This is an optimization exercise on Yosys and OpenROAD, whose aim is small area and a short achievable clock period, not a production implementation.
In this exercise RTL edits were held to simulation tests only and were not proved equivalent to the original.
Not every run is shown, and edits may drop behaviour that the tests do not exercise.
Power and IR drop assume default switching activity.

==> flow/design.v <==
module c_aoi21(output y, input a1, a2, b1);
    assign y = ~((a1 & a2) | b1);
endmodule
module c_oai21(output y, input a1, a2, b1);
    assign y = ~((a1 | a2) & b1);
endmodule
module c_nand2(output y, input a, b);
    assign y = ~(a & b);
endmodule
module c_nor2(output y, input a, b);
    assign y = ~(a | b);
endmodule
module c_inv(output y, input a);
    assign y = ~a;
endmodule
module c_xor2(output y, input a, b);
    assign y = a ^ b;
endmodule
module c_xnor2(output y, input a, b);
    assign y = ~(a ^ b);
endmodule
module c_mux2i(output y, input a0, a1, s);
    assign y = ~(s ? a1 : a0);
endmodule
module c_nand3b(output y, input an, b, c);
    assign y = ~(~an & b & c);
endmodule
module c_nand2b(output y, input an, b);
    assign y = ~(~an & b);
endmodule
module c_o22ai(output y, input a1, a2, b1, b2);
    assign y = ~((a1 | a2) & (b1 | b2));
endmodule
module c_kbit(output y, input a, bn, ss);
    assign y = ss & (a | ~bn);
endmodule
module alu_front0(output gn, pp, k, input a, r, im, src, sub, ss, sa, so);
    wire bsel = src ? im : r;
    wire b    = bsel ^ sub;
    assign gn = ~(ss & ((a & b) | ((a ^ b) & sub)));
    wire lg   = (sa & a & bsel) | (so & (a | bsel));
    assign pp = ss ? (a ^ b) : lg;
    assign k  = ss & (a | b);
endmodule
module alu_and64(output y, input [63:0] z);
    assign y = &z;
endmodule
module ALU(result, zero, A, R, IMM12, isg, src, sub, ss, sa, so);
    input  [63:0] A, R;
    input  [11:0] IMM12;
    input         isg;
    wire   [63:0] IMM = {{52{isg}}, IMM12};
    input         src, sub, ss, sa, so;
    output [63:0] result;
    output        zero;
    wire [63:0] pp, k, z;
    wire c1n = ~(ss | so);
    wire c2n = ~(sa | so);
    wire [63:0] imx = IMM ^ {64{sub}};
    wire [63:0] b1 = src ? imx : {64{~sub}};
    wire [63:0] b0 = src ? imx : {64{sub}};
    wire g0_0;
    wire bn_1;
    wire p0_1;
    wire g0_1;
    wire un_1;
    wire bn_2;
    wire p0_2;
    wire g0_2;
    wire un_2;
    wire bn_3;
    wire p0_3;
    wire g0_3;
    wire un_3;
    wire bn_4;
    wire p0_4;
    wire g0_4;
    wire un_4;
    wire bn_5;
    wire p0_5;
    wire g0_5;
    wire un_5;
    wire bn_6;
    wire p0_6;
    wire g0_6;
    wire un_6;
    wire bn_7;
    wire p0_7;
    wire g0_7;
    wire un_7;
    wire bn_8;
    wire p0_8;
    wire g0_8;
    wire un_8;
    wire bn_9;
    wire p0_9;
    wire g0_9;
    wire un_9;
    wire bn_10;
    wire p0_10;
    wire g0_10;
    wire un_10;
    wire bn_11;
    wire p0_11;
    wire g0_11;
    wire un_11;
    wire bn_12;
    wire p0_12;
    wire g0_12;
    wire un_12;
    wire bn_13;
    wire p0_13;
    wire g0_13;
    wire un_13;
    wire bn_14;
    wire p0_14;
    wire g0_14;
    wire un_14;
    wire bn_15;
    wire p0_15;
    wire g0_15;
    wire un_15;
    wire bn_16;
    wire p0_16;
    wire g0_16;
    wire un_16;
    wire bn_17;
    wire p0_17;
    wire g0_17;
    wire un_17;
    wire bn_18;
    wire p0_18;
    wire g0_18;
    wire un_18;
    wire bn_19;
    wire p0_19;
    wire g0_19;
    wire un_19;
    wire bn_20;
    wire p0_20;
    wire g0_20;
    wire un_20;
    wire bn_21;
    wire p0_21;
    wire g0_21;
    wire un_21;
    wire bn_22;
    wire p0_22;
    wire g0_22;
    wire un_22;
    wire bn_23;
    wire p0_23;
    wire g0_23;
    wire un_23;
    wire bn_24;
    wire p0_24;
    wire g0_24;
    wire un_24;
    wire bn_25;
    wire p0_25;
    wire g0_25;
    wire un_25;
    wire bn_26;
    wire p0_26;
    wire g0_26;
    wire un_26;
    wire bn_27;
    wire p0_27;
    wire g0_27;
    wire un_27;
    wire bn_28;
    wire p0_28;
    wire g0_28;
    wire un_28;
    wire bn_29;
    wire p0_29;
    wire g0_29;
    wire un_29;
    wire bn_30;
    wire p0_30;
    wire g0_30;
    wire un_30;
    wire bn_31;
    wire p0_31;
    wire g0_31;
    wire un_31;
    wire bn_32;
    wire p0_32;
    wire g0_32;
    wire un_32;
    wire bn_33;
    wire p0_33;
    wire g0_33;
    wire un_33;
    wire bn_34;
    wire p0_34;
    wire g0_34;
    wire un_34;
    wire bn_35;
    wire p0_35;
    wire g0_35;
    wire un_35;
    wire bn_36;
    wire p0_36;
    wire g0_36;
    wire un_36;
    wire bn_37;
    wire p0_37;
    wire g0_37;
    wire un_37;
    wire bn_38;
    wire p0_38;
    wire g0_38;
    wire un_38;
    wire bn_39;
    wire p0_39;
    wire g0_39;
    wire un_39;
    wire bn_40;
    wire p0_40;
    wire g0_40;
    wire un_40;
    wire bn_41;
    wire p0_41;
    wire g0_41;
    wire un_41;
    wire bn_42;
    wire p0_42;
    wire g0_42;
    wire un_42;
    wire bn_43;
    wire p0_43;
    wire g0_43;
    wire un_43;
    wire bn_44;
    wire p0_44;
    wire g0_44;
    wire un_44;
    wire bn_45;
    wire p0_45;
    wire g0_45;
    wire un_45;
    wire bn_46;
    wire p0_46;
    wire g0_46;
    wire un_46;
    wire bn_47;
    wire p0_47;
    wire g0_47;
    wire un_47;
    wire bn_48;
    wire p0_48;
    wire g0_48;
    wire un_48;
    wire bn_49;
    wire p0_49;
    wire g0_49;
    wire un_49;
    wire bn_50;
    wire p0_50;
    wire g0_50;
    wire un_50;
    wire bn_51;
    wire p0_51;
    wire g0_51;
    wire un_51;
    wire bn_52;
    wire p0_52;
    wire g0_52;
    wire un_52;
    wire bn_53;
    wire p0_53;
    wire g0_53;
    wire un_53;
    wire bn_54;
    wire p0_54;
    wire g0_54;
    wire un_54;
    wire bn_55;
    wire p0_55;
    wire g0_55;
    wire un_55;
    wire bn_56;
    wire p0_56;
    wire g0_56;
    wire un_56;
    wire bn_57;
    wire p0_57;
    wire g0_57;
    wire un_57;
    wire bn_58;
    wire p0_58;
    wire g0_58;
    wire un_58;
    wire bn_59;
    wire p0_59;
    wire g0_59;
    wire un_59;
    wire bn_60;
    wire p0_60;
    wire g0_60;
    wire un_60;
    wire bn_61;
    wire p0_61;
    wire g0_61;
    wire un_61;
    wire bn_62;
    wire p0_62;
    wire g0_62;
    wire un_62;
    wire bn_63;
    wire p0_63;
    wire g0_63;
    wire un_63;
    wire g1_1;
    wire g1_3;
    wire p1_3;
    wire g1_5;
    wire p1_5;
    wire g1_7;
    wire p1_7;
    wire g1_9;
    wire p1_9;
    wire g1_11;
    wire p1_11;
    wire g1_13;
    wire p1_13;
    wire g1_15;
    wire p1_15;
    wire g1_17;
    wire p1_17;
    wire g1_19;
    wire p1_19;
    wire g1_21;
    wire p1_21;
    wire g1_23;
    wire p1_23;
    wire g1_25;
    wire p1_25;
    wire g1_27;
    wire p1_27;
    wire g1_29;
    wire p1_29;
    wire g1_31;
    wire p1_31;
    wire g1_33;
    wire p1_33;
    wire g1_35;
    wire p1_35;
    wire g1_37;
    wire p1_37;
    wire g1_39;
    wire p1_39;
    wire g1_41;
    wire p1_41;
    wire g1_43;
    wire p1_43;
    wire g1_45;
    wire p1_45;
    wire g1_47;
    wire p1_47;
    wire g1_49;
    wire p1_49;
    wire g1_51;
    wire p1_51;
    wire g1_53;
    wire p1_53;
    wire g1_55;
    wire p1_55;
    wire g1_57;
    wire p1_57;
    wire g1_59;
    wire p1_59;
    wire g1_61;
    wire p1_61;
    wire g1_63;
    wire p1_63;
    wire g2_3;
    wire g2_5;
    wire p2_5;
    wire g2_7;
    wire p2_7;
    wire g2_9;
    wire p2_9;
    wire g2_11;
    wire p2_11;
    wire g2_13;
    wire p2_13;
    wire g2_15;
    wire p2_15;
    wire g2_17;
    wire p2_17;
    wire g2_19;
    wire p2_19;
    wire g2_21;
    wire p2_21;
    wire g2_23;
    wire p2_23;
    wire g2_25;
    wire p2_25;
    wire g2_27;
    wire p2_27;
    wire g2_29;
    wire p2_29;
    wire g2_31;
    wire p2_31;
    wire g2_33;
    wire p2_33;
    wire g2_35;
    wire p2_35;
    wire g2_37;
    wire p2_37;
    wire g2_39;
    wire p2_39;
    wire g2_41;
    wire p2_41;
    wire g2_43;
    wire p2_43;
    wire g2_45;
    wire p2_45;
    wire g2_47;
    wire p2_47;
    wire g2_49;
    wire p2_49;
    wire g2_51;
    wire p2_51;
    wire g2_53;
    wire p2_53;
    wire g2_55;
    wire p2_55;
    wire g2_57;
    wire p2_57;
    wire g2_59;
    wire p2_59;
    wire g2_61;
    wire p2_61;
    wire g2_63;
    wire p2_63;
    wire gdn_1;
    wire g3_5;
    wire g3_7;
    wire g3_9;
    wire p3_9;
    wire g3_11;
    wire p3_11;
    wire g3_13;
    wire p3_13;
    wire g3_15;
    wire p3_15;
    wire g3_17;
    wire p3_17;
    wire g3_19;
    wire p3_19;
    wire g3_21;
    wire p3_21;
    wire g3_23;
    wire p3_23;
    wire g3_25;
    wire p3_25;
    wire g3_27;
    wire p3_27;
    wire g3_29;
    wire p3_29;
    wire g3_31;
    wire p3_31;
    wire g3_33;
    wire p3_33;
    wire g3_35;
    wire p3_35;
    wire g3_37;
    wire p3_37;
    wire g3_39;
    wire p3_39;
    wire g3_41;
    wire p3_41;
    wire g3_43;
    wire p3_43;
    wire g3_45;
    wire p3_45;
    wire g3_47;
    wire p3_47;
    wire g3_49;
    wire p3_49;
    wire g3_51;
    wire p3_51;
    wire g3_53;
    wire p3_53;
    wire g3_55;
    wire p3_55;
    wire g3_57;
    wire p3_57;
    wire g3_59;
    wire p3_59;
    wire g3_61;
    wire p3_61;
    wire g3_63;
    wire p3_63;
    wire g4_9;
    wire gdp_3;
    wire g4_11;
    wire g4_13;
    wire g4_15;
    wire g4_17;
    wire p4_17;
    wire g4_19;
    wire p4_19;
    wire g4_21;
    wire p4_21;
    wire g4_23;
    wire p4_23;
    wire g4_25;
    wire p4_25;
    wire g4_27;
    wire p4_27;
    wire g4_29;
    wire p4_29;
    wire g4_31;
    wire p4_31;
    wire g4_33;
    wire p4_33;
    wire g4_35;
    wire p4_35;
    wire g4_37;
    wire p4_37;
    wire g4_39;
    wire p4_39;
    wire g4_41;
    wire p4_41;
    wire g4_43;
    wire p4_43;
    wire g4_45;
    wire p4_45;
    wire g4_47;
    wire p4_47;
    wire g4_49;
    wire p4_49;
    wire g4_51;
    wire p4_51;
    wire g4_53;
    wire p4_53;
    wire g4_55;
    wire p4_55;
    wire g4_57;
    wire p4_57;
    wire g4_59;
    wire p4_59;
    wire g4_61;
    wire p4_61;
    wire g4_63;
    wire p4_63;
    wire g5_17;
    wire g5_19;
    wire gdn_5;
    wire g5_21;
    wire gdn_7;
    wire g5_23;
    wire g5_25;
    wire g5_27;
    wire g5_29;
    wire g5_31;
    wire g5_33;
    wire p5_33;
    wire g5_35;
    wire p5_35;
    wire g5_37;
    wire p5_37;
    wire g5_39;
    wire p5_39;
    wire g5_41;
    wire p5_41;
    wire g5_43;
    wire p5_43;
    wire g5_45;
    wire p5_45;
    wire g5_47;
    wire p5_47;
    wire g5_49;
    wire p5_49;
    wire g5_51;
    wire p5_51;
    wire g5_53;
    wire p5_53;
    wire g5_55;
    wire p5_55;
    wire g5_57;
    wire p5_57;
    wire g5_59;
    wire p5_59;
    wire g5_61;
    wire p5_61;
    wire g5_63;
    wire p5_63;
    wire g6_33;
    wire g6_35;
    wire g6_37;
    wire g6_39;
    wire gdp_9;
    wire g6_41;
    wire gdp_11;
    wire g6_43;
    wire gdp_13;
    wire g6_45;
    wire gdp_15;
    wire g6_47;
    wire g6_49;
    wire g6_51;
    wire g6_53;
    wire g6_55;
    wire g6_57;
    wire g6_59;
    wire g6_61;
    wire g6_63;
    wire g7_2;
    wire g7_4;
    wire g7_6;
    wire g7_8;
    wire g7_10;
    wire g7_12;
    wire g7_14;
    wire g7_16;
    wire gdn_17;
    wire g7_18;
    wire gdn_19;
    wire g7_20;
    wire gdn_21;
    wire g7_22;
    wire gdn_23;
    wire g7_24;
    wire gdn_25;
    wire g7_26;
    wire gdn_27;
    wire g7_28;
    wire gdn_29;
    wire g7_30;
    wire gdn_31;
    wire g7_32;
    wire g7_34;
    wire g7_36;
    wire g7_38;
    wire g7_40;
    wire g7_42;
    wire g7_44;
    wire g7_46;
    wire g7_48;
    wire g7_50;
    wire g7_52;
    wire g7_54;
    wire g7_56;
    wire g7_58;
    wire g7_60;
    wire g7_62;
    alu_front0 f0(.gn(g0_0), .pp(pp[0]), .k(k[0]), .a(A[0]), .r(R[0]), .im(IMM[0]), .src(src), .sub(sub), .ss(ss), .sa(sa), .so(so));
    c_mux2i u1(bn_1, b0[1], b1[1], R[1]);
    c_xor2 u2(p0_1, A[1], bn_1);
    c_nand3b u3(g0_1, bn_1, A[1], ss);
    c_nand2b u4(un_1, bn_1, A[1]);
    c_o22ai u5(pp[1], p0_1, c1n, un_1, c2n);
    c_kbit u6(k[1], A[1], bn_1, ss);
    c_mux2i u7(bn_2, b0[2], b1[2], R[2]);
    c_xor2 u8(p0_2, A[2], bn_2);
    c_nand3b u9(g0_2, bn_2, A[2], ss);
    c_nand2b u10(un_2, bn_2, A[2]);
    c_o22ai u11(pp[2], p0_2, c1n, un_2, c2n);
    c_kbit u12(k[2], A[2], bn_2, ss);
    c_mux2i u13(bn_3, b0[3], b1[3], R[3]);
    c_xor2 u14(p0_3, A[3], bn_3);
    c_nand3b u15(g0_3, bn_3, A[3], ss);
    c_nand2b u16(un_3, bn_3, A[3]);
    c_o22ai u17(pp[3], p0_3, c1n, un_3, c2n);
    c_kbit u18(k[3], A[3], bn_3, ss);
    c_mux2i u19(bn_4, b0[4], b1[4], R[4]);
    c_xor2 u20(p0_4, A[4], bn_4);
    c_nand3b u21(g0_4, bn_4, A[4], ss);
    c_nand2b u22(un_4, bn_4, A[4]);
    c_o22ai u23(pp[4], p0_4, c1n, un_4, c2n);
    c_kbit u24(k[4], A[4], bn_4, ss);
    c_mux2i u25(bn_5, b0[5], b1[5], R[5]);
    c_xor2 u26(p0_5, A[5], bn_5);
    c_nand3b u27(g0_5, bn_5, A[5], ss);
    c_nand2b u28(un_5, bn_5, A[5]);
    c_o22ai u29(pp[5], p0_5, c1n, un_5, c2n);
    c_kbit u30(k[5], A[5], bn_5, ss);
    c_mux2i u31(bn_6, b0[6], b1[6], R[6]);
    c_xor2 u32(p0_6, A[6], bn_6);
    c_nand3b u33(g0_6, bn_6, A[6], ss);
    c_nand2b u34(un_6, bn_6, A[6]);
    c_o22ai u35(pp[6], p0_6, c1n, un_6, c2n);
    c_kbit u36(k[6], A[6], bn_6, ss);
    c_mux2i u37(bn_7, b0[7], b1[7], R[7]);
    c_xor2 u38(p0_7, A[7], bn_7);
    c_nand3b u39(g0_7, bn_7, A[7], ss);
    c_nand2b u40(un_7, bn_7, A[7]);
    c_o22ai u41(pp[7], p0_7, c1n, un_7, c2n);
    c_kbit u42(k[7], A[7], bn_7, ss);
    c_mux2i u43(bn_8, b0[8], b1[8], R[8]);
    c_xor2 u44(p0_8, A[8], bn_8);
    c_nand3b u45(g0_8, bn_8, A[8], ss);
    c_nand2b u46(un_8, bn_8, A[8]);
    c_o22ai u47(pp[8], p0_8, c1n, un_8, c2n);
    c_kbit u48(k[8], A[8], bn_8, ss);
    c_mux2i u49(bn_9, b0[9], b1[9], R[9]);
    c_xor2 u50(p0_9, A[9], bn_9);
    c_nand3b u51(g0_9, bn_9, A[9], ss);
    c_nand2b u52(un_9, bn_9, A[9]);
    c_o22ai u53(pp[9], p0_9, c1n, un_9, c2n);
    c_kbit u54(k[9], A[9], bn_9, ss);
    c_mux2i u55(bn_10, b0[10], b1[10], R[10]);
    c_xor2 u56(p0_10, A[10], bn_10);
    c_nand3b u57(g0_10, bn_10, A[10], ss);
    c_nand2b u58(un_10, bn_10, A[10]);
    c_o22ai u59(pp[10], p0_10, c1n, un_10, c2n);
    c_kbit u60(k[10], A[10], bn_10, ss);
    c_mux2i u61(bn_11, b0[11], b1[11], R[11]);
    c_xor2 u62(p0_11, A[11], bn_11);
    c_nand3b u63(g0_11, bn_11, A[11], ss);
    c_nand2b u64(un_11, bn_11, A[11]);
    c_o22ai u65(pp[11], p0_11, c1n, un_11, c2n);
    c_kbit u66(k[11], A[11], bn_11, ss);
    c_mux2i u67(bn_12, b0[12], b1[12], R[12]);
    c_xor2 u68(p0_12, A[12], bn_12);
    c_nand3b u69(g0_12, bn_12, A[12], ss);
    c_nand2b u70(un_12, bn_12, A[12]);
    c_o22ai u71(pp[12], p0_12, c1n, un_12, c2n);
    c_kbit u72(k[12], A[12], bn_12, ss);
    c_mux2i u73(bn_13, b0[13], b1[13], R[13]);
    c_xor2 u74(p0_13, A[13], bn_13);
    c_nand3b u75(g0_13, bn_13, A[13], ss);
    c_nand2b u76(un_13, bn_13, A[13]);
    c_o22ai u77(pp[13], p0_13, c1n, un_13, c2n);
    c_kbit u78(k[13], A[13], bn_13, ss);
    c_mux2i u79(bn_14, b0[14], b1[14], R[14]);
    c_xor2 u80(p0_14, A[14], bn_14);
    c_nand3b u81(g0_14, bn_14, A[14], ss);
    c_nand2b u82(un_14, bn_14, A[14]);
    c_o22ai u83(pp[14], p0_14, c1n, un_14, c2n);
    c_kbit u84(k[14], A[14], bn_14, ss);
    c_mux2i u85(bn_15, b0[15], b1[15], R[15]);
    c_xor2 u86(p0_15, A[15], bn_15);
    c_nand3b u87(g0_15, bn_15, A[15], ss);
    c_nand2b u88(un_15, bn_15, A[15]);
    c_o22ai u89(pp[15], p0_15, c1n, un_15, c2n);
    c_kbit u90(k[15], A[15], bn_15, ss);
    c_mux2i u91(bn_16, b0[16], b1[16], R[16]);
    c_xor2 u92(p0_16, A[16], bn_16);
    c_nand3b u93(g0_16, bn_16, A[16], ss);
    c_nand2b u94(un_16, bn_16, A[16]);
    c_o22ai u95(pp[16], p0_16, c1n, un_16, c2n);
    c_kbit u96(k[16], A[16], bn_16, ss);
    c_mux2i u97(bn_17, b0[17], b1[17], R[17]);
    c_xor2 u98(p0_17, A[17], bn_17);
    c_nand3b u99(g0_17, bn_17, A[17], ss);
    c_nand2b u100(un_17, bn_17, A[17]);
    c_o22ai u101(pp[17], p0_17, c1n, un_17, c2n);
    c_kbit u102(k[17], A[17], bn_17, ss);
    c_mux2i u103(bn_18, b0[18], b1[18], R[18]);
    c_xor2 u104(p0_18, A[18], bn_18);
    c_nand3b u105(g0_18, bn_18, A[18], ss);
    c_nand2b u106(un_18, bn_18, A[18]);
    c_o22ai u107(pp[18], p0_18, c1n, un_18, c2n);
    c_kbit u108(k[18], A[18], bn_18, ss);
    c_mux2i u109(bn_19, b0[19], b1[19], R[19]);
    c_xor2 u110(p0_19, A[19], bn_19);
    c_nand3b u111(g0_19, bn_19, A[19], ss);
    c_nand2b u112(un_19, bn_19, A[19]);
    c_o22ai u113(pp[19], p0_19, c1n, un_19, c2n);
    c_kbit u114(k[19], A[19], bn_19, ss);
    c_mux2i u115(bn_20, b0[20], b1[20], R[20]);
    c_xor2 u116(p0_20, A[20], bn_20);
    c_nand3b u117(g0_20, bn_20, A[20], ss);
    c_nand2b u118(un_20, bn_20, A[20]);
    c_o22ai u119(pp[20], p0_20, c1n, un_20, c2n);
    c_kbit u120(k[20], A[20], bn_20, ss);
    c_mux2i u121(bn_21, b0[21], b1[21], R[21]);
    c_xor2 u122(p0_21, A[21], bn_21);
    c_nand3b u123(g0_21, bn_21, A[21], ss);
    c_nand2b u124(un_21, bn_21, A[21]);
    c_o22ai u125(pp[21], p0_21, c1n, un_21, c2n);
    c_kbit u126(k[21], A[21], bn_21, ss);
    c_mux2i u127(bn_22, b0[22], b1[22], R[22]);
    c_xor2 u128(p0_22, A[22], bn_22);
    c_nand3b u129(g0_22, bn_22, A[22], ss);
    c_nand2b u130(un_22, bn_22, A[22]);
    c_o22ai u131(pp[22], p0_22, c1n, un_22, c2n);
    c_kbit u132(k[22], A[22], bn_22, ss);
    c_mux2i u133(bn_23, b0[23], b1[23], R[23]);
    c_xor2 u134(p0_23, A[23], bn_23);
    c_nand3b u135(g0_23, bn_23, A[23], ss);
    c_nand2b u136(un_23, bn_23, A[23]);
    c_o22ai u137(pp[23], p0_23, c1n, un_23, c2n);
    c_kbit u138(k[23], A[23], bn_23, ss);
    c_mux2i u139(bn_24, b0[24], b1[24], R[24]);
    c_xor2 u140(p0_24, A[24], bn_24);
    c_nand3b u141(g0_24, bn_24, A[24], ss);
    c_nand2b u142(un_24, bn_24, A[24]);
    c_o22ai u143(pp[24], p0_24, c1n, un_24, c2n);
    c_kbit u144(k[24], A[24], bn_24, ss);
    c_mux2i u145(bn_25, b0[25], b1[25], R[25]);
    c_xor2 u146(p0_25, A[25], bn_25);
    c_nand3b u147(g0_25, bn_25, A[25], ss);
    c_nand2b u148(un_25, bn_25, A[25]);
    c_o22ai u149(pp[25], p0_25, c1n, un_25, c2n);
    c_kbit u150(k[25], A[25], bn_25, ss);
    c_mux2i u151(bn_26, b0[26], b1[26], R[26]);
    c_xor2 u152(p0_26, A[26], bn_26);
    c_nand3b u153(g0_26, bn_26, A[26], ss);
    c_nand2b u154(un_26, bn_26, A[26]);
    c_o22ai u155(pp[26], p0_26, c1n, un_26, c2n);
    c_kbit u156(k[26], A[26], bn_26, ss);
    c_mux2i u157(bn_27, b0[27], b1[27], R[27]);
    c_xor2 u158(p0_27, A[27], bn_27);
    c_nand3b u159(g0_27, bn_27, A[27], ss);
    c_nand2b u160(un_27, bn_27, A[27]);
    c_o22ai u161(pp[27], p0_27, c1n, un_27, c2n);
    c_kbit u162(k[27], A[27], bn_27, ss);
    c_mux2i u163(bn_28, b0[28], b1[28], R[28]);
    c_xor2 u164(p0_28, A[28], bn_28);
    c_nand3b u165(g0_28, bn_28, A[28], ss);
    c_nand2b u166(un_28, bn_28, A[28]);
    c_o22ai u167(pp[28], p0_28, c1n, un_28, c2n);
    c_kbit u168(k[28], A[28], bn_28, ss);
    c_mux2i u169(bn_29, b0[29], b1[29], R[29]);
    c_xor2 u170(p0_29, A[29], bn_29);
    c_nand3b u171(g0_29, bn_29, A[29], ss);
    c_nand2b u172(un_29, bn_29, A[29]);
    c_o22ai u173(pp[29], p0_29, c1n, un_29, c2n);
    c_kbit u174(k[29], A[29], bn_29, ss);
    c_mux2i u175(bn_30, b0[30], b1[30], R[30]);
    c_xor2 u176(p0_30, A[30], bn_30);
    c_nand3b u177(g0_30, bn_30, A[30], ss);
    c_nand2b u178(un_30, bn_30, A[30]);
    c_o22ai u179(pp[30], p0_30, c1n, un_30, c2n);
    c_kbit u180(k[30], A[30], bn_30, ss);
    c_mux2i u181(bn_31, b0[31], b1[31], R[31]);
    c_xor2 u182(p0_31, A[31], bn_31);
    c_nand3b u183(g0_31, bn_31, A[31], ss);
    c_nand2b u184(un_31, bn_31, A[31]);
    c_o22ai u185(pp[31], p0_31, c1n, un_31, c2n);
    c_kbit u186(k[31], A[31], bn_31, ss);
    c_mux2i u187(bn_32, b0[32], b1[32], R[32]);
    c_xor2 u188(p0_32, A[32], bn_32);
    c_nand3b u189(g0_32, bn_32, A[32], ss);
    c_nand2b u190(un_32, bn_32, A[32]);
    c_o22ai u191(pp[32], p0_32, c1n, un_32, c2n);
    c_kbit u192(k[32], A[32], bn_32, ss);
    c_mux2i u193(bn_33, b0[33], b1[33], R[33]);
    c_xor2 u194(p0_33, A[33], bn_33);
    c_nand3b u195(g0_33, bn_33, A[33], ss);
    c_nand2b u196(un_33, bn_33, A[33]);
    c_o22ai u197(pp[33], p0_33, c1n, un_33, c2n);
    c_kbit u198(k[33], A[33], bn_33, ss);
    c_mux2i u199(bn_34, b0[34], b1[34], R[34]);
    c_xor2 u200(p0_34, A[34], bn_34);
    c_nand3b u201(g0_34, bn_34, A[34], ss);
    c_nand2b u202(un_34, bn_34, A[34]);
    c_o22ai u203(pp[34], p0_34, c1n, un_34, c2n);
    c_kbit u204(k[34], A[34], bn_34, ss);
    c_mux2i u205(bn_35, b0[35], b1[35], R[35]);
    c_xor2 u206(p0_35, A[35], bn_35);
    c_nand3b u207(g0_35, bn_35, A[35], ss);
    c_nand2b u208(un_35, bn_35, A[35]);
    c_o22ai u209(pp[35], p0_35, c1n, un_35, c2n);
    c_kbit u210(k[35], A[35], bn_35, ss);
    c_mux2i u211(bn_36, b0[36], b1[36], R[36]);
    c_xor2 u212(p0_36, A[36], bn_36);
    c_nand3b u213(g0_36, bn_36, A[36], ss);
    c_nand2b u214(un_36, bn_36, A[36]);
    c_o22ai u215(pp[36], p0_36, c1n, un_36, c2n);
    c_kbit u216(k[36], A[36], bn_36, ss);
    c_mux2i u217(bn_37, b0[37], b1[37], R[37]);
    c_xor2 u218(p0_37, A[37], bn_37);
    c_nand3b u219(g0_37, bn_37, A[37], ss);
    c_nand2b u220(un_37, bn_37, A[37]);
    c_o22ai u221(pp[37], p0_37, c1n, un_37, c2n);
    c_kbit u222(k[37], A[37], bn_37, ss);
    c_mux2i u223(bn_38, b0[38], b1[38], R[38]);
    c_xor2 u224(p0_38, A[38], bn_38);
    c_nand3b u225(g0_38, bn_38, A[38], ss);
    c_nand2b u226(un_38, bn_38, A[38]);
    c_o22ai u227(pp[38], p0_38, c1n, un_38, c2n);
    c_kbit u228(k[38], A[38], bn_38, ss);
    c_mux2i u229(bn_39, b0[39], b1[39], R[39]);
    c_xor2 u230(p0_39, A[39], bn_39);
    c_nand3b u231(g0_39, bn_39, A[39], ss);
    c_nand2b u232(un_39, bn_39, A[39]);
    c_o22ai u233(pp[39], p0_39, c1n, un_39, c2n);
    c_kbit u234(k[39], A[39], bn_39, ss);
    c_mux2i u235(bn_40, b0[40], b1[40], R[40]);
    c_xor2 u236(p0_40, A[40], bn_40);
    c_nand3b u237(g0_40, bn_40, A[40], ss);
    c_nand2b u238(un_40, bn_40, A[40]);
    c_o22ai u239(pp[40], p0_40, c1n, un_40, c2n);
    c_kbit u240(k[40], A[40], bn_40, ss);
    c_mux2i u241(bn_41, b0[41], b1[41], R[41]);
    c_xor2 u242(p0_41, A[41], bn_41);
    c_nand3b u243(g0_41, bn_41, A[41], ss);
    c_nand2b u244(un_41, bn_41, A[41]);
    c_o22ai u245(pp[41], p0_41, c1n, un_41, c2n);
    c_kbit u246(k[41], A[41], bn_41, ss);
    c_mux2i u247(bn_42, b0[42], b1[42], R[42]);
    c_xor2 u248(p0_42, A[42], bn_42);
    c_nand3b u249(g0_42, bn_42, A[42], ss);
    c_nand2b u250(un_42, bn_42, A[42]);
    c_o22ai u251(pp[42], p0_42, c1n, un_42, c2n);
    c_kbit u252(k[42], A[42], bn_42, ss);
    c_mux2i u253(bn_43, b0[43], b1[43], R[43]);
    c_xor2 u254(p0_43, A[43], bn_43);
    c_nand3b u255(g0_43, bn_43, A[43], ss);
    c_nand2b u256(un_43, bn_43, A[43]);
    c_o22ai u257(pp[43], p0_43, c1n, un_43, c2n);
    c_kbit u258(k[43], A[43], bn_43, ss);
    c_mux2i u259(bn_44, b0[44], b1[44], R[44]);
    c_xor2 u260(p0_44, A[44], bn_44);
    c_nand3b u261(g0_44, bn_44, A[44], ss);
    c_nand2b u262(un_44, bn_44, A[44]);
    c_o22ai u263(pp[44], p0_44, c1n, un_44, c2n);
    c_kbit u264(k[44], A[44], bn_44, ss);
    c_mux2i u265(bn_45, b0[45], b1[45], R[45]);
    c_xor2 u266(p0_45, A[45], bn_45);
    c_nand3b u267(g0_45, bn_45, A[45], ss);
    c_nand2b u268(un_45, bn_45, A[45]);
    c_o22ai u269(pp[45], p0_45, c1n, un_45, c2n);
    c_kbit u270(k[45], A[45], bn_45, ss);
    c_mux2i u271(bn_46, b0[46], b1[46], R[46]);
    c_xor2 u272(p0_46, A[46], bn_46);
    c_nand3b u273(g0_46, bn_46, A[46], ss);
    c_nand2b u274(un_46, bn_46, A[46]);
    c_o22ai u275(pp[46], p0_46, c1n, un_46, c2n);
    c_kbit u276(k[46], A[46], bn_46, ss);
    c_mux2i u277(bn_47, b0[47], b1[47], R[47]);
    c_xor2 u278(p0_47, A[47], bn_47);
    c_nand3b u279(g0_47, bn_47, A[47], ss);
    c_nand2b u280(un_47, bn_47, A[47]);
    c_o22ai u281(pp[47], p0_47, c1n, un_47, c2n);
    c_kbit u282(k[47], A[47], bn_47, ss);
    c_mux2i u283(bn_48, b0[48], b1[48], R[48]);
    c_xor2 u284(p0_48, A[48], bn_48);
    c_nand3b u285(g0_48, bn_48, A[48], ss);
    c_nand2b u286(un_48, bn_48, A[48]);
    c_o22ai u287(pp[48], p0_48, c1n, un_48, c2n);
    c_kbit u288(k[48], A[48], bn_48, ss);
    c_mux2i u289(bn_49, b0[49], b1[49], R[49]);
    c_xor2 u290(p0_49, A[49], bn_49);
    c_nand3b u291(g0_49, bn_49, A[49], ss);
    c_nand2b u292(un_49, bn_49, A[49]);
    c_o22ai u293(pp[49], p0_49, c1n, un_49, c2n);
    c_kbit u294(k[49], A[49], bn_49, ss);
    c_mux2i u295(bn_50, b0[50], b1[50], R[50]);
    c_xor2 u296(p0_50, A[50], bn_50);
    c_nand3b u297(g0_50, bn_50, A[50], ss);
    c_nand2b u298(un_50, bn_50, A[50]);
    c_o22ai u299(pp[50], p0_50, c1n, un_50, c2n);
    c_kbit u300(k[50], A[50], bn_50, ss);
    c_mux2i u301(bn_51, b0[51], b1[51], R[51]);
    c_xor2 u302(p0_51, A[51], bn_51);
    c_nand3b u303(g0_51, bn_51, A[51], ss);
    c_nand2b u304(un_51, bn_51, A[51]);
    c_o22ai u305(pp[51], p0_51, c1n, un_51, c2n);
    c_kbit u306(k[51], A[51], bn_51, ss);
    c_mux2i u307(bn_52, b0[52], b1[52], R[52]);
    c_xor2 u308(p0_52, A[52], bn_52);
    c_nand3b u309(g0_52, bn_52, A[52], ss);
    c_nand2b u310(un_52, bn_52, A[52]);
    c_o22ai u311(pp[52], p0_52, c1n, un_52, c2n);
    c_kbit u312(k[52], A[52], bn_52, ss);
    c_mux2i u313(bn_53, b0[53], b1[53], R[53]);
    c_xor2 u314(p0_53, A[53], bn_53);
    c_nand3b u315(g0_53, bn_53, A[53], ss);
    c_nand2b u316(un_53, bn_53, A[53]);
    c_o22ai u317(pp[53], p0_53, c1n, un_53, c2n);
    c_kbit u318(k[53], A[53], bn_53, ss);
    c_mux2i u319(bn_54, b0[54], b1[54], R[54]);
    c_xor2 u320(p0_54, A[54], bn_54);
    c_nand3b u321(g0_54, bn_54, A[54], ss);
    c_nand2b u322(un_54, bn_54, A[54]);
    c_o22ai u323(pp[54], p0_54, c1n, un_54, c2n);
    c_kbit u324(k[54], A[54], bn_54, ss);
    c_mux2i u325(bn_55, b0[55], b1[55], R[55]);
    c_xor2 u326(p0_55, A[55], bn_55);
    c_nand3b u327(g0_55, bn_55, A[55], ss);
    c_nand2b u328(un_55, bn_55, A[55]);
    c_o22ai u329(pp[55], p0_55, c1n, un_55, c2n);
    c_kbit u330(k[55], A[55], bn_55, ss);
    c_mux2i u331(bn_56, b0[56], b1[56], R[56]);
    c_xor2 u332(p0_56, A[56], bn_56);
    c_nand3b u333(g0_56, bn_56, A[56], ss);
    c_nand2b u334(un_56, bn_56, A[56]);
    c_o22ai u335(pp[56], p0_56, c1n, un_56, c2n);
    c_kbit u336(k[56], A[56], bn_56, ss);
    c_mux2i u337(bn_57, b0[57], b1[57], R[57]);
    c_xor2 u338(p0_57, A[57], bn_57);
    c_nand3b u339(g0_57, bn_57, A[57], ss);
    c_nand2b u340(un_57, bn_57, A[57]);
    c_o22ai u341(pp[57], p0_57, c1n, un_57, c2n);
    c_kbit u342(k[57], A[57], bn_57, ss);
    c_mux2i u343(bn_58, b0[58], b1[58], R[58]);
    c_xor2 u344(p0_58, A[58], bn_58);
    c_nand3b u345(g0_58, bn_58, A[58], ss);
    c_nand2b u346(un_58, bn_58, A[58]);
    c_o22ai u347(pp[58], p0_58, c1n, un_58, c2n);
    c_kbit u348(k[58], A[58], bn_58, ss);
    c_mux2i u349(bn_59, b0[59], b1[59], R[59]);
    c_xor2 u350(p0_59, A[59], bn_59);
    c_nand3b u351(g0_59, bn_59, A[59], ss);
    c_nand2b u352(un_59, bn_59, A[59]);
    c_o22ai u353(pp[59], p0_59, c1n, un_59, c2n);
    c_kbit u354(k[59], A[59], bn_59, ss);
    c_mux2i u355(bn_60, b0[60], b1[60], R[60]);
    c_xor2 u356(p0_60, A[60], bn_60);
    c_nand3b u357(g0_60, bn_60, A[60], ss);
    c_nand2b u358(un_60, bn_60, A[60]);
    c_o22ai u359(pp[60], p0_60, c1n, un_60, c2n);
    c_kbit u360(k[60], A[60], bn_60, ss);
    c_mux2i u361(bn_61, b0[61], b1[61], R[61]);
    c_xor2 u362(p0_61, A[61], bn_61);
    c_nand3b u363(g0_61, bn_61, A[61], ss);
    c_nand2b u364(un_61, bn_61, A[61]);
    c_o22ai u365(pp[61], p0_61, c1n, un_61, c2n);
    c_kbit u366(k[61], A[61], bn_61, ss);
    c_mux2i u367(bn_62, b0[62], b1[62], R[62]);
    c_xor2 u368(p0_62, A[62], bn_62);
    c_nand3b u369(g0_62, bn_62, A[62], ss);
    c_nand2b u370(un_62, bn_62, A[62]);
    c_o22ai u371(pp[62], p0_62, c1n, un_62, c2n);
    c_kbit u372(k[62], A[62], bn_62, ss);
    c_mux2i u373(bn_63, b0[63], b1[63], R[63]);
    c_xor2 u374(p0_63, A[63], bn_63);
    c_nand3b u375(g0_63, bn_63, A[63], ss);
    c_nand2b u376(un_63, bn_63, A[63]);
    c_o22ai u377(pp[63], p0_63, c1n, un_63, c2n);
    c_kbit u378(k[63], A[63], bn_63, ss);
    c_oai21 u379(g1_1, p0_1, g0_0, g0_1);
    c_oai21 u380(g1_3, p0_3, g0_2, g0_3);
    c_nor2 u381(p1_3, p0_3, p0_2);
    c_oai21 u382(g1_5, p0_5, g0_4, g0_5);
    c_nor2 u383(p1_5, p0_5, p0_4);
    c_oai21 u384(g1_7, p0_7, g0_6, g0_7);
    c_nor2 u385(p1_7, p0_7, p0_6);
    c_oai21 u386(g1_9, p0_9, g0_8, g0_9);
    c_nor2 u387(p1_9, p0_9, p0_8);
    c_oai21 u388(g1_11, p0_11, g0_10, g0_11);
    c_nor2 u389(p1_11, p0_11, p0_10);
    c_oai21 u390(g1_13, p0_13, g0_12, g0_13);
    c_nor2 u391(p1_13, p0_13, p0_12);
    c_oai21 u392(g1_15, p0_15, g0_14, g0_15);
    c_nor2 u393(p1_15, p0_15, p0_14);
    c_oai21 u394(g1_17, p0_17, g0_16, g0_17);
    c_nor2 u395(p1_17, p0_17, p0_16);
    c_oai21 u396(g1_19, p0_19, g0_18, g0_19);
    c_nor2 u397(p1_19, p0_19, p0_18);
    c_oai21 u398(g1_21, p0_21, g0_20, g0_21);
    c_nor2 u399(p1_21, p0_21, p0_20);
    c_oai21 u400(g1_23, p0_23, g0_22, g0_23);
    c_nor2 u401(p1_23, p0_23, p0_22);
    c_oai21 u402(g1_25, p0_25, g0_24, g0_25);
    c_nor2 u403(p1_25, p0_25, p0_24);
    c_oai21 u404(g1_27, p0_27, g0_26, g0_27);
    c_nor2 u405(p1_27, p0_27, p0_26);
    c_oai21 u406(g1_29, p0_29, g0_28, g0_29);
    c_nor2 u407(p1_29, p0_29, p0_28);
    c_oai21 u408(g1_31, p0_31, g0_30, g0_31);
    c_nor2 u409(p1_31, p0_31, p0_30);
    c_oai21 u410(g1_33, p0_33, g0_32, g0_33);
    c_nor2 u411(p1_33, p0_33, p0_32);
    c_oai21 u412(g1_35, p0_35, g0_34, g0_35);
    c_nor2 u413(p1_35, p0_35, p0_34);
    c_oai21 u414(g1_37, p0_37, g0_36, g0_37);
    c_nor2 u415(p1_37, p0_37, p0_36);
    c_oai21 u416(g1_39, p0_39, g0_38, g0_39);
    c_nor2 u417(p1_39, p0_39, p0_38);
    c_oai21 u418(g1_41, p0_41, g0_40, g0_41);
    c_nor2 u419(p1_41, p0_41, p0_40);
    c_oai21 u420(g1_43, p0_43, g0_42, g0_43);
    c_nor2 u421(p1_43, p0_43, p0_42);
    c_oai21 u422(g1_45, p0_45, g0_44, g0_45);
    c_nor2 u423(p1_45, p0_45, p0_44);
    c_oai21 u424(g1_47, p0_47, g0_46, g0_47);
    c_nor2 u425(p1_47, p0_47, p0_46);
    c_oai21 u426(g1_49, p0_49, g0_48, g0_49);
    c_nor2 u427(p1_49, p0_49, p0_48);
    c_oai21 u428(g1_51, p0_51, g0_50, g0_51);
    c_nor2 u429(p1_51, p0_51, p0_50);
    c_oai21 u430(g1_53, p0_53, g0_52, g0_53);
    c_nor2 u431(p1_53, p0_53, p0_52);
    c_oai21 u432(g1_55, p0_55, g0_54, g0_55);
    c_nor2 u433(p1_55, p0_55, p0_54);
    c_oai21 u434(g1_57, p0_57, g0_56, g0_57);
    c_nor2 u435(p1_57, p0_57, p0_56);
    c_oai21 u436(g1_59, p0_59, g0_58, g0_59);
    c_nor2 u437(p1_59, p0_59, p0_58);
    c_oai21 u438(g1_61, p0_61, g0_60, g0_61);
    c_nor2 u439(p1_61, p0_61, p0_60);
    c_oai21 u440(g1_63, p0_63, g0_62, g0_63);
    c_nor2 u441(p1_63, p0_63, p0_62);
    c_aoi21 u442(g2_3, p1_3, g1_1, g1_3);
    c_aoi21 u443(g2_5, p1_5, g1_3, g1_5);
    c_nand2 u444(p2_5, p1_5, p1_3);
    c_aoi21 u445(g2_7, p1_7, g1_5, g1_7);
    c_nand2 u446(p2_7, p1_7, p1_5);
    c_aoi21 u447(g2_9, p1_9, g1_7, g1_9);
    c_nand2 u448(p2_9, p1_9, p1_7);
    c_aoi21 u449(g2_11, p1_11, g1_9, g1_11);
    c_nand2 u450(p2_11, p1_11, p1_9);
    c_aoi21 u451(g2_13, p1_13, g1_11, g1_13);
    c_nand2 u452(p2_13, p1_13, p1_11);
    c_aoi21 u453(g2_15, p1_15, g1_13, g1_15);
    c_nand2 u454(p2_15, p1_15, p1_13);
    c_aoi21 u455(g2_17, p1_17, g1_15, g1_17);
    c_nand2 u456(p2_17, p1_17, p1_15);
    c_aoi21 u457(g2_19, p1_19, g1_17, g1_19);
    c_nand2 u458(p2_19, p1_19, p1_17);
    c_aoi21 u459(g2_21, p1_21, g1_19, g1_21);
    c_nand2 u460(p2_21, p1_21, p1_19);
    c_aoi21 u461(g2_23, p1_23, g1_21, g1_23);
    c_nand2 u462(p2_23, p1_23, p1_21);
    c_aoi21 u463(g2_25, p1_25, g1_23, g1_25);
    c_nand2 u464(p2_25, p1_25, p1_23);
    c_aoi21 u465(g2_27, p1_27, g1_25, g1_27);
    c_nand2 u466(p2_27, p1_27, p1_25);
    c_aoi21 u467(g2_29, p1_29, g1_27, g1_29);
    c_nand2 u468(p2_29, p1_29, p1_27);
    c_aoi21 u469(g2_31, p1_31, g1_29, g1_31);
    c_nand2 u470(p2_31, p1_31, p1_29);
    c_aoi21 u471(g2_33, p1_33, g1_31, g1_33);
    c_nand2 u472(p2_33, p1_33, p1_31);
    c_aoi21 u473(g2_35, p1_35, g1_33, g1_35);
    c_nand2 u474(p2_35, p1_35, p1_33);
    c_aoi21 u475(g2_37, p1_37, g1_35, g1_37);
    c_nand2 u476(p2_37, p1_37, p1_35);
    c_aoi21 u477(g2_39, p1_39, g1_37, g1_39);
    c_nand2 u478(p2_39, p1_39, p1_37);
    c_aoi21 u479(g2_41, p1_41, g1_39, g1_41);
    c_nand2 u480(p2_41, p1_41, p1_39);
    c_aoi21 u481(g2_43, p1_43, g1_41, g1_43);
    c_nand2 u482(p2_43, p1_43, p1_41);
    c_aoi21 u483(g2_45, p1_45, g1_43, g1_45);
    c_nand2 u484(p2_45, p1_45, p1_43);
    c_aoi21 u485(g2_47, p1_47, g1_45, g1_47);
    c_nand2 u486(p2_47, p1_47, p1_45);
    c_aoi21 u487(g2_49, p1_49, g1_47, g1_49);
    c_nand2 u488(p2_49, p1_49, p1_47);
    c_aoi21 u489(g2_51, p1_51, g1_49, g1_51);
    c_nand2 u490(p2_51, p1_51, p1_49);
    c_aoi21 u491(g2_53, p1_53, g1_51, g1_53);
    c_nand2 u492(p2_53, p1_53, p1_51);
    c_aoi21 u493(g2_55, p1_55, g1_53, g1_55);
    c_nand2 u494(p2_55, p1_55, p1_53);
    c_aoi21 u495(g2_57, p1_57, g1_55, g1_57);
    c_nand2 u496(p2_57, p1_57, p1_55);
    c_aoi21 u497(g2_59, p1_59, g1_57, g1_59);
    c_nand2 u498(p2_59, p1_59, p1_57);
    c_aoi21 u499(g2_61, p1_61, g1_59, g1_61);
    c_nand2 u500(p2_61, p1_61, p1_59);
    c_aoi21 u501(g2_63, p1_63, g1_61, g1_63);
    c_nand2 u502(p2_63, p1_63, p1_61);
    c_inv u503(gdn_1, g1_1);
    c_oai21 u504(g3_5, p2_5, gdn_1, g2_5);
    c_oai21 u505(g3_7, p2_7, g2_3, g2_7);
    c_oai21 u506(g3_9, p2_9, g2_5, g2_9);
    c_nor2 u507(p3_9, p2_9, p2_5);
    c_oai21 u508(g3_11, p2_11, g2_7, g2_11);
    c_nor2 u509(p3_11, p2_11, p2_7);
    c_oai21 u510(g3_13, p2_13, g2_9, g2_13);
    c_nor2 u511(p3_13, p2_13, p2_9);
    c_oai21 u512(g3_15, p2_15, g2_11, g2_15);
    c_nor2 u513(p3_15, p2_15, p2_11);
    c_oai21 u514(g3_17, p2_17, g2_13, g2_17);
    c_nor2 u515(p3_17, p2_17, p2_13);
    c_oai21 u516(g3_19, p2_19, g2_15, g2_19);
    c_nor2 u517(p3_19, p2_19, p2_15);
    c_oai21 u518(g3_21, p2_21, g2_17, g2_21);
    c_nor2 u519(p3_21, p2_21, p2_17);
    c_oai21 u520(g3_23, p2_23, g2_19, g2_23);
    c_nor2 u521(p3_23, p2_23, p2_19);
    c_oai21 u522(g3_25, p2_25, g2_21, g2_25);
    c_nor2 u523(p3_25, p2_25, p2_21);
    c_oai21 u524(g3_27, p2_27, g2_23, g2_27);
    c_nor2 u525(p3_27, p2_27, p2_23);
    c_oai21 u526(g3_29, p2_29, g2_25, g2_29);
    c_nor2 u527(p3_29, p2_29, p2_25);
    c_oai21 u528(g3_31, p2_31, g2_27, g2_31);
    c_nor2 u529(p3_31, p2_31, p2_27);
    c_oai21 u530(g3_33, p2_33, g2_29, g2_33);
    c_nor2 u531(p3_33, p2_33, p2_29);
    c_oai21 u532(g3_35, p2_35, g2_31, g2_35);
    c_nor2 u533(p3_35, p2_35, p2_31);
    c_oai21 u534(g3_37, p2_37, g2_33, g2_37);
    c_nor2 u535(p3_37, p2_37, p2_33);
    c_oai21 u536(g3_39, p2_39, g2_35, g2_39);
    c_nor2 u537(p3_39, p2_39, p2_35);
    c_oai21 u538(g3_41, p2_41, g2_37, g2_41);
    c_nor2 u539(p3_41, p2_41, p2_37);
    c_oai21 u540(g3_43, p2_43, g2_39, g2_43);
    c_nor2 u541(p3_43, p2_43, p2_39);
    c_oai21 u542(g3_45, p2_45, g2_41, g2_45);
    c_nor2 u543(p3_45, p2_45, p2_41);
    c_oai21 u544(g3_47, p2_47, g2_43, g2_47);
    c_nor2 u545(p3_47, p2_47, p2_43);
    c_oai21 u546(g3_49, p2_49, g2_45, g2_49);
    c_nor2 u547(p3_49, p2_49, p2_45);
    c_oai21 u548(g3_51, p2_51, g2_47, g2_51);
    c_nor2 u549(p3_51, p2_51, p2_47);
    c_oai21 u550(g3_53, p2_53, g2_49, g2_53);
    c_nor2 u551(p3_53, p2_53, p2_49);
    c_oai21 u552(g3_55, p2_55, g2_51, g2_55);
    c_nor2 u553(p3_55, p2_55, p2_51);
    c_oai21 u554(g3_57, p2_57, g2_53, g2_57);
    c_nor2 u555(p3_57, p2_57, p2_53);
    c_oai21 u556(g3_59, p2_59, g2_55, g2_59);
    c_nor2 u557(p3_59, p2_59, p2_55);
    c_oai21 u558(g3_61, p2_61, g2_57, g2_61);
    c_nor2 u559(p3_61, p2_61, p2_57);
    c_oai21 u560(g3_63, p2_63, g2_59, g2_63);
    c_nor2 u561(p3_63, p2_63, p2_59);
    c_aoi21 u562(g4_9, p3_9, g1_1, g3_9);
    c_inv u563(gdp_3, g2_3);
    c_aoi21 u564(g4_11, p3_11, gdp_3, g3_11);
    c_aoi21 u565(g4_13, p3_13, g3_5, g3_13);
    c_aoi21 u566(g4_15, p3_15, g3_7, g3_15);
    c_aoi21 u567(g4_17, p3_17, g3_9, g3_17);
    c_nand2 u568(p4_17, p3_17, p3_9);
    c_aoi21 u569(g4_19, p3_19, g3_11, g3_19);
    c_nand2 u570(p4_19, p3_19, p3_11);
    c_aoi21 u571(g4_21, p3_21, g3_13, g3_21);
    c_nand2 u572(p4_21, p3_21, p3_13);
    c_aoi21 u573(g4_23, p3_23, g3_15, g3_23);
    c_nand2 u574(p4_23, p3_23, p3_15);
    c_aoi21 u575(g4_25, p3_25, g3_17, g3_25);
    c_nand2 u576(p4_25, p3_25, p3_17);
    c_aoi21 u577(g4_27, p3_27, g3_19, g3_27);
    c_nand2 u578(p4_27, p3_27, p3_19);
    c_aoi21 u579(g4_29, p3_29, g3_21, g3_29);
    c_nand2 u580(p4_29, p3_29, p3_21);
    c_aoi21 u581(g4_31, p3_31, g3_23, g3_31);
    c_nand2 u582(p4_31, p3_31, p3_23);
    c_aoi21 u583(g4_33, p3_33, g3_25, g3_33);
    c_nand2 u584(p4_33, p3_33, p3_25);
    c_aoi21 u585(g4_35, p3_35, g3_27, g3_35);
    c_nand2 u586(p4_35, p3_35, p3_27);
    c_aoi21 u587(g4_37, p3_37, g3_29, g3_37);
    c_nand2 u588(p4_37, p3_37, p3_29);
    c_aoi21 u589(g4_39, p3_39, g3_31, g3_39);
    c_nand2 u590(p4_39, p3_39, p3_31);
    c_aoi21 u591(g4_41, p3_41, g3_33, g3_41);
    c_nand2 u592(p4_41, p3_41, p3_33);
    c_aoi21 u593(g4_43, p3_43, g3_35, g3_43);
    c_nand2 u594(p4_43, p3_43, p3_35);
    c_aoi21 u595(g4_45, p3_45, g3_37, g3_45);
    c_nand2 u596(p4_45, p3_45, p3_37);
    c_aoi21 u597(g4_47, p3_47, g3_39, g3_47);
    c_nand2 u598(p4_47, p3_47, p3_39);
    c_aoi21 u599(g4_49, p3_49, g3_41, g3_49);
    c_nand2 u600(p4_49, p3_49, p3_41);
    c_aoi21 u601(g4_51, p3_51, g3_43, g3_51);
    c_nand2 u602(p4_51, p3_51, p3_43);
    c_aoi21 u603(g4_53, p3_53, g3_45, g3_53);
    c_nand2 u604(p4_53, p3_53, p3_45);
    c_aoi21 u605(g4_55, p3_55, g3_47, g3_55);
    c_nand2 u606(p4_55, p3_55, p3_47);
    c_aoi21 u607(g4_57, p3_57, g3_49, g3_57);
    c_nand2 u608(p4_57, p3_57, p3_49);
    c_aoi21 u609(g4_59, p3_59, g3_51, g3_59);
    c_nand2 u610(p4_59, p3_59, p3_51);
    c_aoi21 u611(g4_61, p3_61, g3_53, g3_61);
    c_nand2 u612(p4_61, p3_61, p3_53);
    c_aoi21 u613(g4_63, p3_63, g3_55, g3_63);
    c_nand2 u614(p4_63, p3_63, p3_55);
    c_oai21 u615(g5_17, p4_17, gdn_1, g4_17);
    c_oai21 u616(g5_19, p4_19, g2_3, g4_19);
    c_inv u617(gdn_5, g3_5);
    c_oai21 u618(g5_21, p4_21, gdn_5, g4_21);
    c_inv u619(gdn_7, g3_7);
    c_oai21 u620(g5_23, p4_23, gdn_7, g4_23);
    c_oai21 u621(g5_25, p4_25, g4_9, g4_25);
    c_oai21 u622(g5_27, p4_27, g4_11, g4_27);
    c_oai21 u623(g5_29, p4_29, g4_13, g4_29);
    c_oai21 u624(g5_31, p4_31, g4_15, g4_31);
    c_oai21 u625(g5_33, p4_33, g4_17, g4_33);
    c_nor2 u626(p5_33, p4_33, p4_17);
    c_oai21 u627(g5_35, p4_35, g4_19, g4_35);
    c_nor2 u628(p5_35, p4_35, p4_19);
    c_oai21 u629(g5_37, p4_37, g4_21, g4_37);
    c_nor2 u630(p5_37, p4_37, p4_21);
    c_oai21 u631(g5_39, p4_39, g4_23, g4_39);
    c_nor2 u632(p5_39, p4_39, p4_23);
    c_oai21 u633(g5_41, p4_41, g4_25, g4_41);
    c_nor2 u634(p5_41, p4_41, p4_25);
    c_oai21 u635(g5_43, p4_43, g4_27, g4_43);
    c_nor2 u636(p5_43, p4_43, p4_27);
    c_oai21 u637(g5_45, p4_45, g4_29, g4_45);
    c_nor2 u638(p5_45, p4_45, p4_29);
    c_oai21 u639(g5_47, p4_47, g4_31, g4_47);
    c_nor2 u640(p5_47, p4_47, p4_31);
    c_oai21 u641(g5_49, p4_49, g4_33, g4_49);
    c_nor2 u642(p5_49, p4_49, p4_33);
    c_oai21 u643(g5_51, p4_51, g4_35, g4_51);
    c_nor2 u644(p5_51, p4_51, p4_35);
    c_oai21 u645(g5_53, p4_53, g4_37, g4_53);
    c_nor2 u646(p5_53, p4_53, p4_37);
    c_oai21 u647(g5_55, p4_55, g4_39, g4_55);
    c_nor2 u648(p5_55, p4_55, p4_39);
    c_oai21 u649(g5_57, p4_57, g4_41, g4_57);
    c_nor2 u650(p5_57, p4_57, p4_41);
    c_oai21 u651(g5_59, p4_59, g4_43, g4_59);
    c_nor2 u652(p5_59, p4_59, p4_43);
    c_oai21 u653(g5_61, p4_61, g4_45, g4_61);
    c_nor2 u654(p5_61, p4_61, p4_45);
    c_oai21 u655(g5_63, p4_63, g4_47, g4_63);
    c_nor2 u656(p5_63, p4_63, p4_47);
    c_aoi21 u657(g6_33, p5_33, g1_1, g5_33);
    c_aoi21 u658(g6_35, p5_35, gdp_3, g5_35);
    c_aoi21 u659(g6_37, p5_37, g3_5, g5_37);
    c_aoi21 u660(g6_39, p5_39, g3_7, g5_39);
    c_inv u661(gdp_9, g4_9);
    c_aoi21 u662(g6_41, p5_41, gdp_9, g5_41);
    c_inv u663(gdp_11, g4_11);
    c_aoi21 u664(g6_43, p5_43, gdp_11, g5_43);
    c_inv u665(gdp_13, g4_13);
    c_aoi21 u666(g6_45, p5_45, gdp_13, g5_45);
    c_inv u667(gdp_15, g4_15);
    c_aoi21 u668(g6_47, p5_47, gdp_15, g5_47);
    c_aoi21 u669(g6_49, p5_49, g5_17, g5_49);
    c_aoi21 u670(g6_51, p5_51, g5_19, g5_51);
    c_aoi21 u671(g6_53, p5_53, g5_21, g5_53);
    c_aoi21 u672(g6_55, p5_55, g5_23, g5_55);
    c_aoi21 u673(g6_57, p5_57, g5_25, g5_57);
    c_aoi21 u674(g6_59, p5_59, g5_27, g5_59);
    c_aoi21 u675(g6_61, p5_61, g5_29, g5_61);
    c_aoi21 u676(g6_63, p5_63, g5_31, g5_63);
    c_oai21 u677(g7_2, p0_2, gdn_1, g0_2);
    c_oai21 u678(g7_4, p0_4, g2_3, g0_4);
    c_oai21 u679(g7_6, p0_6, gdn_5, g0_6);
    c_oai21 u680(g7_8, p0_8, gdn_7, g0_8);
    c_oai21 u681(g7_10, p0_10, g4_9, g0_10);
    c_oai21 u682(g7_12, p0_12, g4_11, g0_12);
    c_oai21 u683(g7_14, p0_14, g4_13, g0_14);
    c_oai21 u684(g7_16, p0_16, g4_15, g0_16);
    c_inv u685(gdn_17, g5_17);
    c_oai21 u686(g7_18, p0_18, gdn_17, g0_18);
    c_inv u687(gdn_19, g5_19);
    c_oai21 u688(g7_20, p0_20, gdn_19, g0_20);
    c_inv u689(gdn_21, g5_21);
    c_oai21 u690(g7_22, p0_22, gdn_21, g0_22);
    c_inv u691(gdn_23, g5_23);
    c_oai21 u692(g7_24, p0_24, gdn_23, g0_24);
    c_inv u693(gdn_25, g5_25);
    c_oai21 u694(g7_26, p0_26, gdn_25, g0_26);
    c_inv u695(gdn_27, g5_27);
    c_oai21 u696(g7_28, p0_28, gdn_27, g0_28);
    c_inv u697(gdn_29, g5_29);
    c_oai21 u698(g7_30, p0_30, gdn_29, g0_30);
    c_inv u699(gdn_31, g5_31);
    c_oai21 u700(g7_32, p0_32, gdn_31, g0_32);
    c_oai21 u701(g7_34, p0_34, g6_33, g0_34);
    c_oai21 u702(g7_36, p0_36, g6_35, g0_36);
    c_oai21 u703(g7_38, p0_38, g6_37, g0_38);
    c_oai21 u704(g7_40, p0_40, g6_39, g0_40);
    c_oai21 u705(g7_42, p0_42, g6_41, g0_42);
    c_oai21 u706(g7_44, p0_44, g6_43, g0_44);
    c_oai21 u707(g7_46, p0_46, g6_45, g0_46);
    c_oai21 u708(g7_48, p0_48, g6_47, g0_48);
    c_oai21 u709(g7_50, p0_50, g6_49, g0_50);
    c_oai21 u710(g7_52, p0_52, g6_51, g0_52);
    c_oai21 u711(g7_54, p0_54, g6_53, g0_54);
    c_oai21 u712(g7_56, p0_56, g6_55, g0_56);
    c_oai21 u713(g7_58, p0_58, g6_57, g0_58);
    c_oai21 u714(g7_60, p0_60, g6_59, g0_60);
    c_oai21 u715(g7_62, p0_62, g6_61, g0_62);
    wire cin = sub & ss;
    assign result[0] = pp[0] ^ cin;
    c_xnor2 u716(result[1], pp[1], g0_0);
    c_xor2 u717(result[2], pp[2], g1_1);
    c_xor2 u718(result[3], pp[3], g7_2);
    c_xor2 u719(result[4], pp[4], gdp_3);
    c_xor2 u720(result[5], pp[5], g7_4);
    c_xor2 u721(result[6], pp[6], g3_5);
    c_xor2 u722(result[7], pp[7], g7_6);
    c_xor2 u723(result[8], pp[8], g3_7);
    c_xor2 u724(result[9], pp[9], g7_8);
    c_xor2 u725(result[10], pp[10], gdp_9);
    c_xor2 u726(result[11], pp[11], g7_10);
    c_xor2 u727(result[12], pp[12], gdp_11);
    c_xor2 u728(result[13], pp[13], g7_12);
    c_xor2 u729(result[14], pp[14], gdp_13);
    c_xor2 u730(result[15], pp[15], g7_14);
    c_xor2 u731(result[16], pp[16], gdp_15);
    c_xor2 u732(result[17], pp[17], g7_16);
    c_xor2 u733(result[18], pp[18], g5_17);
    c_xor2 u734(result[19], pp[19], g7_18);
    c_xor2 u735(result[20], pp[20], g5_19);
    c_xor2 u736(result[21], pp[21], g7_20);
    c_xor2 u737(result[22], pp[22], g5_21);
    c_xor2 u738(result[23], pp[23], g7_22);
    c_xor2 u739(result[24], pp[24], g5_23);
    c_xor2 u740(result[25], pp[25], g7_24);
    c_xor2 u741(result[26], pp[26], g5_25);
    c_xor2 u742(result[27], pp[27], g7_26);
    c_xor2 u743(result[28], pp[28], g5_27);
    c_xor2 u744(result[29], pp[29], g7_28);
    c_xor2 u745(result[30], pp[30], g5_29);
    c_xor2 u746(result[31], pp[31], g7_30);
    c_xor2 u747(result[32], pp[32], g5_31);
    c_xor2 u748(result[33], pp[33], g7_32);
    c_xnor2 u749(result[34], pp[34], g6_33);
    c_xor2 u750(result[35], pp[35], g7_34);
    c_xnor2 u751(result[36], pp[36], g6_35);
    c_xor2 u752(result[37], pp[37], g7_36);
    c_xnor2 u753(result[38], pp[38], g6_37);
    c_xor2 u754(result[39], pp[39], g7_38);
    c_xnor2 u755(result[40], pp[40], g6_39);
    c_xor2 u756(result[41], pp[41], g7_40);
    c_xnor2 u757(result[42], pp[42], g6_41);
    c_xor2 u758(result[43], pp[43], g7_42);
    c_xnor2 u759(result[44], pp[44], g6_43);
    c_xor2 u760(result[45], pp[45], g7_44);
    c_xnor2 u761(result[46], pp[46], g6_45);
    c_xor2 u762(result[47], pp[47], g7_46);
    c_xnor2 u763(result[48], pp[48], g6_47);
    c_xor2 u764(result[49], pp[49], g7_48);
    c_xnor2 u765(result[50], pp[50], g6_49);
    c_xor2 u766(result[51], pp[51], g7_50);
    c_xnor2 u767(result[52], pp[52], g6_51);
    c_xor2 u768(result[53], pp[53], g7_52);
    c_xnor2 u769(result[54], pp[54], g6_53);
    c_xor2 u770(result[55], pp[55], g7_54);
    c_xnor2 u771(result[56], pp[56], g6_55);
    c_xor2 u772(result[57], pp[57], g7_56);
    c_xnor2 u773(result[58], pp[58], g6_57);
    c_xor2 u774(result[59], pp[59], g7_58);
    c_xnor2 u775(result[60], pp[60], g6_59);
    c_xor2 u776(result[61], pp[61], g7_60);
    c_xnor2 u777(result[62], pp[62], g6_61);
    c_xor2 u778(result[63], pp[63], g7_62);
    assign z[0] = ~(pp[0] ^ cin);
    c_xnor2 u779(z[1], pp[1], k[0]);
    c_xnor2 u780(z[2], pp[2], k[1]);
    c_xnor2 u781(z[3], pp[3], k[2]);
    c_xnor2 u782(z[4], pp[4], k[3]);
    c_xnor2 u783(z[5], pp[5], k[4]);
    c_xnor2 u784(z[6], pp[6], k[5]);
    c_xnor2 u785(z[7], pp[7], k[6]);
    c_xnor2 u786(z[8], pp[8], k[7]);
    c_xnor2 u787(z[9], pp[9], k[8]);
    c_xnor2 u788(z[10], pp[10], k[9]);
    c_xnor2 u789(z[11], pp[11], k[10]);
    c_xnor2 u790(z[12], pp[12], k[11]);
    c_xnor2 u791(z[13], pp[13], k[12]);
    c_xnor2 u792(z[14], pp[14], k[13]);
    c_xnor2 u793(z[15], pp[15], k[14]);
    c_xnor2 u794(z[16], pp[16], k[15]);
    c_xnor2 u795(z[17], pp[17], k[16]);
    c_xnor2 u796(z[18], pp[18], k[17]);
    c_xnor2 u797(z[19], pp[19], k[18]);
    c_xnor2 u798(z[20], pp[20], k[19]);
    c_xnor2 u799(z[21], pp[21], k[20]);
    c_xnor2 u800(z[22], pp[22], k[21]);
    c_xnor2 u801(z[23], pp[23], k[22]);
    c_xnor2 u802(z[24], pp[24], k[23]);
    c_xnor2 u803(z[25], pp[25], k[24]);
    c_xnor2 u804(z[26], pp[26], k[25]);
    c_xnor2 u805(z[27], pp[27], k[26]);
    c_xnor2 u806(z[28], pp[28], k[27]);
    c_xnor2 u807(z[29], pp[29], k[28]);
    c_xnor2 u808(z[30], pp[30], k[29]);
    c_xnor2 u809(z[31], pp[31], k[30]);
    c_xnor2 u810(z[32], pp[32], k[31]);
    c_xnor2 u811(z[33], pp[33], k[32]);
    c_xnor2 u812(z[34], pp[34], k[33]);
    c_xnor2 u813(z[35], pp[35], k[34]);
    c_xnor2 u814(z[36], pp[36], k[35]);
    c_xnor2 u815(z[37], pp[37], k[36]);
    c_xnor2 u816(z[38], pp[38], k[37]);
    c_xnor2 u817(z[39], pp[39], k[38]);
    c_xnor2 u818(z[40], pp[40], k[39]);
    c_xnor2 u819(z[41], pp[41], k[40]);
    c_xnor2 u820(z[42], pp[42], k[41]);
    c_xnor2 u821(z[43], pp[43], k[42]);
    c_xnor2 u822(z[44], pp[44], k[43]);
    c_xnor2 u823(z[45], pp[45], k[44]);
    c_xnor2 u824(z[46], pp[46], k[45]);
    c_xnor2 u825(z[47], pp[47], k[46]);
    c_xnor2 u826(z[48], pp[48], k[47]);
    c_xnor2 u827(z[49], pp[49], k[48]);
    c_xnor2 u828(z[50], pp[50], k[49]);
    c_xnor2 u829(z[51], pp[51], k[50]);
    c_xnor2 u830(z[52], pp[52], k[51]);
    c_xnor2 u831(z[53], pp[53], k[52]);
    c_xnor2 u832(z[54], pp[54], k[53]);
    c_xnor2 u833(z[55], pp[55], k[54]);
    c_xnor2 u834(z[56], pp[56], k[55]);
    c_xnor2 u835(z[57], pp[57], k[56]);
    c_xnor2 u836(z[58], pp[58], k[57]);
    c_xnor2 u837(z[59], pp[59], k[58]);
    c_xnor2 u838(z[60], pp[60], k[59]);
    c_xnor2 u839(z[61], pp[61], k[60]);
    c_xnor2 u840(z[62], pp[62], k[61]);
    c_xnor2 u841(z[63], pp[63], k[62]);
    alu_and64 zt(zero, z);
endmodule
module ALU_CU(operation, f3, b30, AluOp);
    input  [2:0] f3;
    input        b30;
    input  [1:0] AluOp;
    output [2:0] operation;
    assign operation[0] = (f3[2] | f3[0]) & AluOp[1];
    assign operation[1] = ~f3[1] | ~AluOp[1];
    assign operation[2] = (b30 & AluOp[1]) | AluOp[0];
endmodule
module Control_Unit (instruction6_0,Branch,MemRead,ALUOp,MemToReg,MemWrite,ALUSrc,RegWrite);
    input  [6:0] instruction6_0;
    output Branch, MemRead, MemToReg, MemWrite, ALUSrc, RegWrite;
    output [1:0] ALUOp;
    wire i6 = instruction6_0[6], i5 = instruction6_0[5], i4 = instruction6_0[4];
    assign ALUSrc   = ~i6 & ~i5 | ~i6 & ~i4;
    assign RegWrite = ~i6 & ~i5 | ~i6 &  i4;
    assign MemWrite = ~i6 &  i5 | ~i6 &  i4;
    assign MemRead  = ~i6 & ~i5 & ~i4;
    assign Branch   =  i6 &  i5 & ~i4;
    assign ALUOp[1] = ~i6 &  i4;
    assign ALUOp[0] =  i6 &  i5 & ~i4;
    assign MemToReg = ~i6 & i4 | i6 & i5 & ~i4;
endmodule
module c_aoi222(output y, input a1, a2, b1, b2, c1, c2);
    assign y = ~((a1 & a2) | (b1 & b2) | (c1 & c2));
endmodule
module c_aoi22(output y, input a1, a2, b1, b2);
    assign y = ~((a1 & a2) | (b1 & b2));
endmodule
module c_nand4(output y, input a, b, c, d);
    assign y = ~(a & b & c & d);
endmodule
module c_nand3(output y, input a, b, c);
    assign y = ~(a & b & c);
endmodule
module rd_tail(output y, input h0, h1, g8, g9, s30, r30, s31, r31);
    wire g10 = ~((s30 & r30) | (s31 & r31));
    assign y = h0 | h1 | ~(g8 & g9 & g10);
endmodule
module rdmux(output y, input [31:0] s, input [31:0] r);
    wire [10:0] g;
    genvar k;
    generate for (k = 0; k < 10; k = k + 1) begin : grp
        c_aoi222 u(g[k], s[3*k], r[3*k], s[3*k+1], r[3*k+1], s[3*k+2], r[3*k+2]);
    end endgenerate
    wire h0, h1;
    c_nand4 n0(h0, g[0], g[1], g[2], g[3]);
    c_nand4 n1(h1, g[4], g[5], g[6], g[7]);
    rd_tail t(y, h0, h1, g[8], g[9], s[30], r[30], s[31], r[31]);
endmodule
module wdbit(output y, input res, m2r, mr, d);
    assign y = m2r ? res : (mr & d);
endmodule
module wdbit_hi(output y, input res, m2r);
    assign y = m2r & res;
endmodule
module pcn_bit(output y, input q, pc4, pcbr, npc, take, jump, rst, we);
    assign y = rst ? 1'b0 : (we ? (jump ? npc : (take ? pcbr : pc4)) : q);
endmodule
module pc_add(output [63:0] pc4, output [63:0] pcbr, input [63:0] pc, input [11:0] imm12, input immsign);
    wire [64:2] ci;
    assign ci[2] = 1'b1;
    genvar i;
    generate for (i = 2; i < 64; i = i + 1) begin : inc
        assign pc4[i]  = pc[i] ^ ci[i];
        assign ci[i+1] = pc[i] & ci[i];
    end endgenerate
    assign pc4[1:0] = pc[1:0];
    wire [63:0] off = {{51{immsign}}, imm12, 1'b0};
    wire [64:1] cb;
    assign cb[1] = 1'b0;
    assign pcbr[0] = pc[0];
    generate for (i = 1; i < 64; i = i + 1) begin : badd
        assign pcbr[i]  = pc[i] ^ off[i] ^ cb[i];
        assign cb[i+1]  = (pc[i] & off[i]) | (cb[i] & (pc[i] ^ off[i]));
    end endgenerate
endmodule
module Datapath(Clk,Instruction,zero,PCNow,PCNext4,Reset,NewPC,Jump,PCWrite,writedataa,readdata1,readdata2,
	DMemAddress,DMemWrite,DMemRead,DMemReadData);
    input         Clk;
    input         Reset, Jump, PCWrite;
    input  [63:0] NewPC;
    output [63:0] writedataa, readdata1, readdata2;
    output [63:0] PCNext4, PCNow;
    input  [31:0] Instruction;
    output        zero;
    output [63:0] DMemAddress;
    output        DMemWrite, DMemRead;
    input  [31:0] DMemReadData;
    wire [6:0] opc = Instruction[6:0];
    wire [4:0] rs1 = Instruction[19:15];
    wire [4:0] rs2 = Instruction[24:20];
    wire [4:0] rd  = Instruction[11:7];
    wire Branch, MemRead, MemToReg, MemWrite, ALUSrc, RegWrite;
    wire [1:0] ALUOp;
    Control_Unit cu(opc, Branch, MemRead, ALUOp, MemToReg, MemWrite, ALUSrc, RegWrite);
    wire [2:0] Operation;
    ALU_CU alucu(Operation, Instruction[14:12], Instruction[30], ALUOp);
    wire sub     = Operation[2];
    wire sel_sum = Operation[1] & (Operation[2] | ~Operation[0]);
    wire sel_and = ~Operation[2] & ~Operation[1] & ~Operation[0];
    wire sel_or  = ~Operation[2] & ~Operation[1] &  Operation[0];
    wire isI = (opc == 7'b0010011) | (opc == 7'b0000011);
    wire isB = (opc == 7'b1100011);
    wire isS = (opc == 7'b0100011);
    wire [11:0] imm12 = isB ? {Instruction[31], Instruction[7], Instruction[30:25], Instruction[11:8]} :
                        isS ? {Instruction[31:25], Instruction[11:7]} :
                        isI ? Instruction[31:20] : 12'd0;
    wire immsign = (isI | isB | isS) & Instruction[31];
    wire [63:0] imm = {{52{immsign}}, imm12};
    wire [63:0] wd_rf;
    reg [63:0] rf [0:31];
    always @(posedge Clk)
        if (RegWrite) rf[rd] <= wd_rf;
    wire [31:0] s1, s2;
    genvar k, b;
    generate for (k = 0; k < 32; k = k + 1) begin : dec
        assign s1[k] = rs1 == k;
        assign s2[k] = rs2 == k;
    end endgenerate
    generate for (b = 0; b < 64; b = b + 1) begin : rbit
        wire [31:0] col;
        for (k = 0; k < 32; k = k + 1) begin : c
            assign col[k] = rf[k][b];
        end
        rdmux m1(readdata1[b], s1, col);
        rdmux m2(readdata2[b], s2, col);
    end endgenerate
    wire [63:0] alu_res;
    ALU alu(alu_res, zero, readdata1, readdata2, imm12, immsign, ALUSrc, sub, sel_sum, sel_and, sel_or);
    assign DMemAddress = alu_res;
    assign DMemWrite   = MemWrite;
    assign DMemRead    = MemRead;
    generate for (b = 0; b < 32; b = b + 1) begin : wdb
        wdbit wp(writedataa[b], alu_res[b], MemToReg, MemRead, DMemReadData[b]);
        wdbit wr(wd_rf[b],      alu_res[b], MemToReg, MemRead, DMemReadData[b]);
    end endgenerate
    generate for (b = 32; b < 64; b = b + 1) begin : wdbh
        wdbit_hi wp(writedataa[b], alu_res[b], MemToReg);
        wdbit_hi wr(wd_rf[b],      alu_res[b], MemToReg);
    end endgenerate
    reg  [63:0] pc;
    wire [63:0] pcbr;
    assign PCNow = pc;
    pc_add pca(PCNext4, pcbr, pc, imm[11:0], immsign);
    wire [63:0] pcn;
    wire take = zero & Branch;
    generate for (b = 0; b < 64; b = b + 1) begin : pcb
        pcn_bit u(pcn[b], pc[b], PCNext4[b], pcbr[b], NewPC[b], take, Jump, Reset, PCWrite);
    end endgenerate
    always @(posedge Clk)
        pc <= pcn;
endmodule
==> flow/flow/run.sh <==
#!/bin/bash
# The standard layout with two changes to how it is made (the clock,
# SDC and design are unchanged):
#  - ports are buffered with buf_1 instead of the delay buffer buffer_ports
#    picks by default (the resizer upsizes the ones that need it);
#  - repair_timing is asked for 48 ns of setup slack, so the input-to-output
#    paths get sized and buffered for speed instead of being left at 0 margin.
set -euo pipefail
bash standard.sh \
  "BUFFER_PORTS_ARGS=-buffer_cell sky130_fd_sc_hd__buf_1" \
  SETUP_SLACK_MARGIN=48 \
  finish > standard.log 2>&1
==> flow/standard.sh <==
#!/bin/bash
# synth_recipe.tcl (not shown) runs the flow's synth.tcl, then flattens the netlist and writes it again
# the make line also repeats each setting of config.mk as NAME=value (left out here)
make -C /OpenROAD-flow-scripts/flow DESIGN_CONFIG=/design/flow/config.mk WORK_HOME=/design/flow/orfs CLKGATE_MAP_FILE= SYNTH_SCRIPT=/design/flow/synth_recipe.tcl "${@:-finish}"
==> flow/config.mk <==
export PLATFORM = sky130hd
export DESIGN_NAME = Datapath
export DESIGN_NICKNAME = Datapath
export VERILOG_FILES = /design/flow/design.v
export SDC_FILE = /design/flow/constraint.sdc
export NUM_CORES = 4
export LEC_CHECK = 0
export CAP_MARGIN = 20
export CORE_MARGIN = 2
export CORE_UTILIZATION = 45
export CTS_BUF_LIST = sky130_fd_sc_hd__clkbuf_16
export CTS_CLUSTER_DIAMETER = 100
export CTS_CLUSTER_SIZE = 25
export SLEW_MARGIN = 20
export SYNTH_HIERARCHICAL = 1
==> flow/constraint.sdc <==
create_clock -name core_clock -period 90.0 [get_ports {Clk}]
set_input_delay 18.0000 -clock core_clock [delete_from_list [all_inputs] [get_ports {Clk}]]
set_output_delay 18.0000 -clock core_clock [all_outputs]
set_load 0.01 [all_outputs]
==> run summary, run 1 <==
Int Pwr 1.47 mW; met2 WL 178 mm; final critical-path required period 42.11 ns; GR Layer Usage met1 48.5%; area of the multi-input gates 31500 sq um; Max Cap Viol 0; Max Freq 23.7 MHz; family with the most delay on the worst path simple AND/OR/NAND/NOR gates; Core Footprint 205000 sq um; Seq/Total Area, Yosys 67.4%; number of buffers and inverters on the critical path 5; Layout fillers 17205; Logic pwr share 21.7%; largest net degree at the start of global routing 101; Crit Reg-Reg Endpoint pc[63]$_DFF_P_; worst path cell trace buf_1, buf_4, or3b_4, nor2_4, buf_6, buf_6, a222oi_1, nand4_1, nor2_4, nand4_1, mux2i_1, xor2_1, nor2_2, a21oi_2, o21ai_1, a21oi_2, o21ai_1, a21oi_2, o21ai_1, xor2_2, and2_1, buf_1; Tapcell Cnt 2688; total design power 2.15 mW; Final Cycle Share 46.8%; clk slew on worst S/H paths 0.09 ns; Largest stage delay, worst path 0.60 ns; post-DR wirelength/cell 44.3 microns; Avg Cell Area, Syn 15.7 sq um; drt pass-1 iters 14; Primary FF master, synth edfxtp_1; adder-cell share of the synthesized area 2.15%; Seq. pwr 1.15 mW; total negative slack 0 ns; n_diodes 16; final-layout non-clock buffer area share 4.44%; Hold-fix buffers, CTS 0; post-CTS sizing 103; outcome finished clean; crit path kind input port to primary output; net switching power 0.682 mW; clock network fraction of total power 24.8%; Arrival @ worst endpoint 24.11 ns; Async S/R FF share, synth 0%; placed instance area 101000 sq um; row cnt 166; hold_ws 0.593 ns; Synth top cells by count 2048 x edfxtp_1, 1280 x a222oi_1, 400 x nand4_1, 311 x nor2_1, 201 x nand2_1; most frequent cells in the layout 2048 x edfxtp_1, 1280 x a222oi_1, 508 x buf_1; compound-cell area share of the yosys netlist 18.1%; io pins 519; maximum vdd drop 0.0210 mV; share of layout cells above drive strength 1 11.9%; initial antenna violation count 24; worst hold stages 2; Placed Instances 9352; initial DRC count 21549; Worst Hold Endpoint pc[40]$_DFF_P_; instance count on the critical path 22; most common cell after layout, fill and taps aside edfxtp_1; Post-Synthesis Cell Area 93100 sq um; sequential power share 53.5%; max layer used met5; Final WS setup 47.89 ns; critical path startpoint Instruction[23]; Finished Core Util 51.4%; top cell type's share of synthesized area 66.1%; top cells by area, synth edfxtp_1 66%, a222oi_1 14%, nand4_1 2.7%; Biggest Area Class sequential cells; Rel. slew slack 10.3%; largest family of logic cells by synthesized area compound AO/OA/AOI/OAI gates; DP Wirelength 261 mm; number of clock sinks 2112; max FFs per register 2048; routed vias/inst 7.93
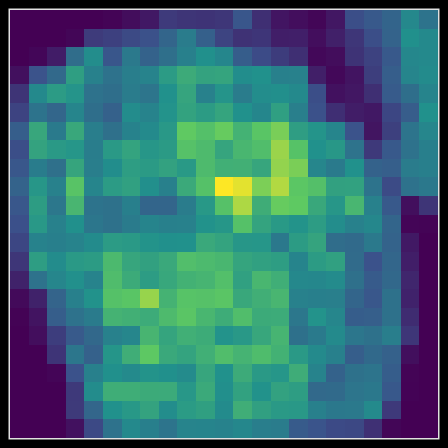
*Signal metal coverage by tile, run 1*
The die is cut into 23 by 23 equal tiles; dark purple is low, yellow is high, scaled to the fullest tile. Values are wire area over tile area, all layers added.
mean over tiles: 0.38
nearly empty tiles: 8.9%
tiles over half the peak: 35%

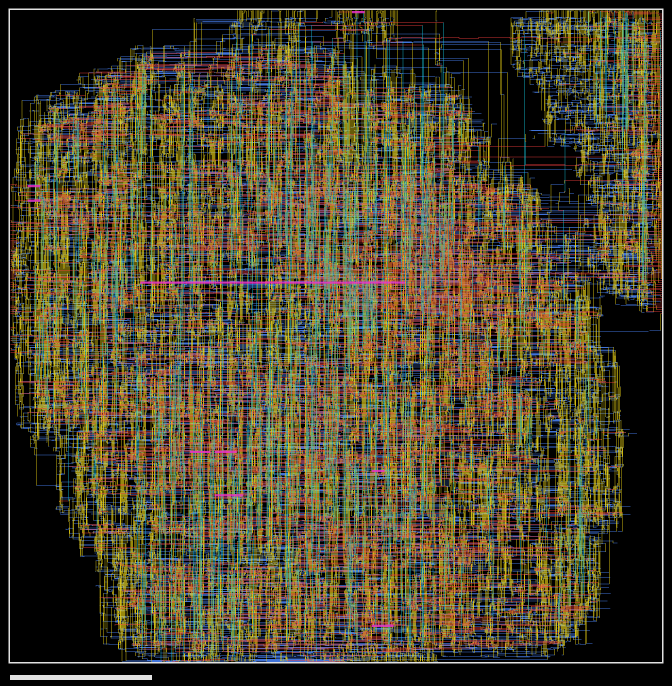
*Signal wires by layer, run 1*
The bar under the picture is 100 microns long.
legend:
  yellow:
    layer: metal 2
    wire_length: 178 mm
  magenta:
    layer: metal 5
    wire_length: 273 microns
  cyan:
    layer: metal 4
    wire_length: 33.4 mm
  red:
    layer: metal 3
    wire_length: 71.2 mm
  blue:
    layer: metal 1
    wire_length: 143 mm

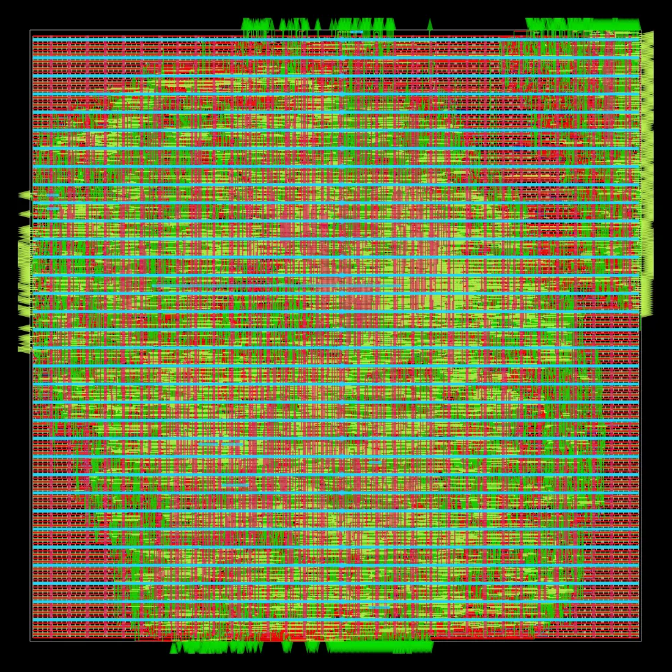
*Full-chip view from the flow's report step, run 1*
DRT Wirelength: 425 mm
die height: 459 microns
Die ar.: 210000 sq um
die width: 459 microns
fin cells: 9599

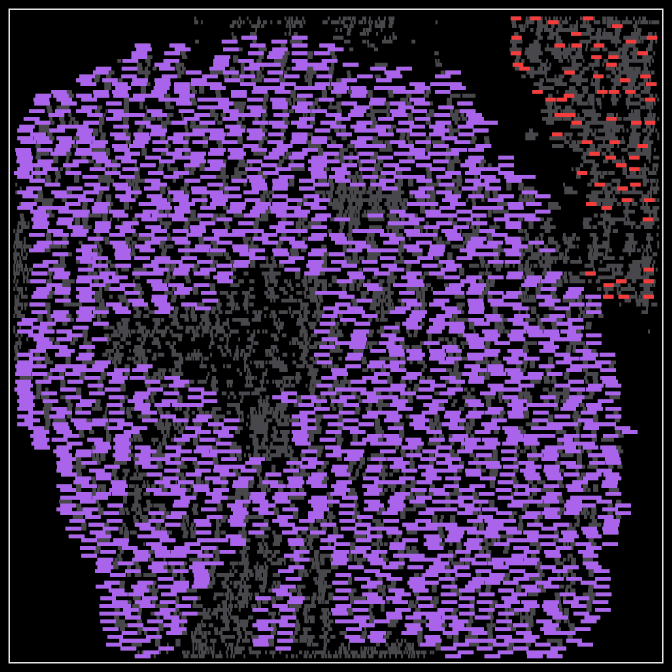
*Where the registers sit, run 1*
legend:
  red:
    netlist_name: pc
    flops: 64
    where: upper right
  purple:
    netlist_name: rf
    flops: 2048
    where: all over the die

### Cell placement, run 1

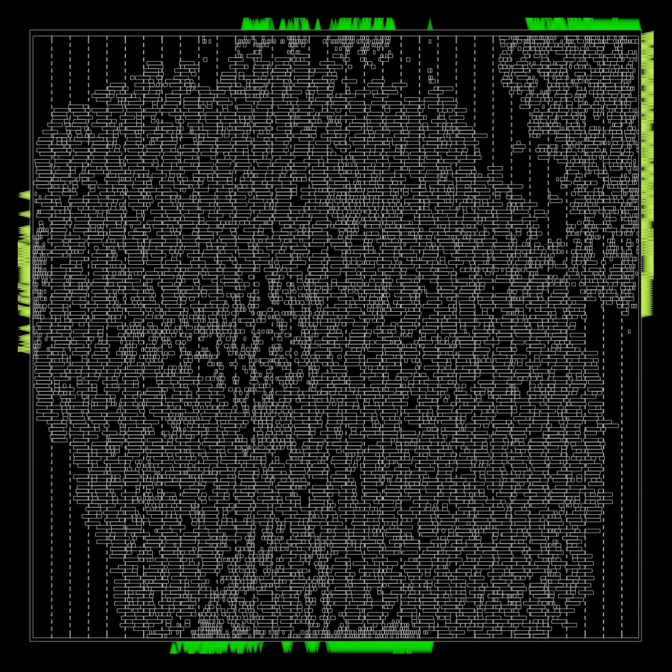

==> run 1 -> run 2 <==
--- a/flow/config.mk
+++ b/flow/config.mk
@@ -6,6 +6,8 @@
 export NUM_CORES = 4
 export LEC_CHECK = 0
 export CAP_MARGIN = 20
+export CELL_PAD_IN_SITES_DETAIL_PLACEMENT = 1
+export CELL_PAD_IN_SITES_GLOBAL_PLACEMENT = 1
 export CORE_MARGIN = 2
 export CORE_UTILIZATION = 45
 export CTS_BUF_LIST = sky130_fd_sc_hd__clkbuf_16
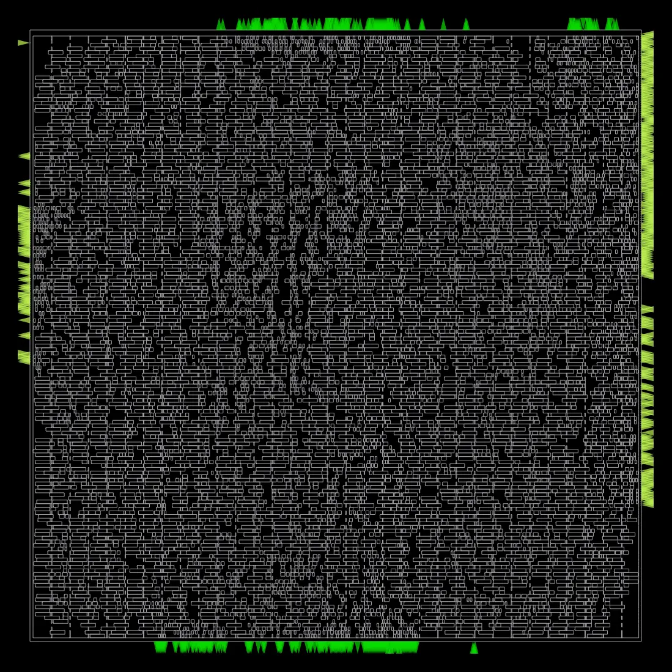
*Cell placement, run 2*
sequential cell area share: 59.5%
Layout fillers: 19760
Tapcell Cnt: 2688
fin cells: 9586

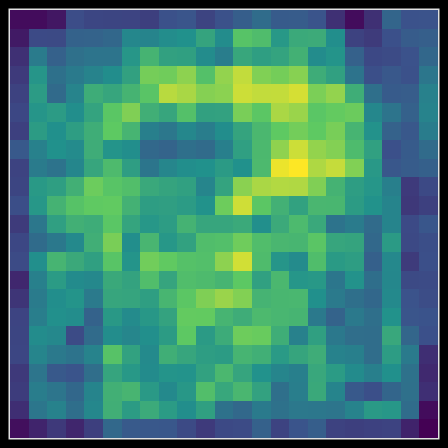
*Signal metal coverage by tile, run 2*
The die is cut into 23 by 23 equal tiles; dark purple is low, yellow is high, scaled to the fullest tile. Values are wire area over tile area, all layers added.
fullest tile: 0.85
mean over tiles: 0.42
tiles over half the peak: 50%

==> run 2 against run 1 <==
Net effect: cell count decreased by 0.14%; worst setup slack lost 0.11 ns; combinational power decreased by 3%; utilization about the same; worst hold slack lost 0.0050 ns; non-clock buffer count is 11 lower; clock skew down 0.015 ns; sequential share of layout area is essentially flat; clock power rose by 2%; via count rose by 2.9%; die area unchanged; count of clock-buffer cells in the layout increased by 2; critical path type unchanged; largest power group unchanged.
==> run summary, run 2 <==
largest family of logic cells by synthesized area compound AO/OA/AOI/OAI gates; most common cell after layout, fill and taps aside edfxtp_1; top cells by area, synth edfxtp_1 66%, a222oi_1 14%, nand4_1 2.7%; drt pass-1 iters 15 (+1); Seq/Total Area, Yosys 67.4% (unchanged); final critical-path required period 42.22 ns (+0.111 ns); Arrival @ worst endpoint 24.22 ns (+0.11 ns); placed instance area 101000 sq um (about the same); P_clk 0.540 mW; critical path startpoint Instruction[19]; Seq. pwr 1.15 mW (about the same); top-count cell post-synth edfxtp_1; inverter count 82; number of buffers and inverters on the critical path 4 (-1); largest net degree at the start of global routing 140 (+39%); post-CTS sizing 126 (+22%); outcome finished clean; die width 459 microns (unchanged); Final WS setup 47.78 ns (-0.111 ns); routed vias/inst 8.17 (+3.0%); FF+latch area 62800 sq um; post-CTS setup buffer count 48; Async S/R FF share, synth 0% (unchanged); GR Layer Usage met1 54.5% (+5.9 points); top cell type's share of synthesized area 66.1% (unchanged); max FFs per register 2048 (unchanged); die height 459 microns (unchanged); Yosys warning count 7; crit path kind input port to primary output; Die ar. 210000 sq um (unchanged); Avg Cell Area, Syn 15.7 sq um (unchanged); final-layout non-clock buffer area share 4.57% (+0.13 points); Int Pwr 1.46 mW (about the same); total negative slack 0 ns (unchanged); DP Wirelength 279 mm (+7.1%); Crit Reg-Reg Endpoint pc[63]$_DFF_P_; Yosys reg bits 2112; Max Cap Viol 0 (unchanged); Logic pwr share 21.1% (-0.6 points); Biggest Area Class sequential cells; family with the most delay on the worst path compound AO/OA/AOI/OAI gates; Hold Crit Class register to register; instance count on the critical path 20 (-9.1%); met2 GRT Util 64.8%; initial DRC count 20430 (-5.2%); area of the multi-input gates 31400 sq um (-0.18%); number of clock sinks 2112 (unchanged); Placed Instances 9353 (+0.011%); Synth top cells by count 2048 x edfxtp_1, 1280 x a222oi_1, 400 x nand4_1, 311 x nor2_1, 201 x nand2_1; clk slew on worst S/H paths 0.11 ns (+0.02 ns); compound-cell area share of the yosys netlist 18.1% (unchanged); total design power 2.14 mW (-0.22%); worst hold stages 2 (unchanged); Max Freq 23.7 MHz (-0.26%); clock root buffer master clkbuf_16; Top Registers rf x2048, pc x64; Largest stage delay, worst path 0.62 ns (+0.02 ns); Post-Synthesis Cell Area 93100 sq um (unchanged); most frequent cells in the layout 2048 x edfxtp_1, 1280 x a222oi_1, 507 x buf_1; adder-cell share of the synthesized area 2.15% (unchanged); n_diodes 12 (-4); sequential power share 53.7% (+0.2 points); Hold-fix buffers, CTS 0 (unchanged); hold_ws 0.588 ns (-0.00496 ns); Primary FF master, synth edfxtp_1; net switching power 0.678 mW (-0.54%); initial antenna violation count 29 (+21%); Area Growth Syn to Fin 13.4%; share of layout cells above drive strength 1 11.6% (-0.29 points); multi-input gate share of total cell area 29.8%; via count 78324; xor-xnor portion of the synthesized cell area 2.07%; max layer used met5; Worst-Margin Slew 1.32 ns; maximum vdd drop 0.0215 mV (+2.6%); Core Footprint 205000 sq um (unchanged); worst path cell trace buf_1, or3b_4, nor2_4, buf_4, buf_6, a222oi_1, nand4_1, nor2_1, nand4_1, xor2_1, o21ai_1, a21oi_2, o21ai_1, a21oi_2, o21ai_1, a21oi_2, o21ai_1, xor2_2, and2_1, buf_1; met2 WL 205 mm (+15%); Worst Hold Endpoint pc[0]$_DFF_P_; Final Cycle Share 46.9% (+0.12 points); post-DR wirelength/cell 50.0 microns (+13%); clock network fraction of total power 25.2% (+0.4 points); GR Util All Layers 43.9%; Rel. slew slack 11.9% (+1.6 points)
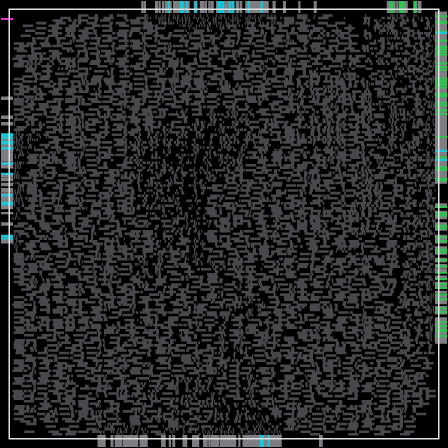
*Ports around the boundary, run 2*
Pins as bars across the die edge, other pins in gray.
legend:
  green:
    port: PCNext4
    pins: 64
    direction: output
    edge: 55 right, 9 top
  cyan:
    port: DMemReadData
    pins: 32
    direction: input
    edge: 13 top, 13 left, 3 right, 3 bottom
  magenta:
    port: Clk
    pins: 1
    direction: input
    edge: left
all pins by edge: 214 right, 127 bottom, 114 top, 64 left

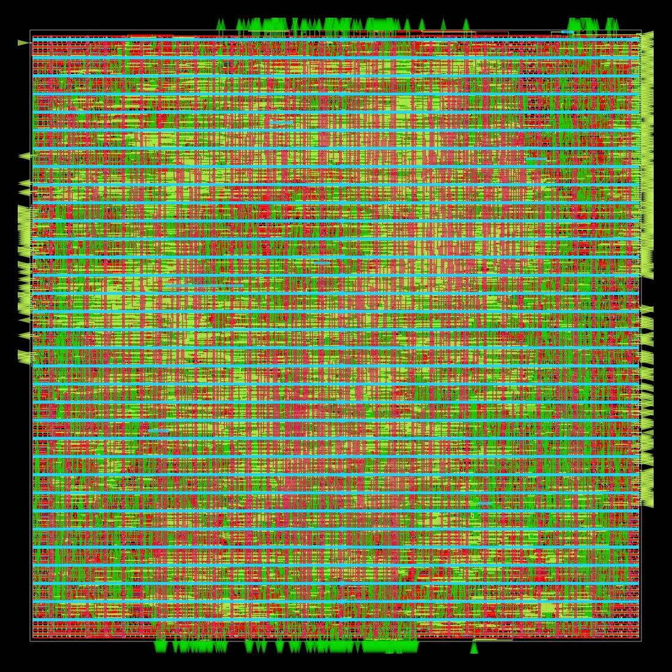
*Full-chip view from the flow's report step, run 2*
DRT Wirelength: 479 mm
io pins: 519
Final Instance Area: 106000 sq um
Finished Core Util: 51.4%
row cnt: 166

### Where the registers sit, run 2

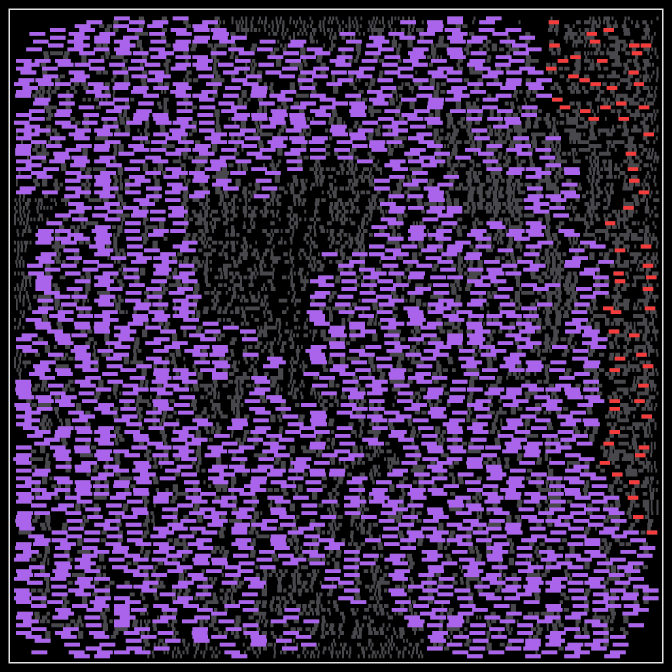

==> run 3: too many edits to list; what changed since run 2 <==
flow/design.v: 1651 -> 1779 lines; modules unchanged: 23
  c_mux2: new, 3 lines
  ALU: edited, 1451 -> 1578 lines
  rd_h2: new, 3 lines
  c_or3: new, 3 lines
  rdmux: edited, 11 -> 13 lines
  removed: c_kbit, c_aoi22, rd_tail
==> module rdmux as of run 3 <==
module rdmux(output y, input [31:0] s, input [31:0] r);
    wire [9:0] g;
    genvar k;
    generate for (k = 0; k < 10; k = k + 1) begin : grp
        c_aoi222 u(g[k], s[3*k], r[3*k], s[3*k+1], r[3*k+1], s[3*k+2], r[3*k+2]);
    end endgenerate
    wire h0, h1;
    c_nand4 n0(h0, g[0], g[1], g[2], g[3]);
    c_nand4 n1(h1, g[4], g[5], g[6], g[7]);
    wire h2;
    rd_h2 n2(h2, g[8], g[9], s[30], r[30], s[31], r[31]);
    c_or3 o(y, h0, h1, h2);
endmodule
==> module c_mux2 as of run 3 <==
module c_mux2(output y, input a0, a1, s);
    assign y = s ? a1 : a0;
endmodule
==> module rd_h2 as of run 3 <==
module rd_h2(output y, input g8, g9, s30, r30, s31, r31);
    assign y = ~(g8 & g9 & ~((s30 & r30) | (s31 & r31)));
endmodule
==> module c_or3 as of run 3 <==
module c_or3(output y, input a, b, c);
    assign y = a | b | c;
endmodule
--- a/flow/config.mk
+++ b/flow/config.mk
@@ -7,6 +7,4 @@
 export LEC_CHECK = 0
 export CAP_MARGIN = 20
-export CELL_PAD_IN_SITES_DETAIL_PLACEMENT = 1
-export CELL_PAD_IN_SITES_GLOBAL_PLACEMENT = 1
 export CORE_MARGIN = 2
 export CORE_UTILIZATION = 45
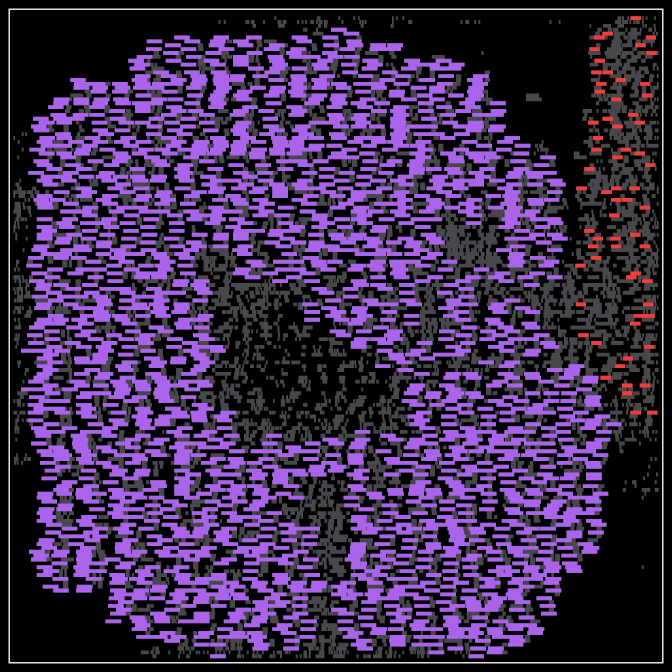
*Where the registers sit, run 3*
legend:
  red:
    netlist_name: pc
    flops: 64
  purple:
    netlist_name: rf
    flops: 2048
    where: all over the die

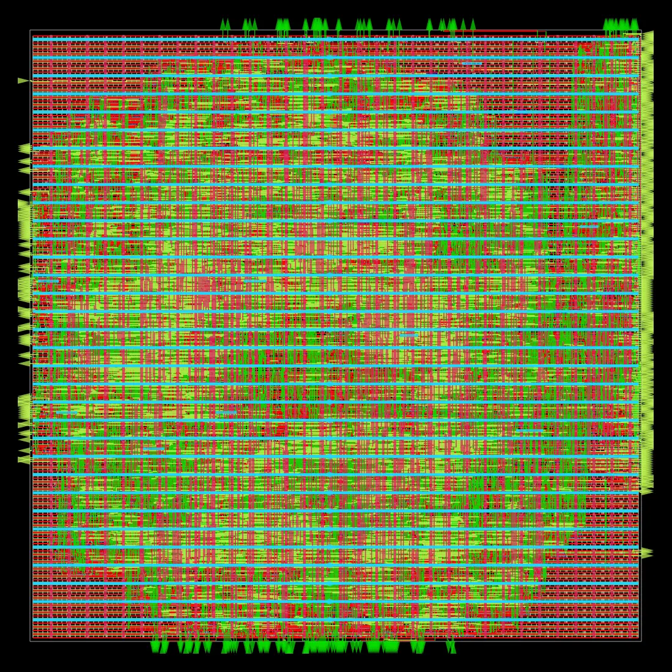
*Full-chip view from the flow's report step, run 3*
die width: 459 microns
fin cells: 9551
DRT Wirelength: 428 mm
Die ar.: 210000 sq um

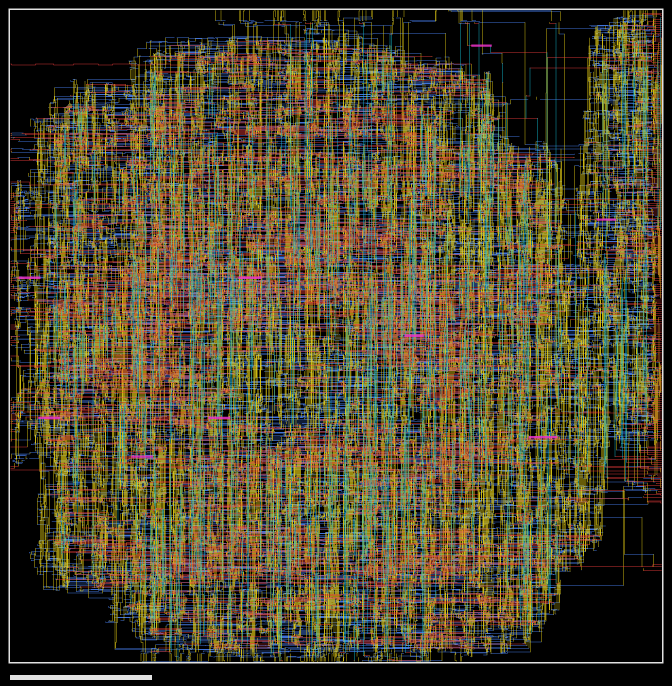
*Signal wires by layer, run 3*
The bar under the picture is 100 microns long.
legend:
  red:
    layer: metal 3
    wire_length: 72.1 mm
  yellow:
    layer: metal 2
    wire_length: 180 mm
  magenta:
    layer: metal 5
    wire_length: 125 microns
  cyan:
    layer: metal 4
    wire_length: 34.4 mm
  blue:
    layer: metal 1
    wire_length: 141 mm

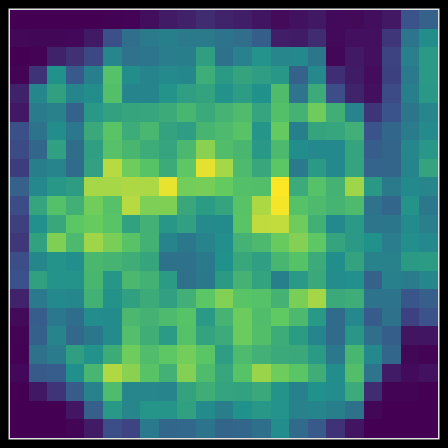
*Signal metal coverage by tile, run 3*
The die is cut into 23 by 23 equal tiles; dark purple is low, yellow is high, scaled to the fullest tile. Values are wire area over tile area, all layers added.
tiles over half the peak: 47%
nearly empty tiles: 6.8%
mean over tiles: 0.38

==> run 3 against run 2 <==
Net effect: clock power down 2%; sequential power about the same; first-iteration DRC count is 2.6% higher; global-route usage fell by 4.9 points; flip-flop and latch count did not move.
==> run summary, run 3 <==
outcome finished clean; initial DRC count 20960 (+2.6%); Logic pwr share 21.6% (+0.5 points); number of buffers and inverters on the critical path 4 (unchanged); Layout fillers 17240 (-13%); Placed Instances 9364 (+0.12%); worst hold stages 2 (unchanged); io pins 519 (unchanged); max layer used met5; adder-cell share of the synthesized area 2.15% (about the same); max FFs per register 2048 (unchanged); Max Cap Viol 0 (unchanged); share of layout cells above drive strength 1 11.1% (-0.51 points); Final Instance Area 105000 sq um (-0.68%); clock network fraction of total power 24.7% (-0.5 points); initial antenna violation count 32 (+10%); hold_ws 0.605 ns (+0.0163 ns); compound-cell area share of the yosys netlist 17.6% (-0.49 points); DP Wirelength 260 mm (-7.0%); largest net degree at the start of global routing 127 (-9.3%); post-CTS setup buffer count 27 (-44%); Avg Cell Area, Syn 15.7 sq um (about the same); Rel. slew slack 16.4% (+4.5 points); multi-input gate share of total cell area 29.7% (about the same); most frequent cells in the layout 2048 x edfxtp_1, 1280 x a222oi_1, 506 x buf_1; Core Footprint 205000 sq um (-0.10%); Yosys reg bits 2112 (unchanged); total negative slack 0 ns (unchanged); final-layout non-clock buffer area share 4.36% (-0.21 points); top-count cell post-synth edfxtp_1; sequential power share 53.7% (about the same); critical path startpoint Instruction[23]; maximum vdd drop 0.0206 mV (-4.1%); clock root buffer master clkbuf_16; top cells by area, synth edfxtp_1 66%, a222oi_1 14%, nand4_1 1.8%; total design power 2.15 mW (+0.37%); Biggest Area Class sequential cells; number of clock sinks 2112 (unchanged); Async S/R FF share, synth 0% (unchanged); largest family of logic cells by synthesized area compound AO/OA/AOI/OAI gates; GR Util All Layers 39.0% (-4.9 points); Seq/Total Area, Yosys 67.5% (about the same); via count 76320 (-2.6%); placed instance area 101000 sq um (about the same); final critical-path required period 42.12 ns (-0.0950 ns); Hold Crit Class register to register; Primary FF master, synth edfxtp_1; instance count on the critical path 18 (-10%); Seq. pwr 1.15 mW (about the same); area of the multi-input gates 31200 sq um (-0.76%); clk slew on worst S/H paths 0.09 ns (-0.02 ns); crit path kind input port to primary output; P_clk 0.531 mW (-2%); Synth top cells by count 2048 x edfxtp_1, 1280 x a222oi_1, 307 x nor2_1, 272 x nand4_1, 264 x nand2_1; Int Pwr 1.47 mW (+0.46%)
### Ports around the boundary, run 3

Pins as bars across the die edge, other pins in gray.
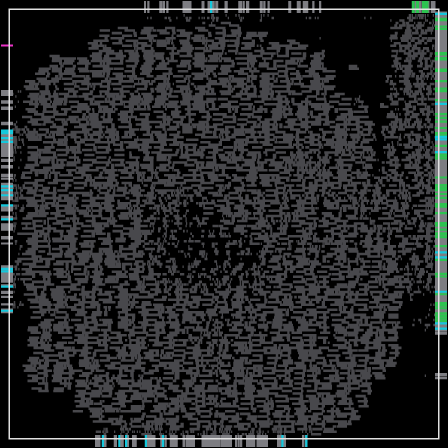

==> run 3 -> run 4 <==
--- a/flow/config.mk
+++ b/flow/config.mk
@@ -7,7 +7,7 @@
 export LEC_CHECK = 0
 export CAP_MARGIN = 20
 export CORE_MARGIN = 2
-export CORE_UTILIZATION = 45
+export CORE_UTILIZATION = 55
 export CTS_BUF_LIST = sky130_fd_sc_hd__clkbuf_16
 export CTS_CLUSTER_DIAMETER = 100
 export CTS_CLUSTER_SIZE = 25
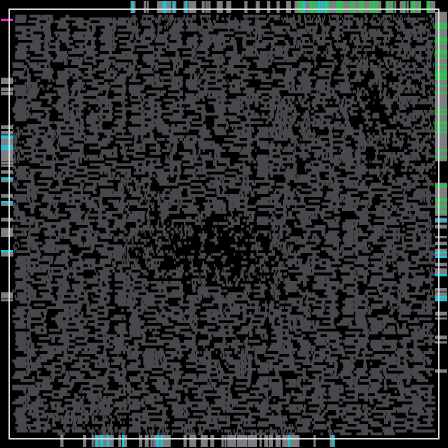
*Ports around the boundary, run 4*
Pins as bars across the die edge, other pins in gray.
legend:
  magenta:
    port: Clk
    pins: 1
    direction: input
    edge: left
  green:
    port: PCNext4
    pins: 64
    direction: output
    edge: 33 right, 31 top
  cyan:
    port: DMemReadData
    pins: 32
    direction: input
    edge: 10 bottom, 9 top, 7 left, 6 right

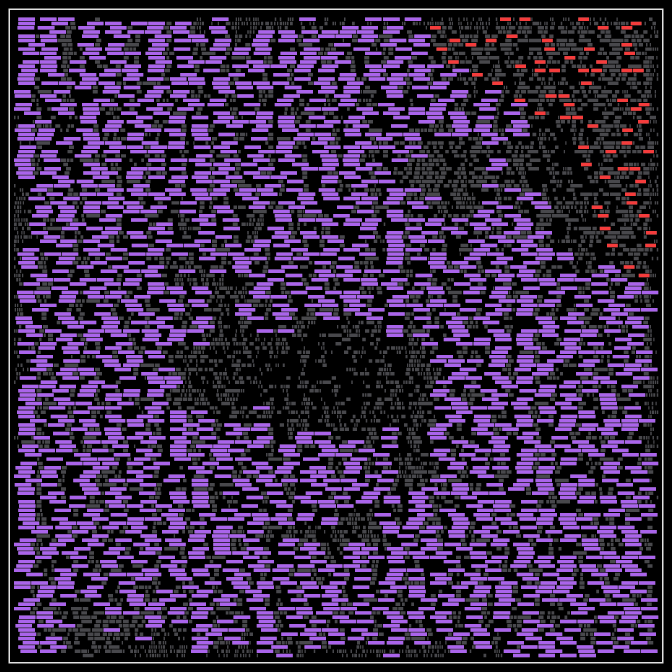
*Where the registers sit, run 4*
legend:
  purple:
    netlist_name: rf
    flops: 2048
    where: all over the die
  red:
    netlist_name: pc
    flops: 64
    where: upper right

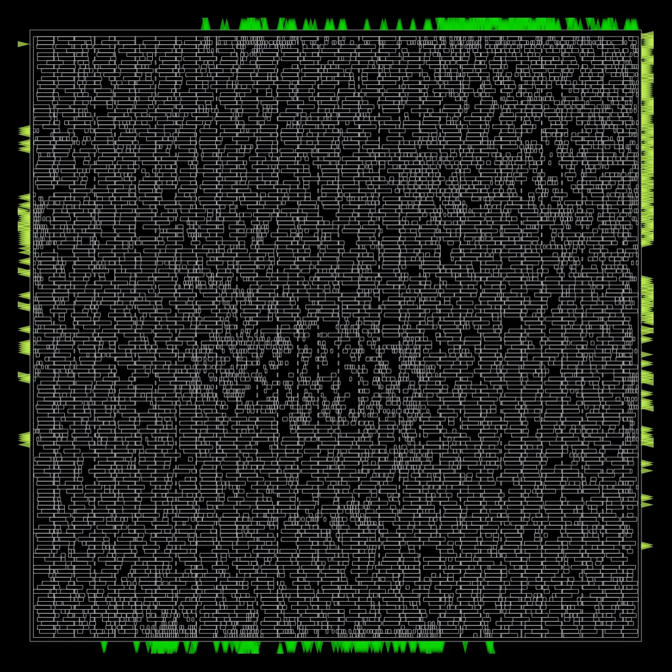
*Cell placement, run 4*
row cnt: 150
Layout fillers: 12660
Core Footprint: 168000 sq um
Finished Core Util: 61.9%
Tapcell Cnt: 2204

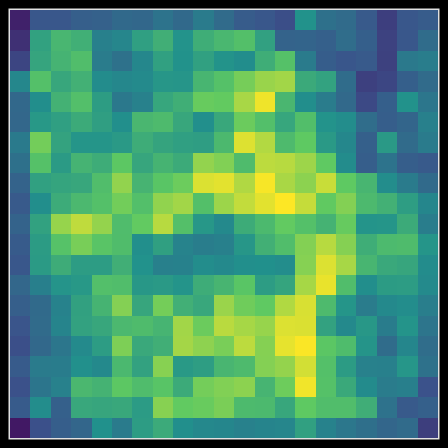
*Signal metal coverage by tile, run 4*
The die is cut into 21 by 21 equal tiles; dark purple is low, yellow is high, scaled to the fullest tile. Values are wire area over tile area, all layers added.
tiles over half the peak: 62%
fullest tile: 0.82
mean over tiles: 0.47

==> run 4 against run 3 <==
Net effect: clock skew down 0.0022 ns; register-to-register slack improved by 0.25 ns; global-route usage increased by 8.4 points; power down 1.5%; synthesized area stayed put; cell area fell by 1.0%; maximum frequency barely moved; worst hold slack lost 0.013 ns; critical path type unchanged; largest cell class unchanged; highest routed layer unchanged.
==> run summary, run 4 <==
Hold Crit Class register to register; total negative slack 0 ns (unchanged); Cell variety after synth 51; Rel. slew slack 9.57% (-6.8 points); Primary FF master, synth edfxtp_1; Int Pwr 1.46 mW (-0.72%); final-layout non-clock buffer area share 4.03% (-0.34 points); Synth top cells by count 2048 x edfxtp_1, 1280 x a222oi_1, 307 x nor2_1, 272 x nand4_1, 264 x nand2_1; P_clk 0.513 mW (-3%); pre-CTS worst setup slack 46.32 ns; Area Growth Syn to Fin 11.6%; clk slew on worst S/H paths 0.11 ns (+0.02 ns); hold_ws 0.592 ns (-0.0130 ns); Avg Cell Area, Syn 15.7 sq um (unchanged); largest family of logic cells by synthesized area compound AO/OA/AOI/OAI gates; instance count on the critical path 20 (+2); top cells by area, synth edfxtp_1 66%, a222oi_1 14%, nand4_1 1.8%; DP Wirelength 245 mm (-5.9%); post-route ant nets 0; DRT Wirelength 424 mm (-0.72%); outcome finished clean; adder-cell share of the synthesized area 2.15% (unchanged); multi-input gate share of total cell area 30.1% (+0.37 points); largest net degree at the start of global routing 101 (-20%); most frequent cells in the layout 2048 x edfxtp_1, 1280 x a222oi_1, 509 x buf_1; GR Util All Layers 47.3% (+8.4 points); Final Instance Area 104000 sq um (-1.0%); Async S/R FF share, synth 0% (unchanged); compound-cell area share of the yosys netlist 17.6% (unchanged); net switching power 0.657 mW; placed instance area 101000 sq um (-0.57%); I/O Buffers 518; sequential power share 54.6% (+0.9 points); crit path kind input port to primary output; worst hold stages 2 (unchanged); maximum vdd drop 0.0211 mV (+2.4%); Hold-fix buffers, CTS 0; fin cells 9021 (-5.5%); Post-Synthesis Cell Area 93000 sq um; share of layout cells above drive strength 1 10.3% (-0.78 points); clock root buffer master clkbuf_16; Seq. pwr 1.15 mW (about the same); Logic pwr share 21.2% (-0.4 points); fin. max-slew vios 0; met2 WL 176 mm; Biggest Area Class sequential cells; Crit path required time 72.00 ns; area of the multi-input gates 31300 sq um (+0.23%); Die ar. 172000 sq um (-18%); met2 GRT Util 67.5%; R2R setup slack 66.01 ns; clock network fraction of total power 24.2% (-0.5 points); number of clock sinks 2112 (unchanged); Clock buffer cells 99; Placed Instances 8864 (-5.3%); initial DRC count 23358 (+11%); Seq/Total Area, Yosys 67.5% (unchanged); number of buffers and inverters on the critical path 4 (unchanged); total design power 2.12 mW (-1.5%); critical path startpoint Instruction[20]; io pins 519 (unchanged); Yosys reg bits 2112 (unchanged); post-CTS setup buffer count 7 (-74%); initial antenna violation count 25 (-22%); final critical-path required period 42.16 ns (+0.0328 ns); max layer used met5; FF+latch area 62800 sq um
### Signal wires by layer, run 4

The bar under the picture is 100 microns long.
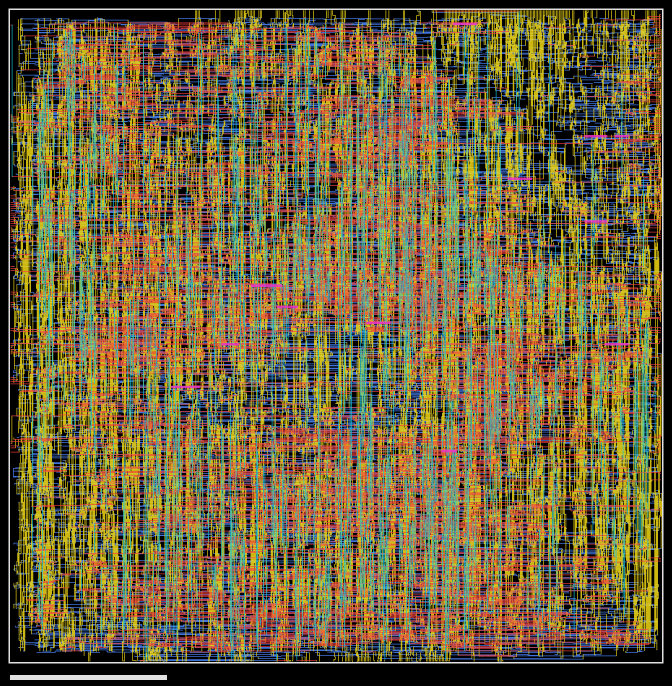

==> run 4 -> run 5 <==
==> flow/flow/run.sh (replaced) <==
#!/bin/bash
# The standard layout with two changes to how it is made (the clock,
# SDC and design are unchanged):
#  - ports are buffered with buf_1 instead of the delay buffer buffer_ports
#    picks by default (the resizer upsizes the ones that need it);
#  - repair_timing is asked for 49 ns of setup slack, so the input-to-output
#    paths get sized and buffered for speed instead of being left at 0 margin.
set -euo pipefail
bash standard.sh \
  "BUFFER_PORTS_ARGS=-buffer_cell sky130_fd_sc_hd__buf_1" \
  SETUP_SLACK_MARGIN=49 \
  finish > standard.log 2>&1
--- a/flow/config.mk
+++ b/flow/config.mk
@@ -7,7 +7,7 @@
 export LEC_CHECK = 0
 export CAP_MARGIN = 20
 export CORE_MARGIN = 2
-export CORE_UTILIZATION = 55
+export CORE_UTILIZATION = 45
 export CTS_BUF_LIST = sky130_fd_sc_hd__clkbuf_16
 export CTS_CLUSTER_DIAMETER = 100
 export CTS_CLUSTER_SIZE = 25
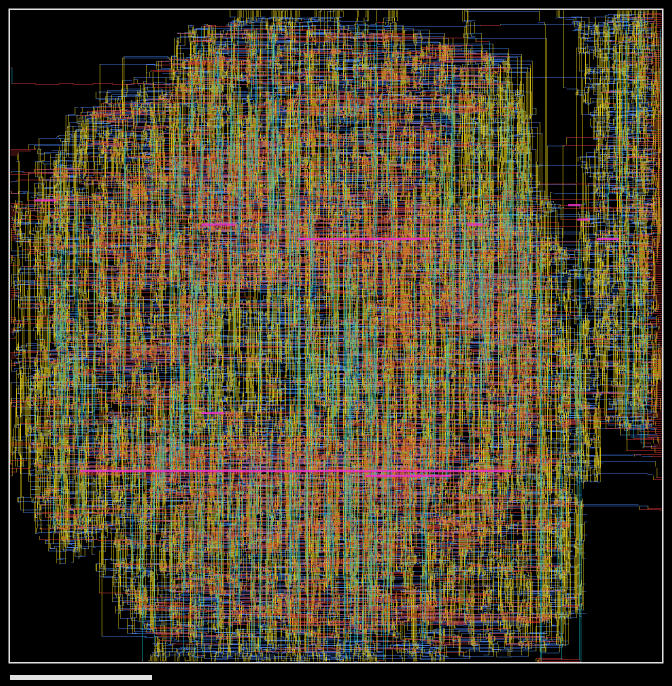
*Signal wires by layer, run 5*
The bar under the picture is 100 microns long.
legend:
  red:
    layer: metal 3
    wire_length: 77.7 mm
  yellow:
    layer: metal 2
    wire_length: 184 mm
  blue:
    layer: metal 1
    wire_length: 144 mm
  magenta:
    layer: metal 5
    wire_length: 538 microns
  cyan:
    layer: metal 4
    wire_length: 34.2 mm

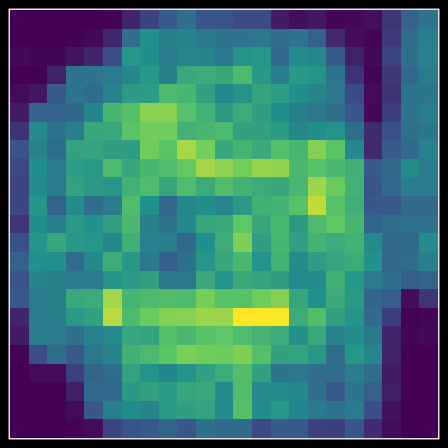
*Signal metal coverage by tile, run 5*
The die is cut into 23 by 23 equal tiles; dark purple is low, yellow is high, scaled to the fullest tile. Values are wire area over tile area, all layers added.
tiles over half the peak: 41%
nearly empty tiles: 7.9%
fullest tile: 0.92
mean over tiles: 0.39

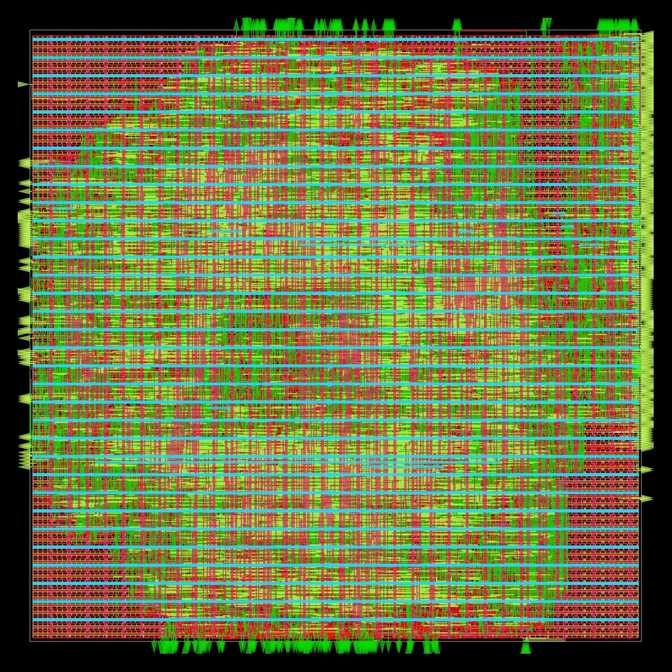
*Full-chip view from the flow's report step, run 5*
Final Instance Area: 108000 sq um
Finished Core Util: 52.7%

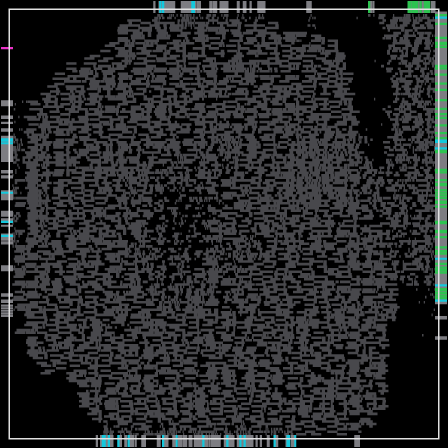
*Ports around the boundary, run 5*
Pins as bars across the die edge, other pins in gray.
legend:
  green:
    port: PCNext4
    pins: 64
    direction: output
    edge: 49 right, 15 top
  magenta:
    port: Clk
    pins: 1
    direction: input
    edge: left
  cyan:
    port: DMemReadData
    pins: 32
    direction: input
    edge: 15 bottom, 7 right, 6 left, 4 top

==> run 5 against run 4 <==
Net effect: utilization fell by 9.3 points; critical path type unchanged; cell count rose by 7.1%; global-route usage fell by 7.6 points; worst setup slack improved by 0.94 ns; combinational power grew 17%; synthesized cell count is the same; highest routed layer unchanged; non-clock buffer count up 126; largest power group unchanged; clock power up 4.5%.
==> run summary, run 5 <==
initial antenna violation count 49 (+96%); Clock buffer cells 103 (+4.0%); Hold Crit Class register to register; Rel. slew slack 17.3% (+7.8 points); Tapcell Cnt 2688 (+22%); Primary FF master, synth edfxtp_1; fin. max-slew vios 0 (unchanged); area of the multi-input gates 32900 sq um (+5.1%); Core Footprint 205000 sq um (+22%); I/O Buffers 518 (unchanged); Arrival @ worst endpoint 23.22 ns; Layout fillers 16902 (+34%); worst r2r src pc[1]$_DFF_P_; xor-xnor portion of the synthesized cell area 2.07%; instance count on the critical path 16 (-20%); Hold-fix buffers, CTS 0 (unchanged); clk slew on worst S/H paths 0.09 ns (-0.02 ns); CTS buffer count 101; post-CTS setup buffer count 79 (+72); Max Cap Viol 0; Biggest Area Class sequential cells; Pleak 33.1 nW; routed vias/inst 8.03; Logic pwr share 23.7% (+2.5 points); number of clock sinks 2112 (unchanged); CP startpoint kind input port; io pins 519 (unchanged); fin cells 9663 (+7.1%); CP endpoint kind primary output; initial DRC count 22391 (-4.1%); M1 wire length 144 mm; Top Registers rf x2048, pc x64; met2 GRT Util 56.7% (-11 points); via count 77565; global route hottest layer met2; Clock-cell share 2.66%; Int Pwr 1.51 mW (+3.1%); family with the most delay on the worst path simple AND/OR/NAND/NOR gates; final-layout non-clock buffer area share 5.49% (+1.5 points); multi-input gate share of total cell area 30.4% (+0.31 points); largest net degree at the start of global routing 121 (+20%); hold_ws 0.601 ns (+0.00905 ns); share of layout cells above drive strength 1 16.5% (+6.1 points); row cnt 166 (+11%); Worst Hold Endpoint pc[57]$_DFF_P_; outcome finished clean; Async S/R FF share, synth 0% (unchanged); met2 WL 184 mm (+4.5%); sequential power share 52.1% (-2.5 points); post-route ant nets 0 (unchanged); worst hold stages 2 (unchanged); DRT Wirelength 441 mm (+3.9%); P_clk 0.536 mW (+4.5%); most frequent cells in the layout 2048 x edfxtp_1, 1280 x a222oi_1, 498 x buf_1; adder-cell share of the synthesized area 2.15% (unchanged); GPL Wtd Cong 1.00; crit path kind input port to primary output; clock network fraction of total power 24.2% (about the same); Area Growth Syn to Fin 16.1%; CTS tree built; clock root buffer master clkbuf_16; critical path startpoint Instruction[22]; RSZ-0062 raised after global routing true; Crit path required time 72.00 ns (about the same); final critical-path required period 41.22 ns (-0.935 ns); Yosys warning count 7; worst-case clock buffer depth 3; largest family of logic cells by synthesized area compound AO/OA/AOI/OAI gates; Yosys reg bits 2112 (unchanged); post-synth net total 6190; max layer used met5; Post-Synthesis Cell Area 93000 sq um (unchanged); Largest Pwr Group sequential cells; Synth top cells by count 2048 x edfxtp_1, 1280 x a222oi_1, 307 x nor2_1, 272 x nand4_1, 264 x nand2_1; Cell variety after synth 51 (unchanged); Seq/Total Area, Yosys 67.5% (unchanged); FF+latch area 62800 sq um (unchanged); Avg Cell Area, Syn 15.7 sq um (unchanged); vias in the first global route 71371; R2R setup slack 66.71 ns (+0.70 ns); compound-cell area share of the yosys netlist 17.6% (unchanged); hold path startpoint pc[57]$_DFF_P_; Placed Instances 9342 (+5.4%); placed instance area 101000 sq um (+0.66%); top cells by area, synth edfxtp_1 66%, a222oi_1 14%, nand4_1 1.8%; maximum vdd drop 0.0169 mV (-20%); Final Hold Viols 0; GR Util All Layers 39.7% (-7.6 points); pre-CTS worst setup slack 45.93 ns (-0.386 ns); Final WS setup 48.78 ns; number of buffers and inverters on the critical path 4 (unchanged); Seq. pwr 1.15 mW (about the same); total design power 2.22 mW (+4.7%); total negative slack 0 ns (unchanged); net switching power 0.710 mW (+8.1%); Die ar. 210000 sq um (+22%); DP Wirelength 259 mm (+6.1%); fin nets 7164

[static timing again, ports no longer ideal]
The flow's constraints put no driver on any port. The routed layouts listed below were extracted and timed again, unchanged, in two steps. Step 1: set_driving_cell puts a clkbuf_16 on Clk and a buf_2 on each other input, an assumption about the parent block. Step 2 adds t to the input delays and takes it off the output delays; t is the mean of the earliest and latest rising clock arrival at the registers after step 1. Input paths then give back, and output paths get back, about the clock's delay inside the block. Three values: ideal ports, drivers, drivers and shift; two values: the first two.
run	t (ns)	slack for setup (ns)	clock arrival spread, ns	worst register clock-pin slew, ns
run 1	0.930	47.892 / 47.696 / 47.465	0.068 / 0.067	0.11 / 0.11
run 2	0.927	47.781 / 47.591 / 47.588	0.053 / 0.054	0.11 / 0.11
run 3	0.897	47.876 / 47.737 / 47.517	0.049 / 0.049	0.12 / 0.12
run 4	0.873	47.843 / 47.794 / 47.583	0.047 / 0.047	0.11 / 0.11
run 5	0.904	48.778 / 48.600 / 48.385	0.060 / 0.060	0.11 / 0.11
After both steps every run listed still meets setup and hold. For run 1, which loses most, drivers alone change the setup slack by -0.196 ns; drivers and shift together by -0.427 ns.
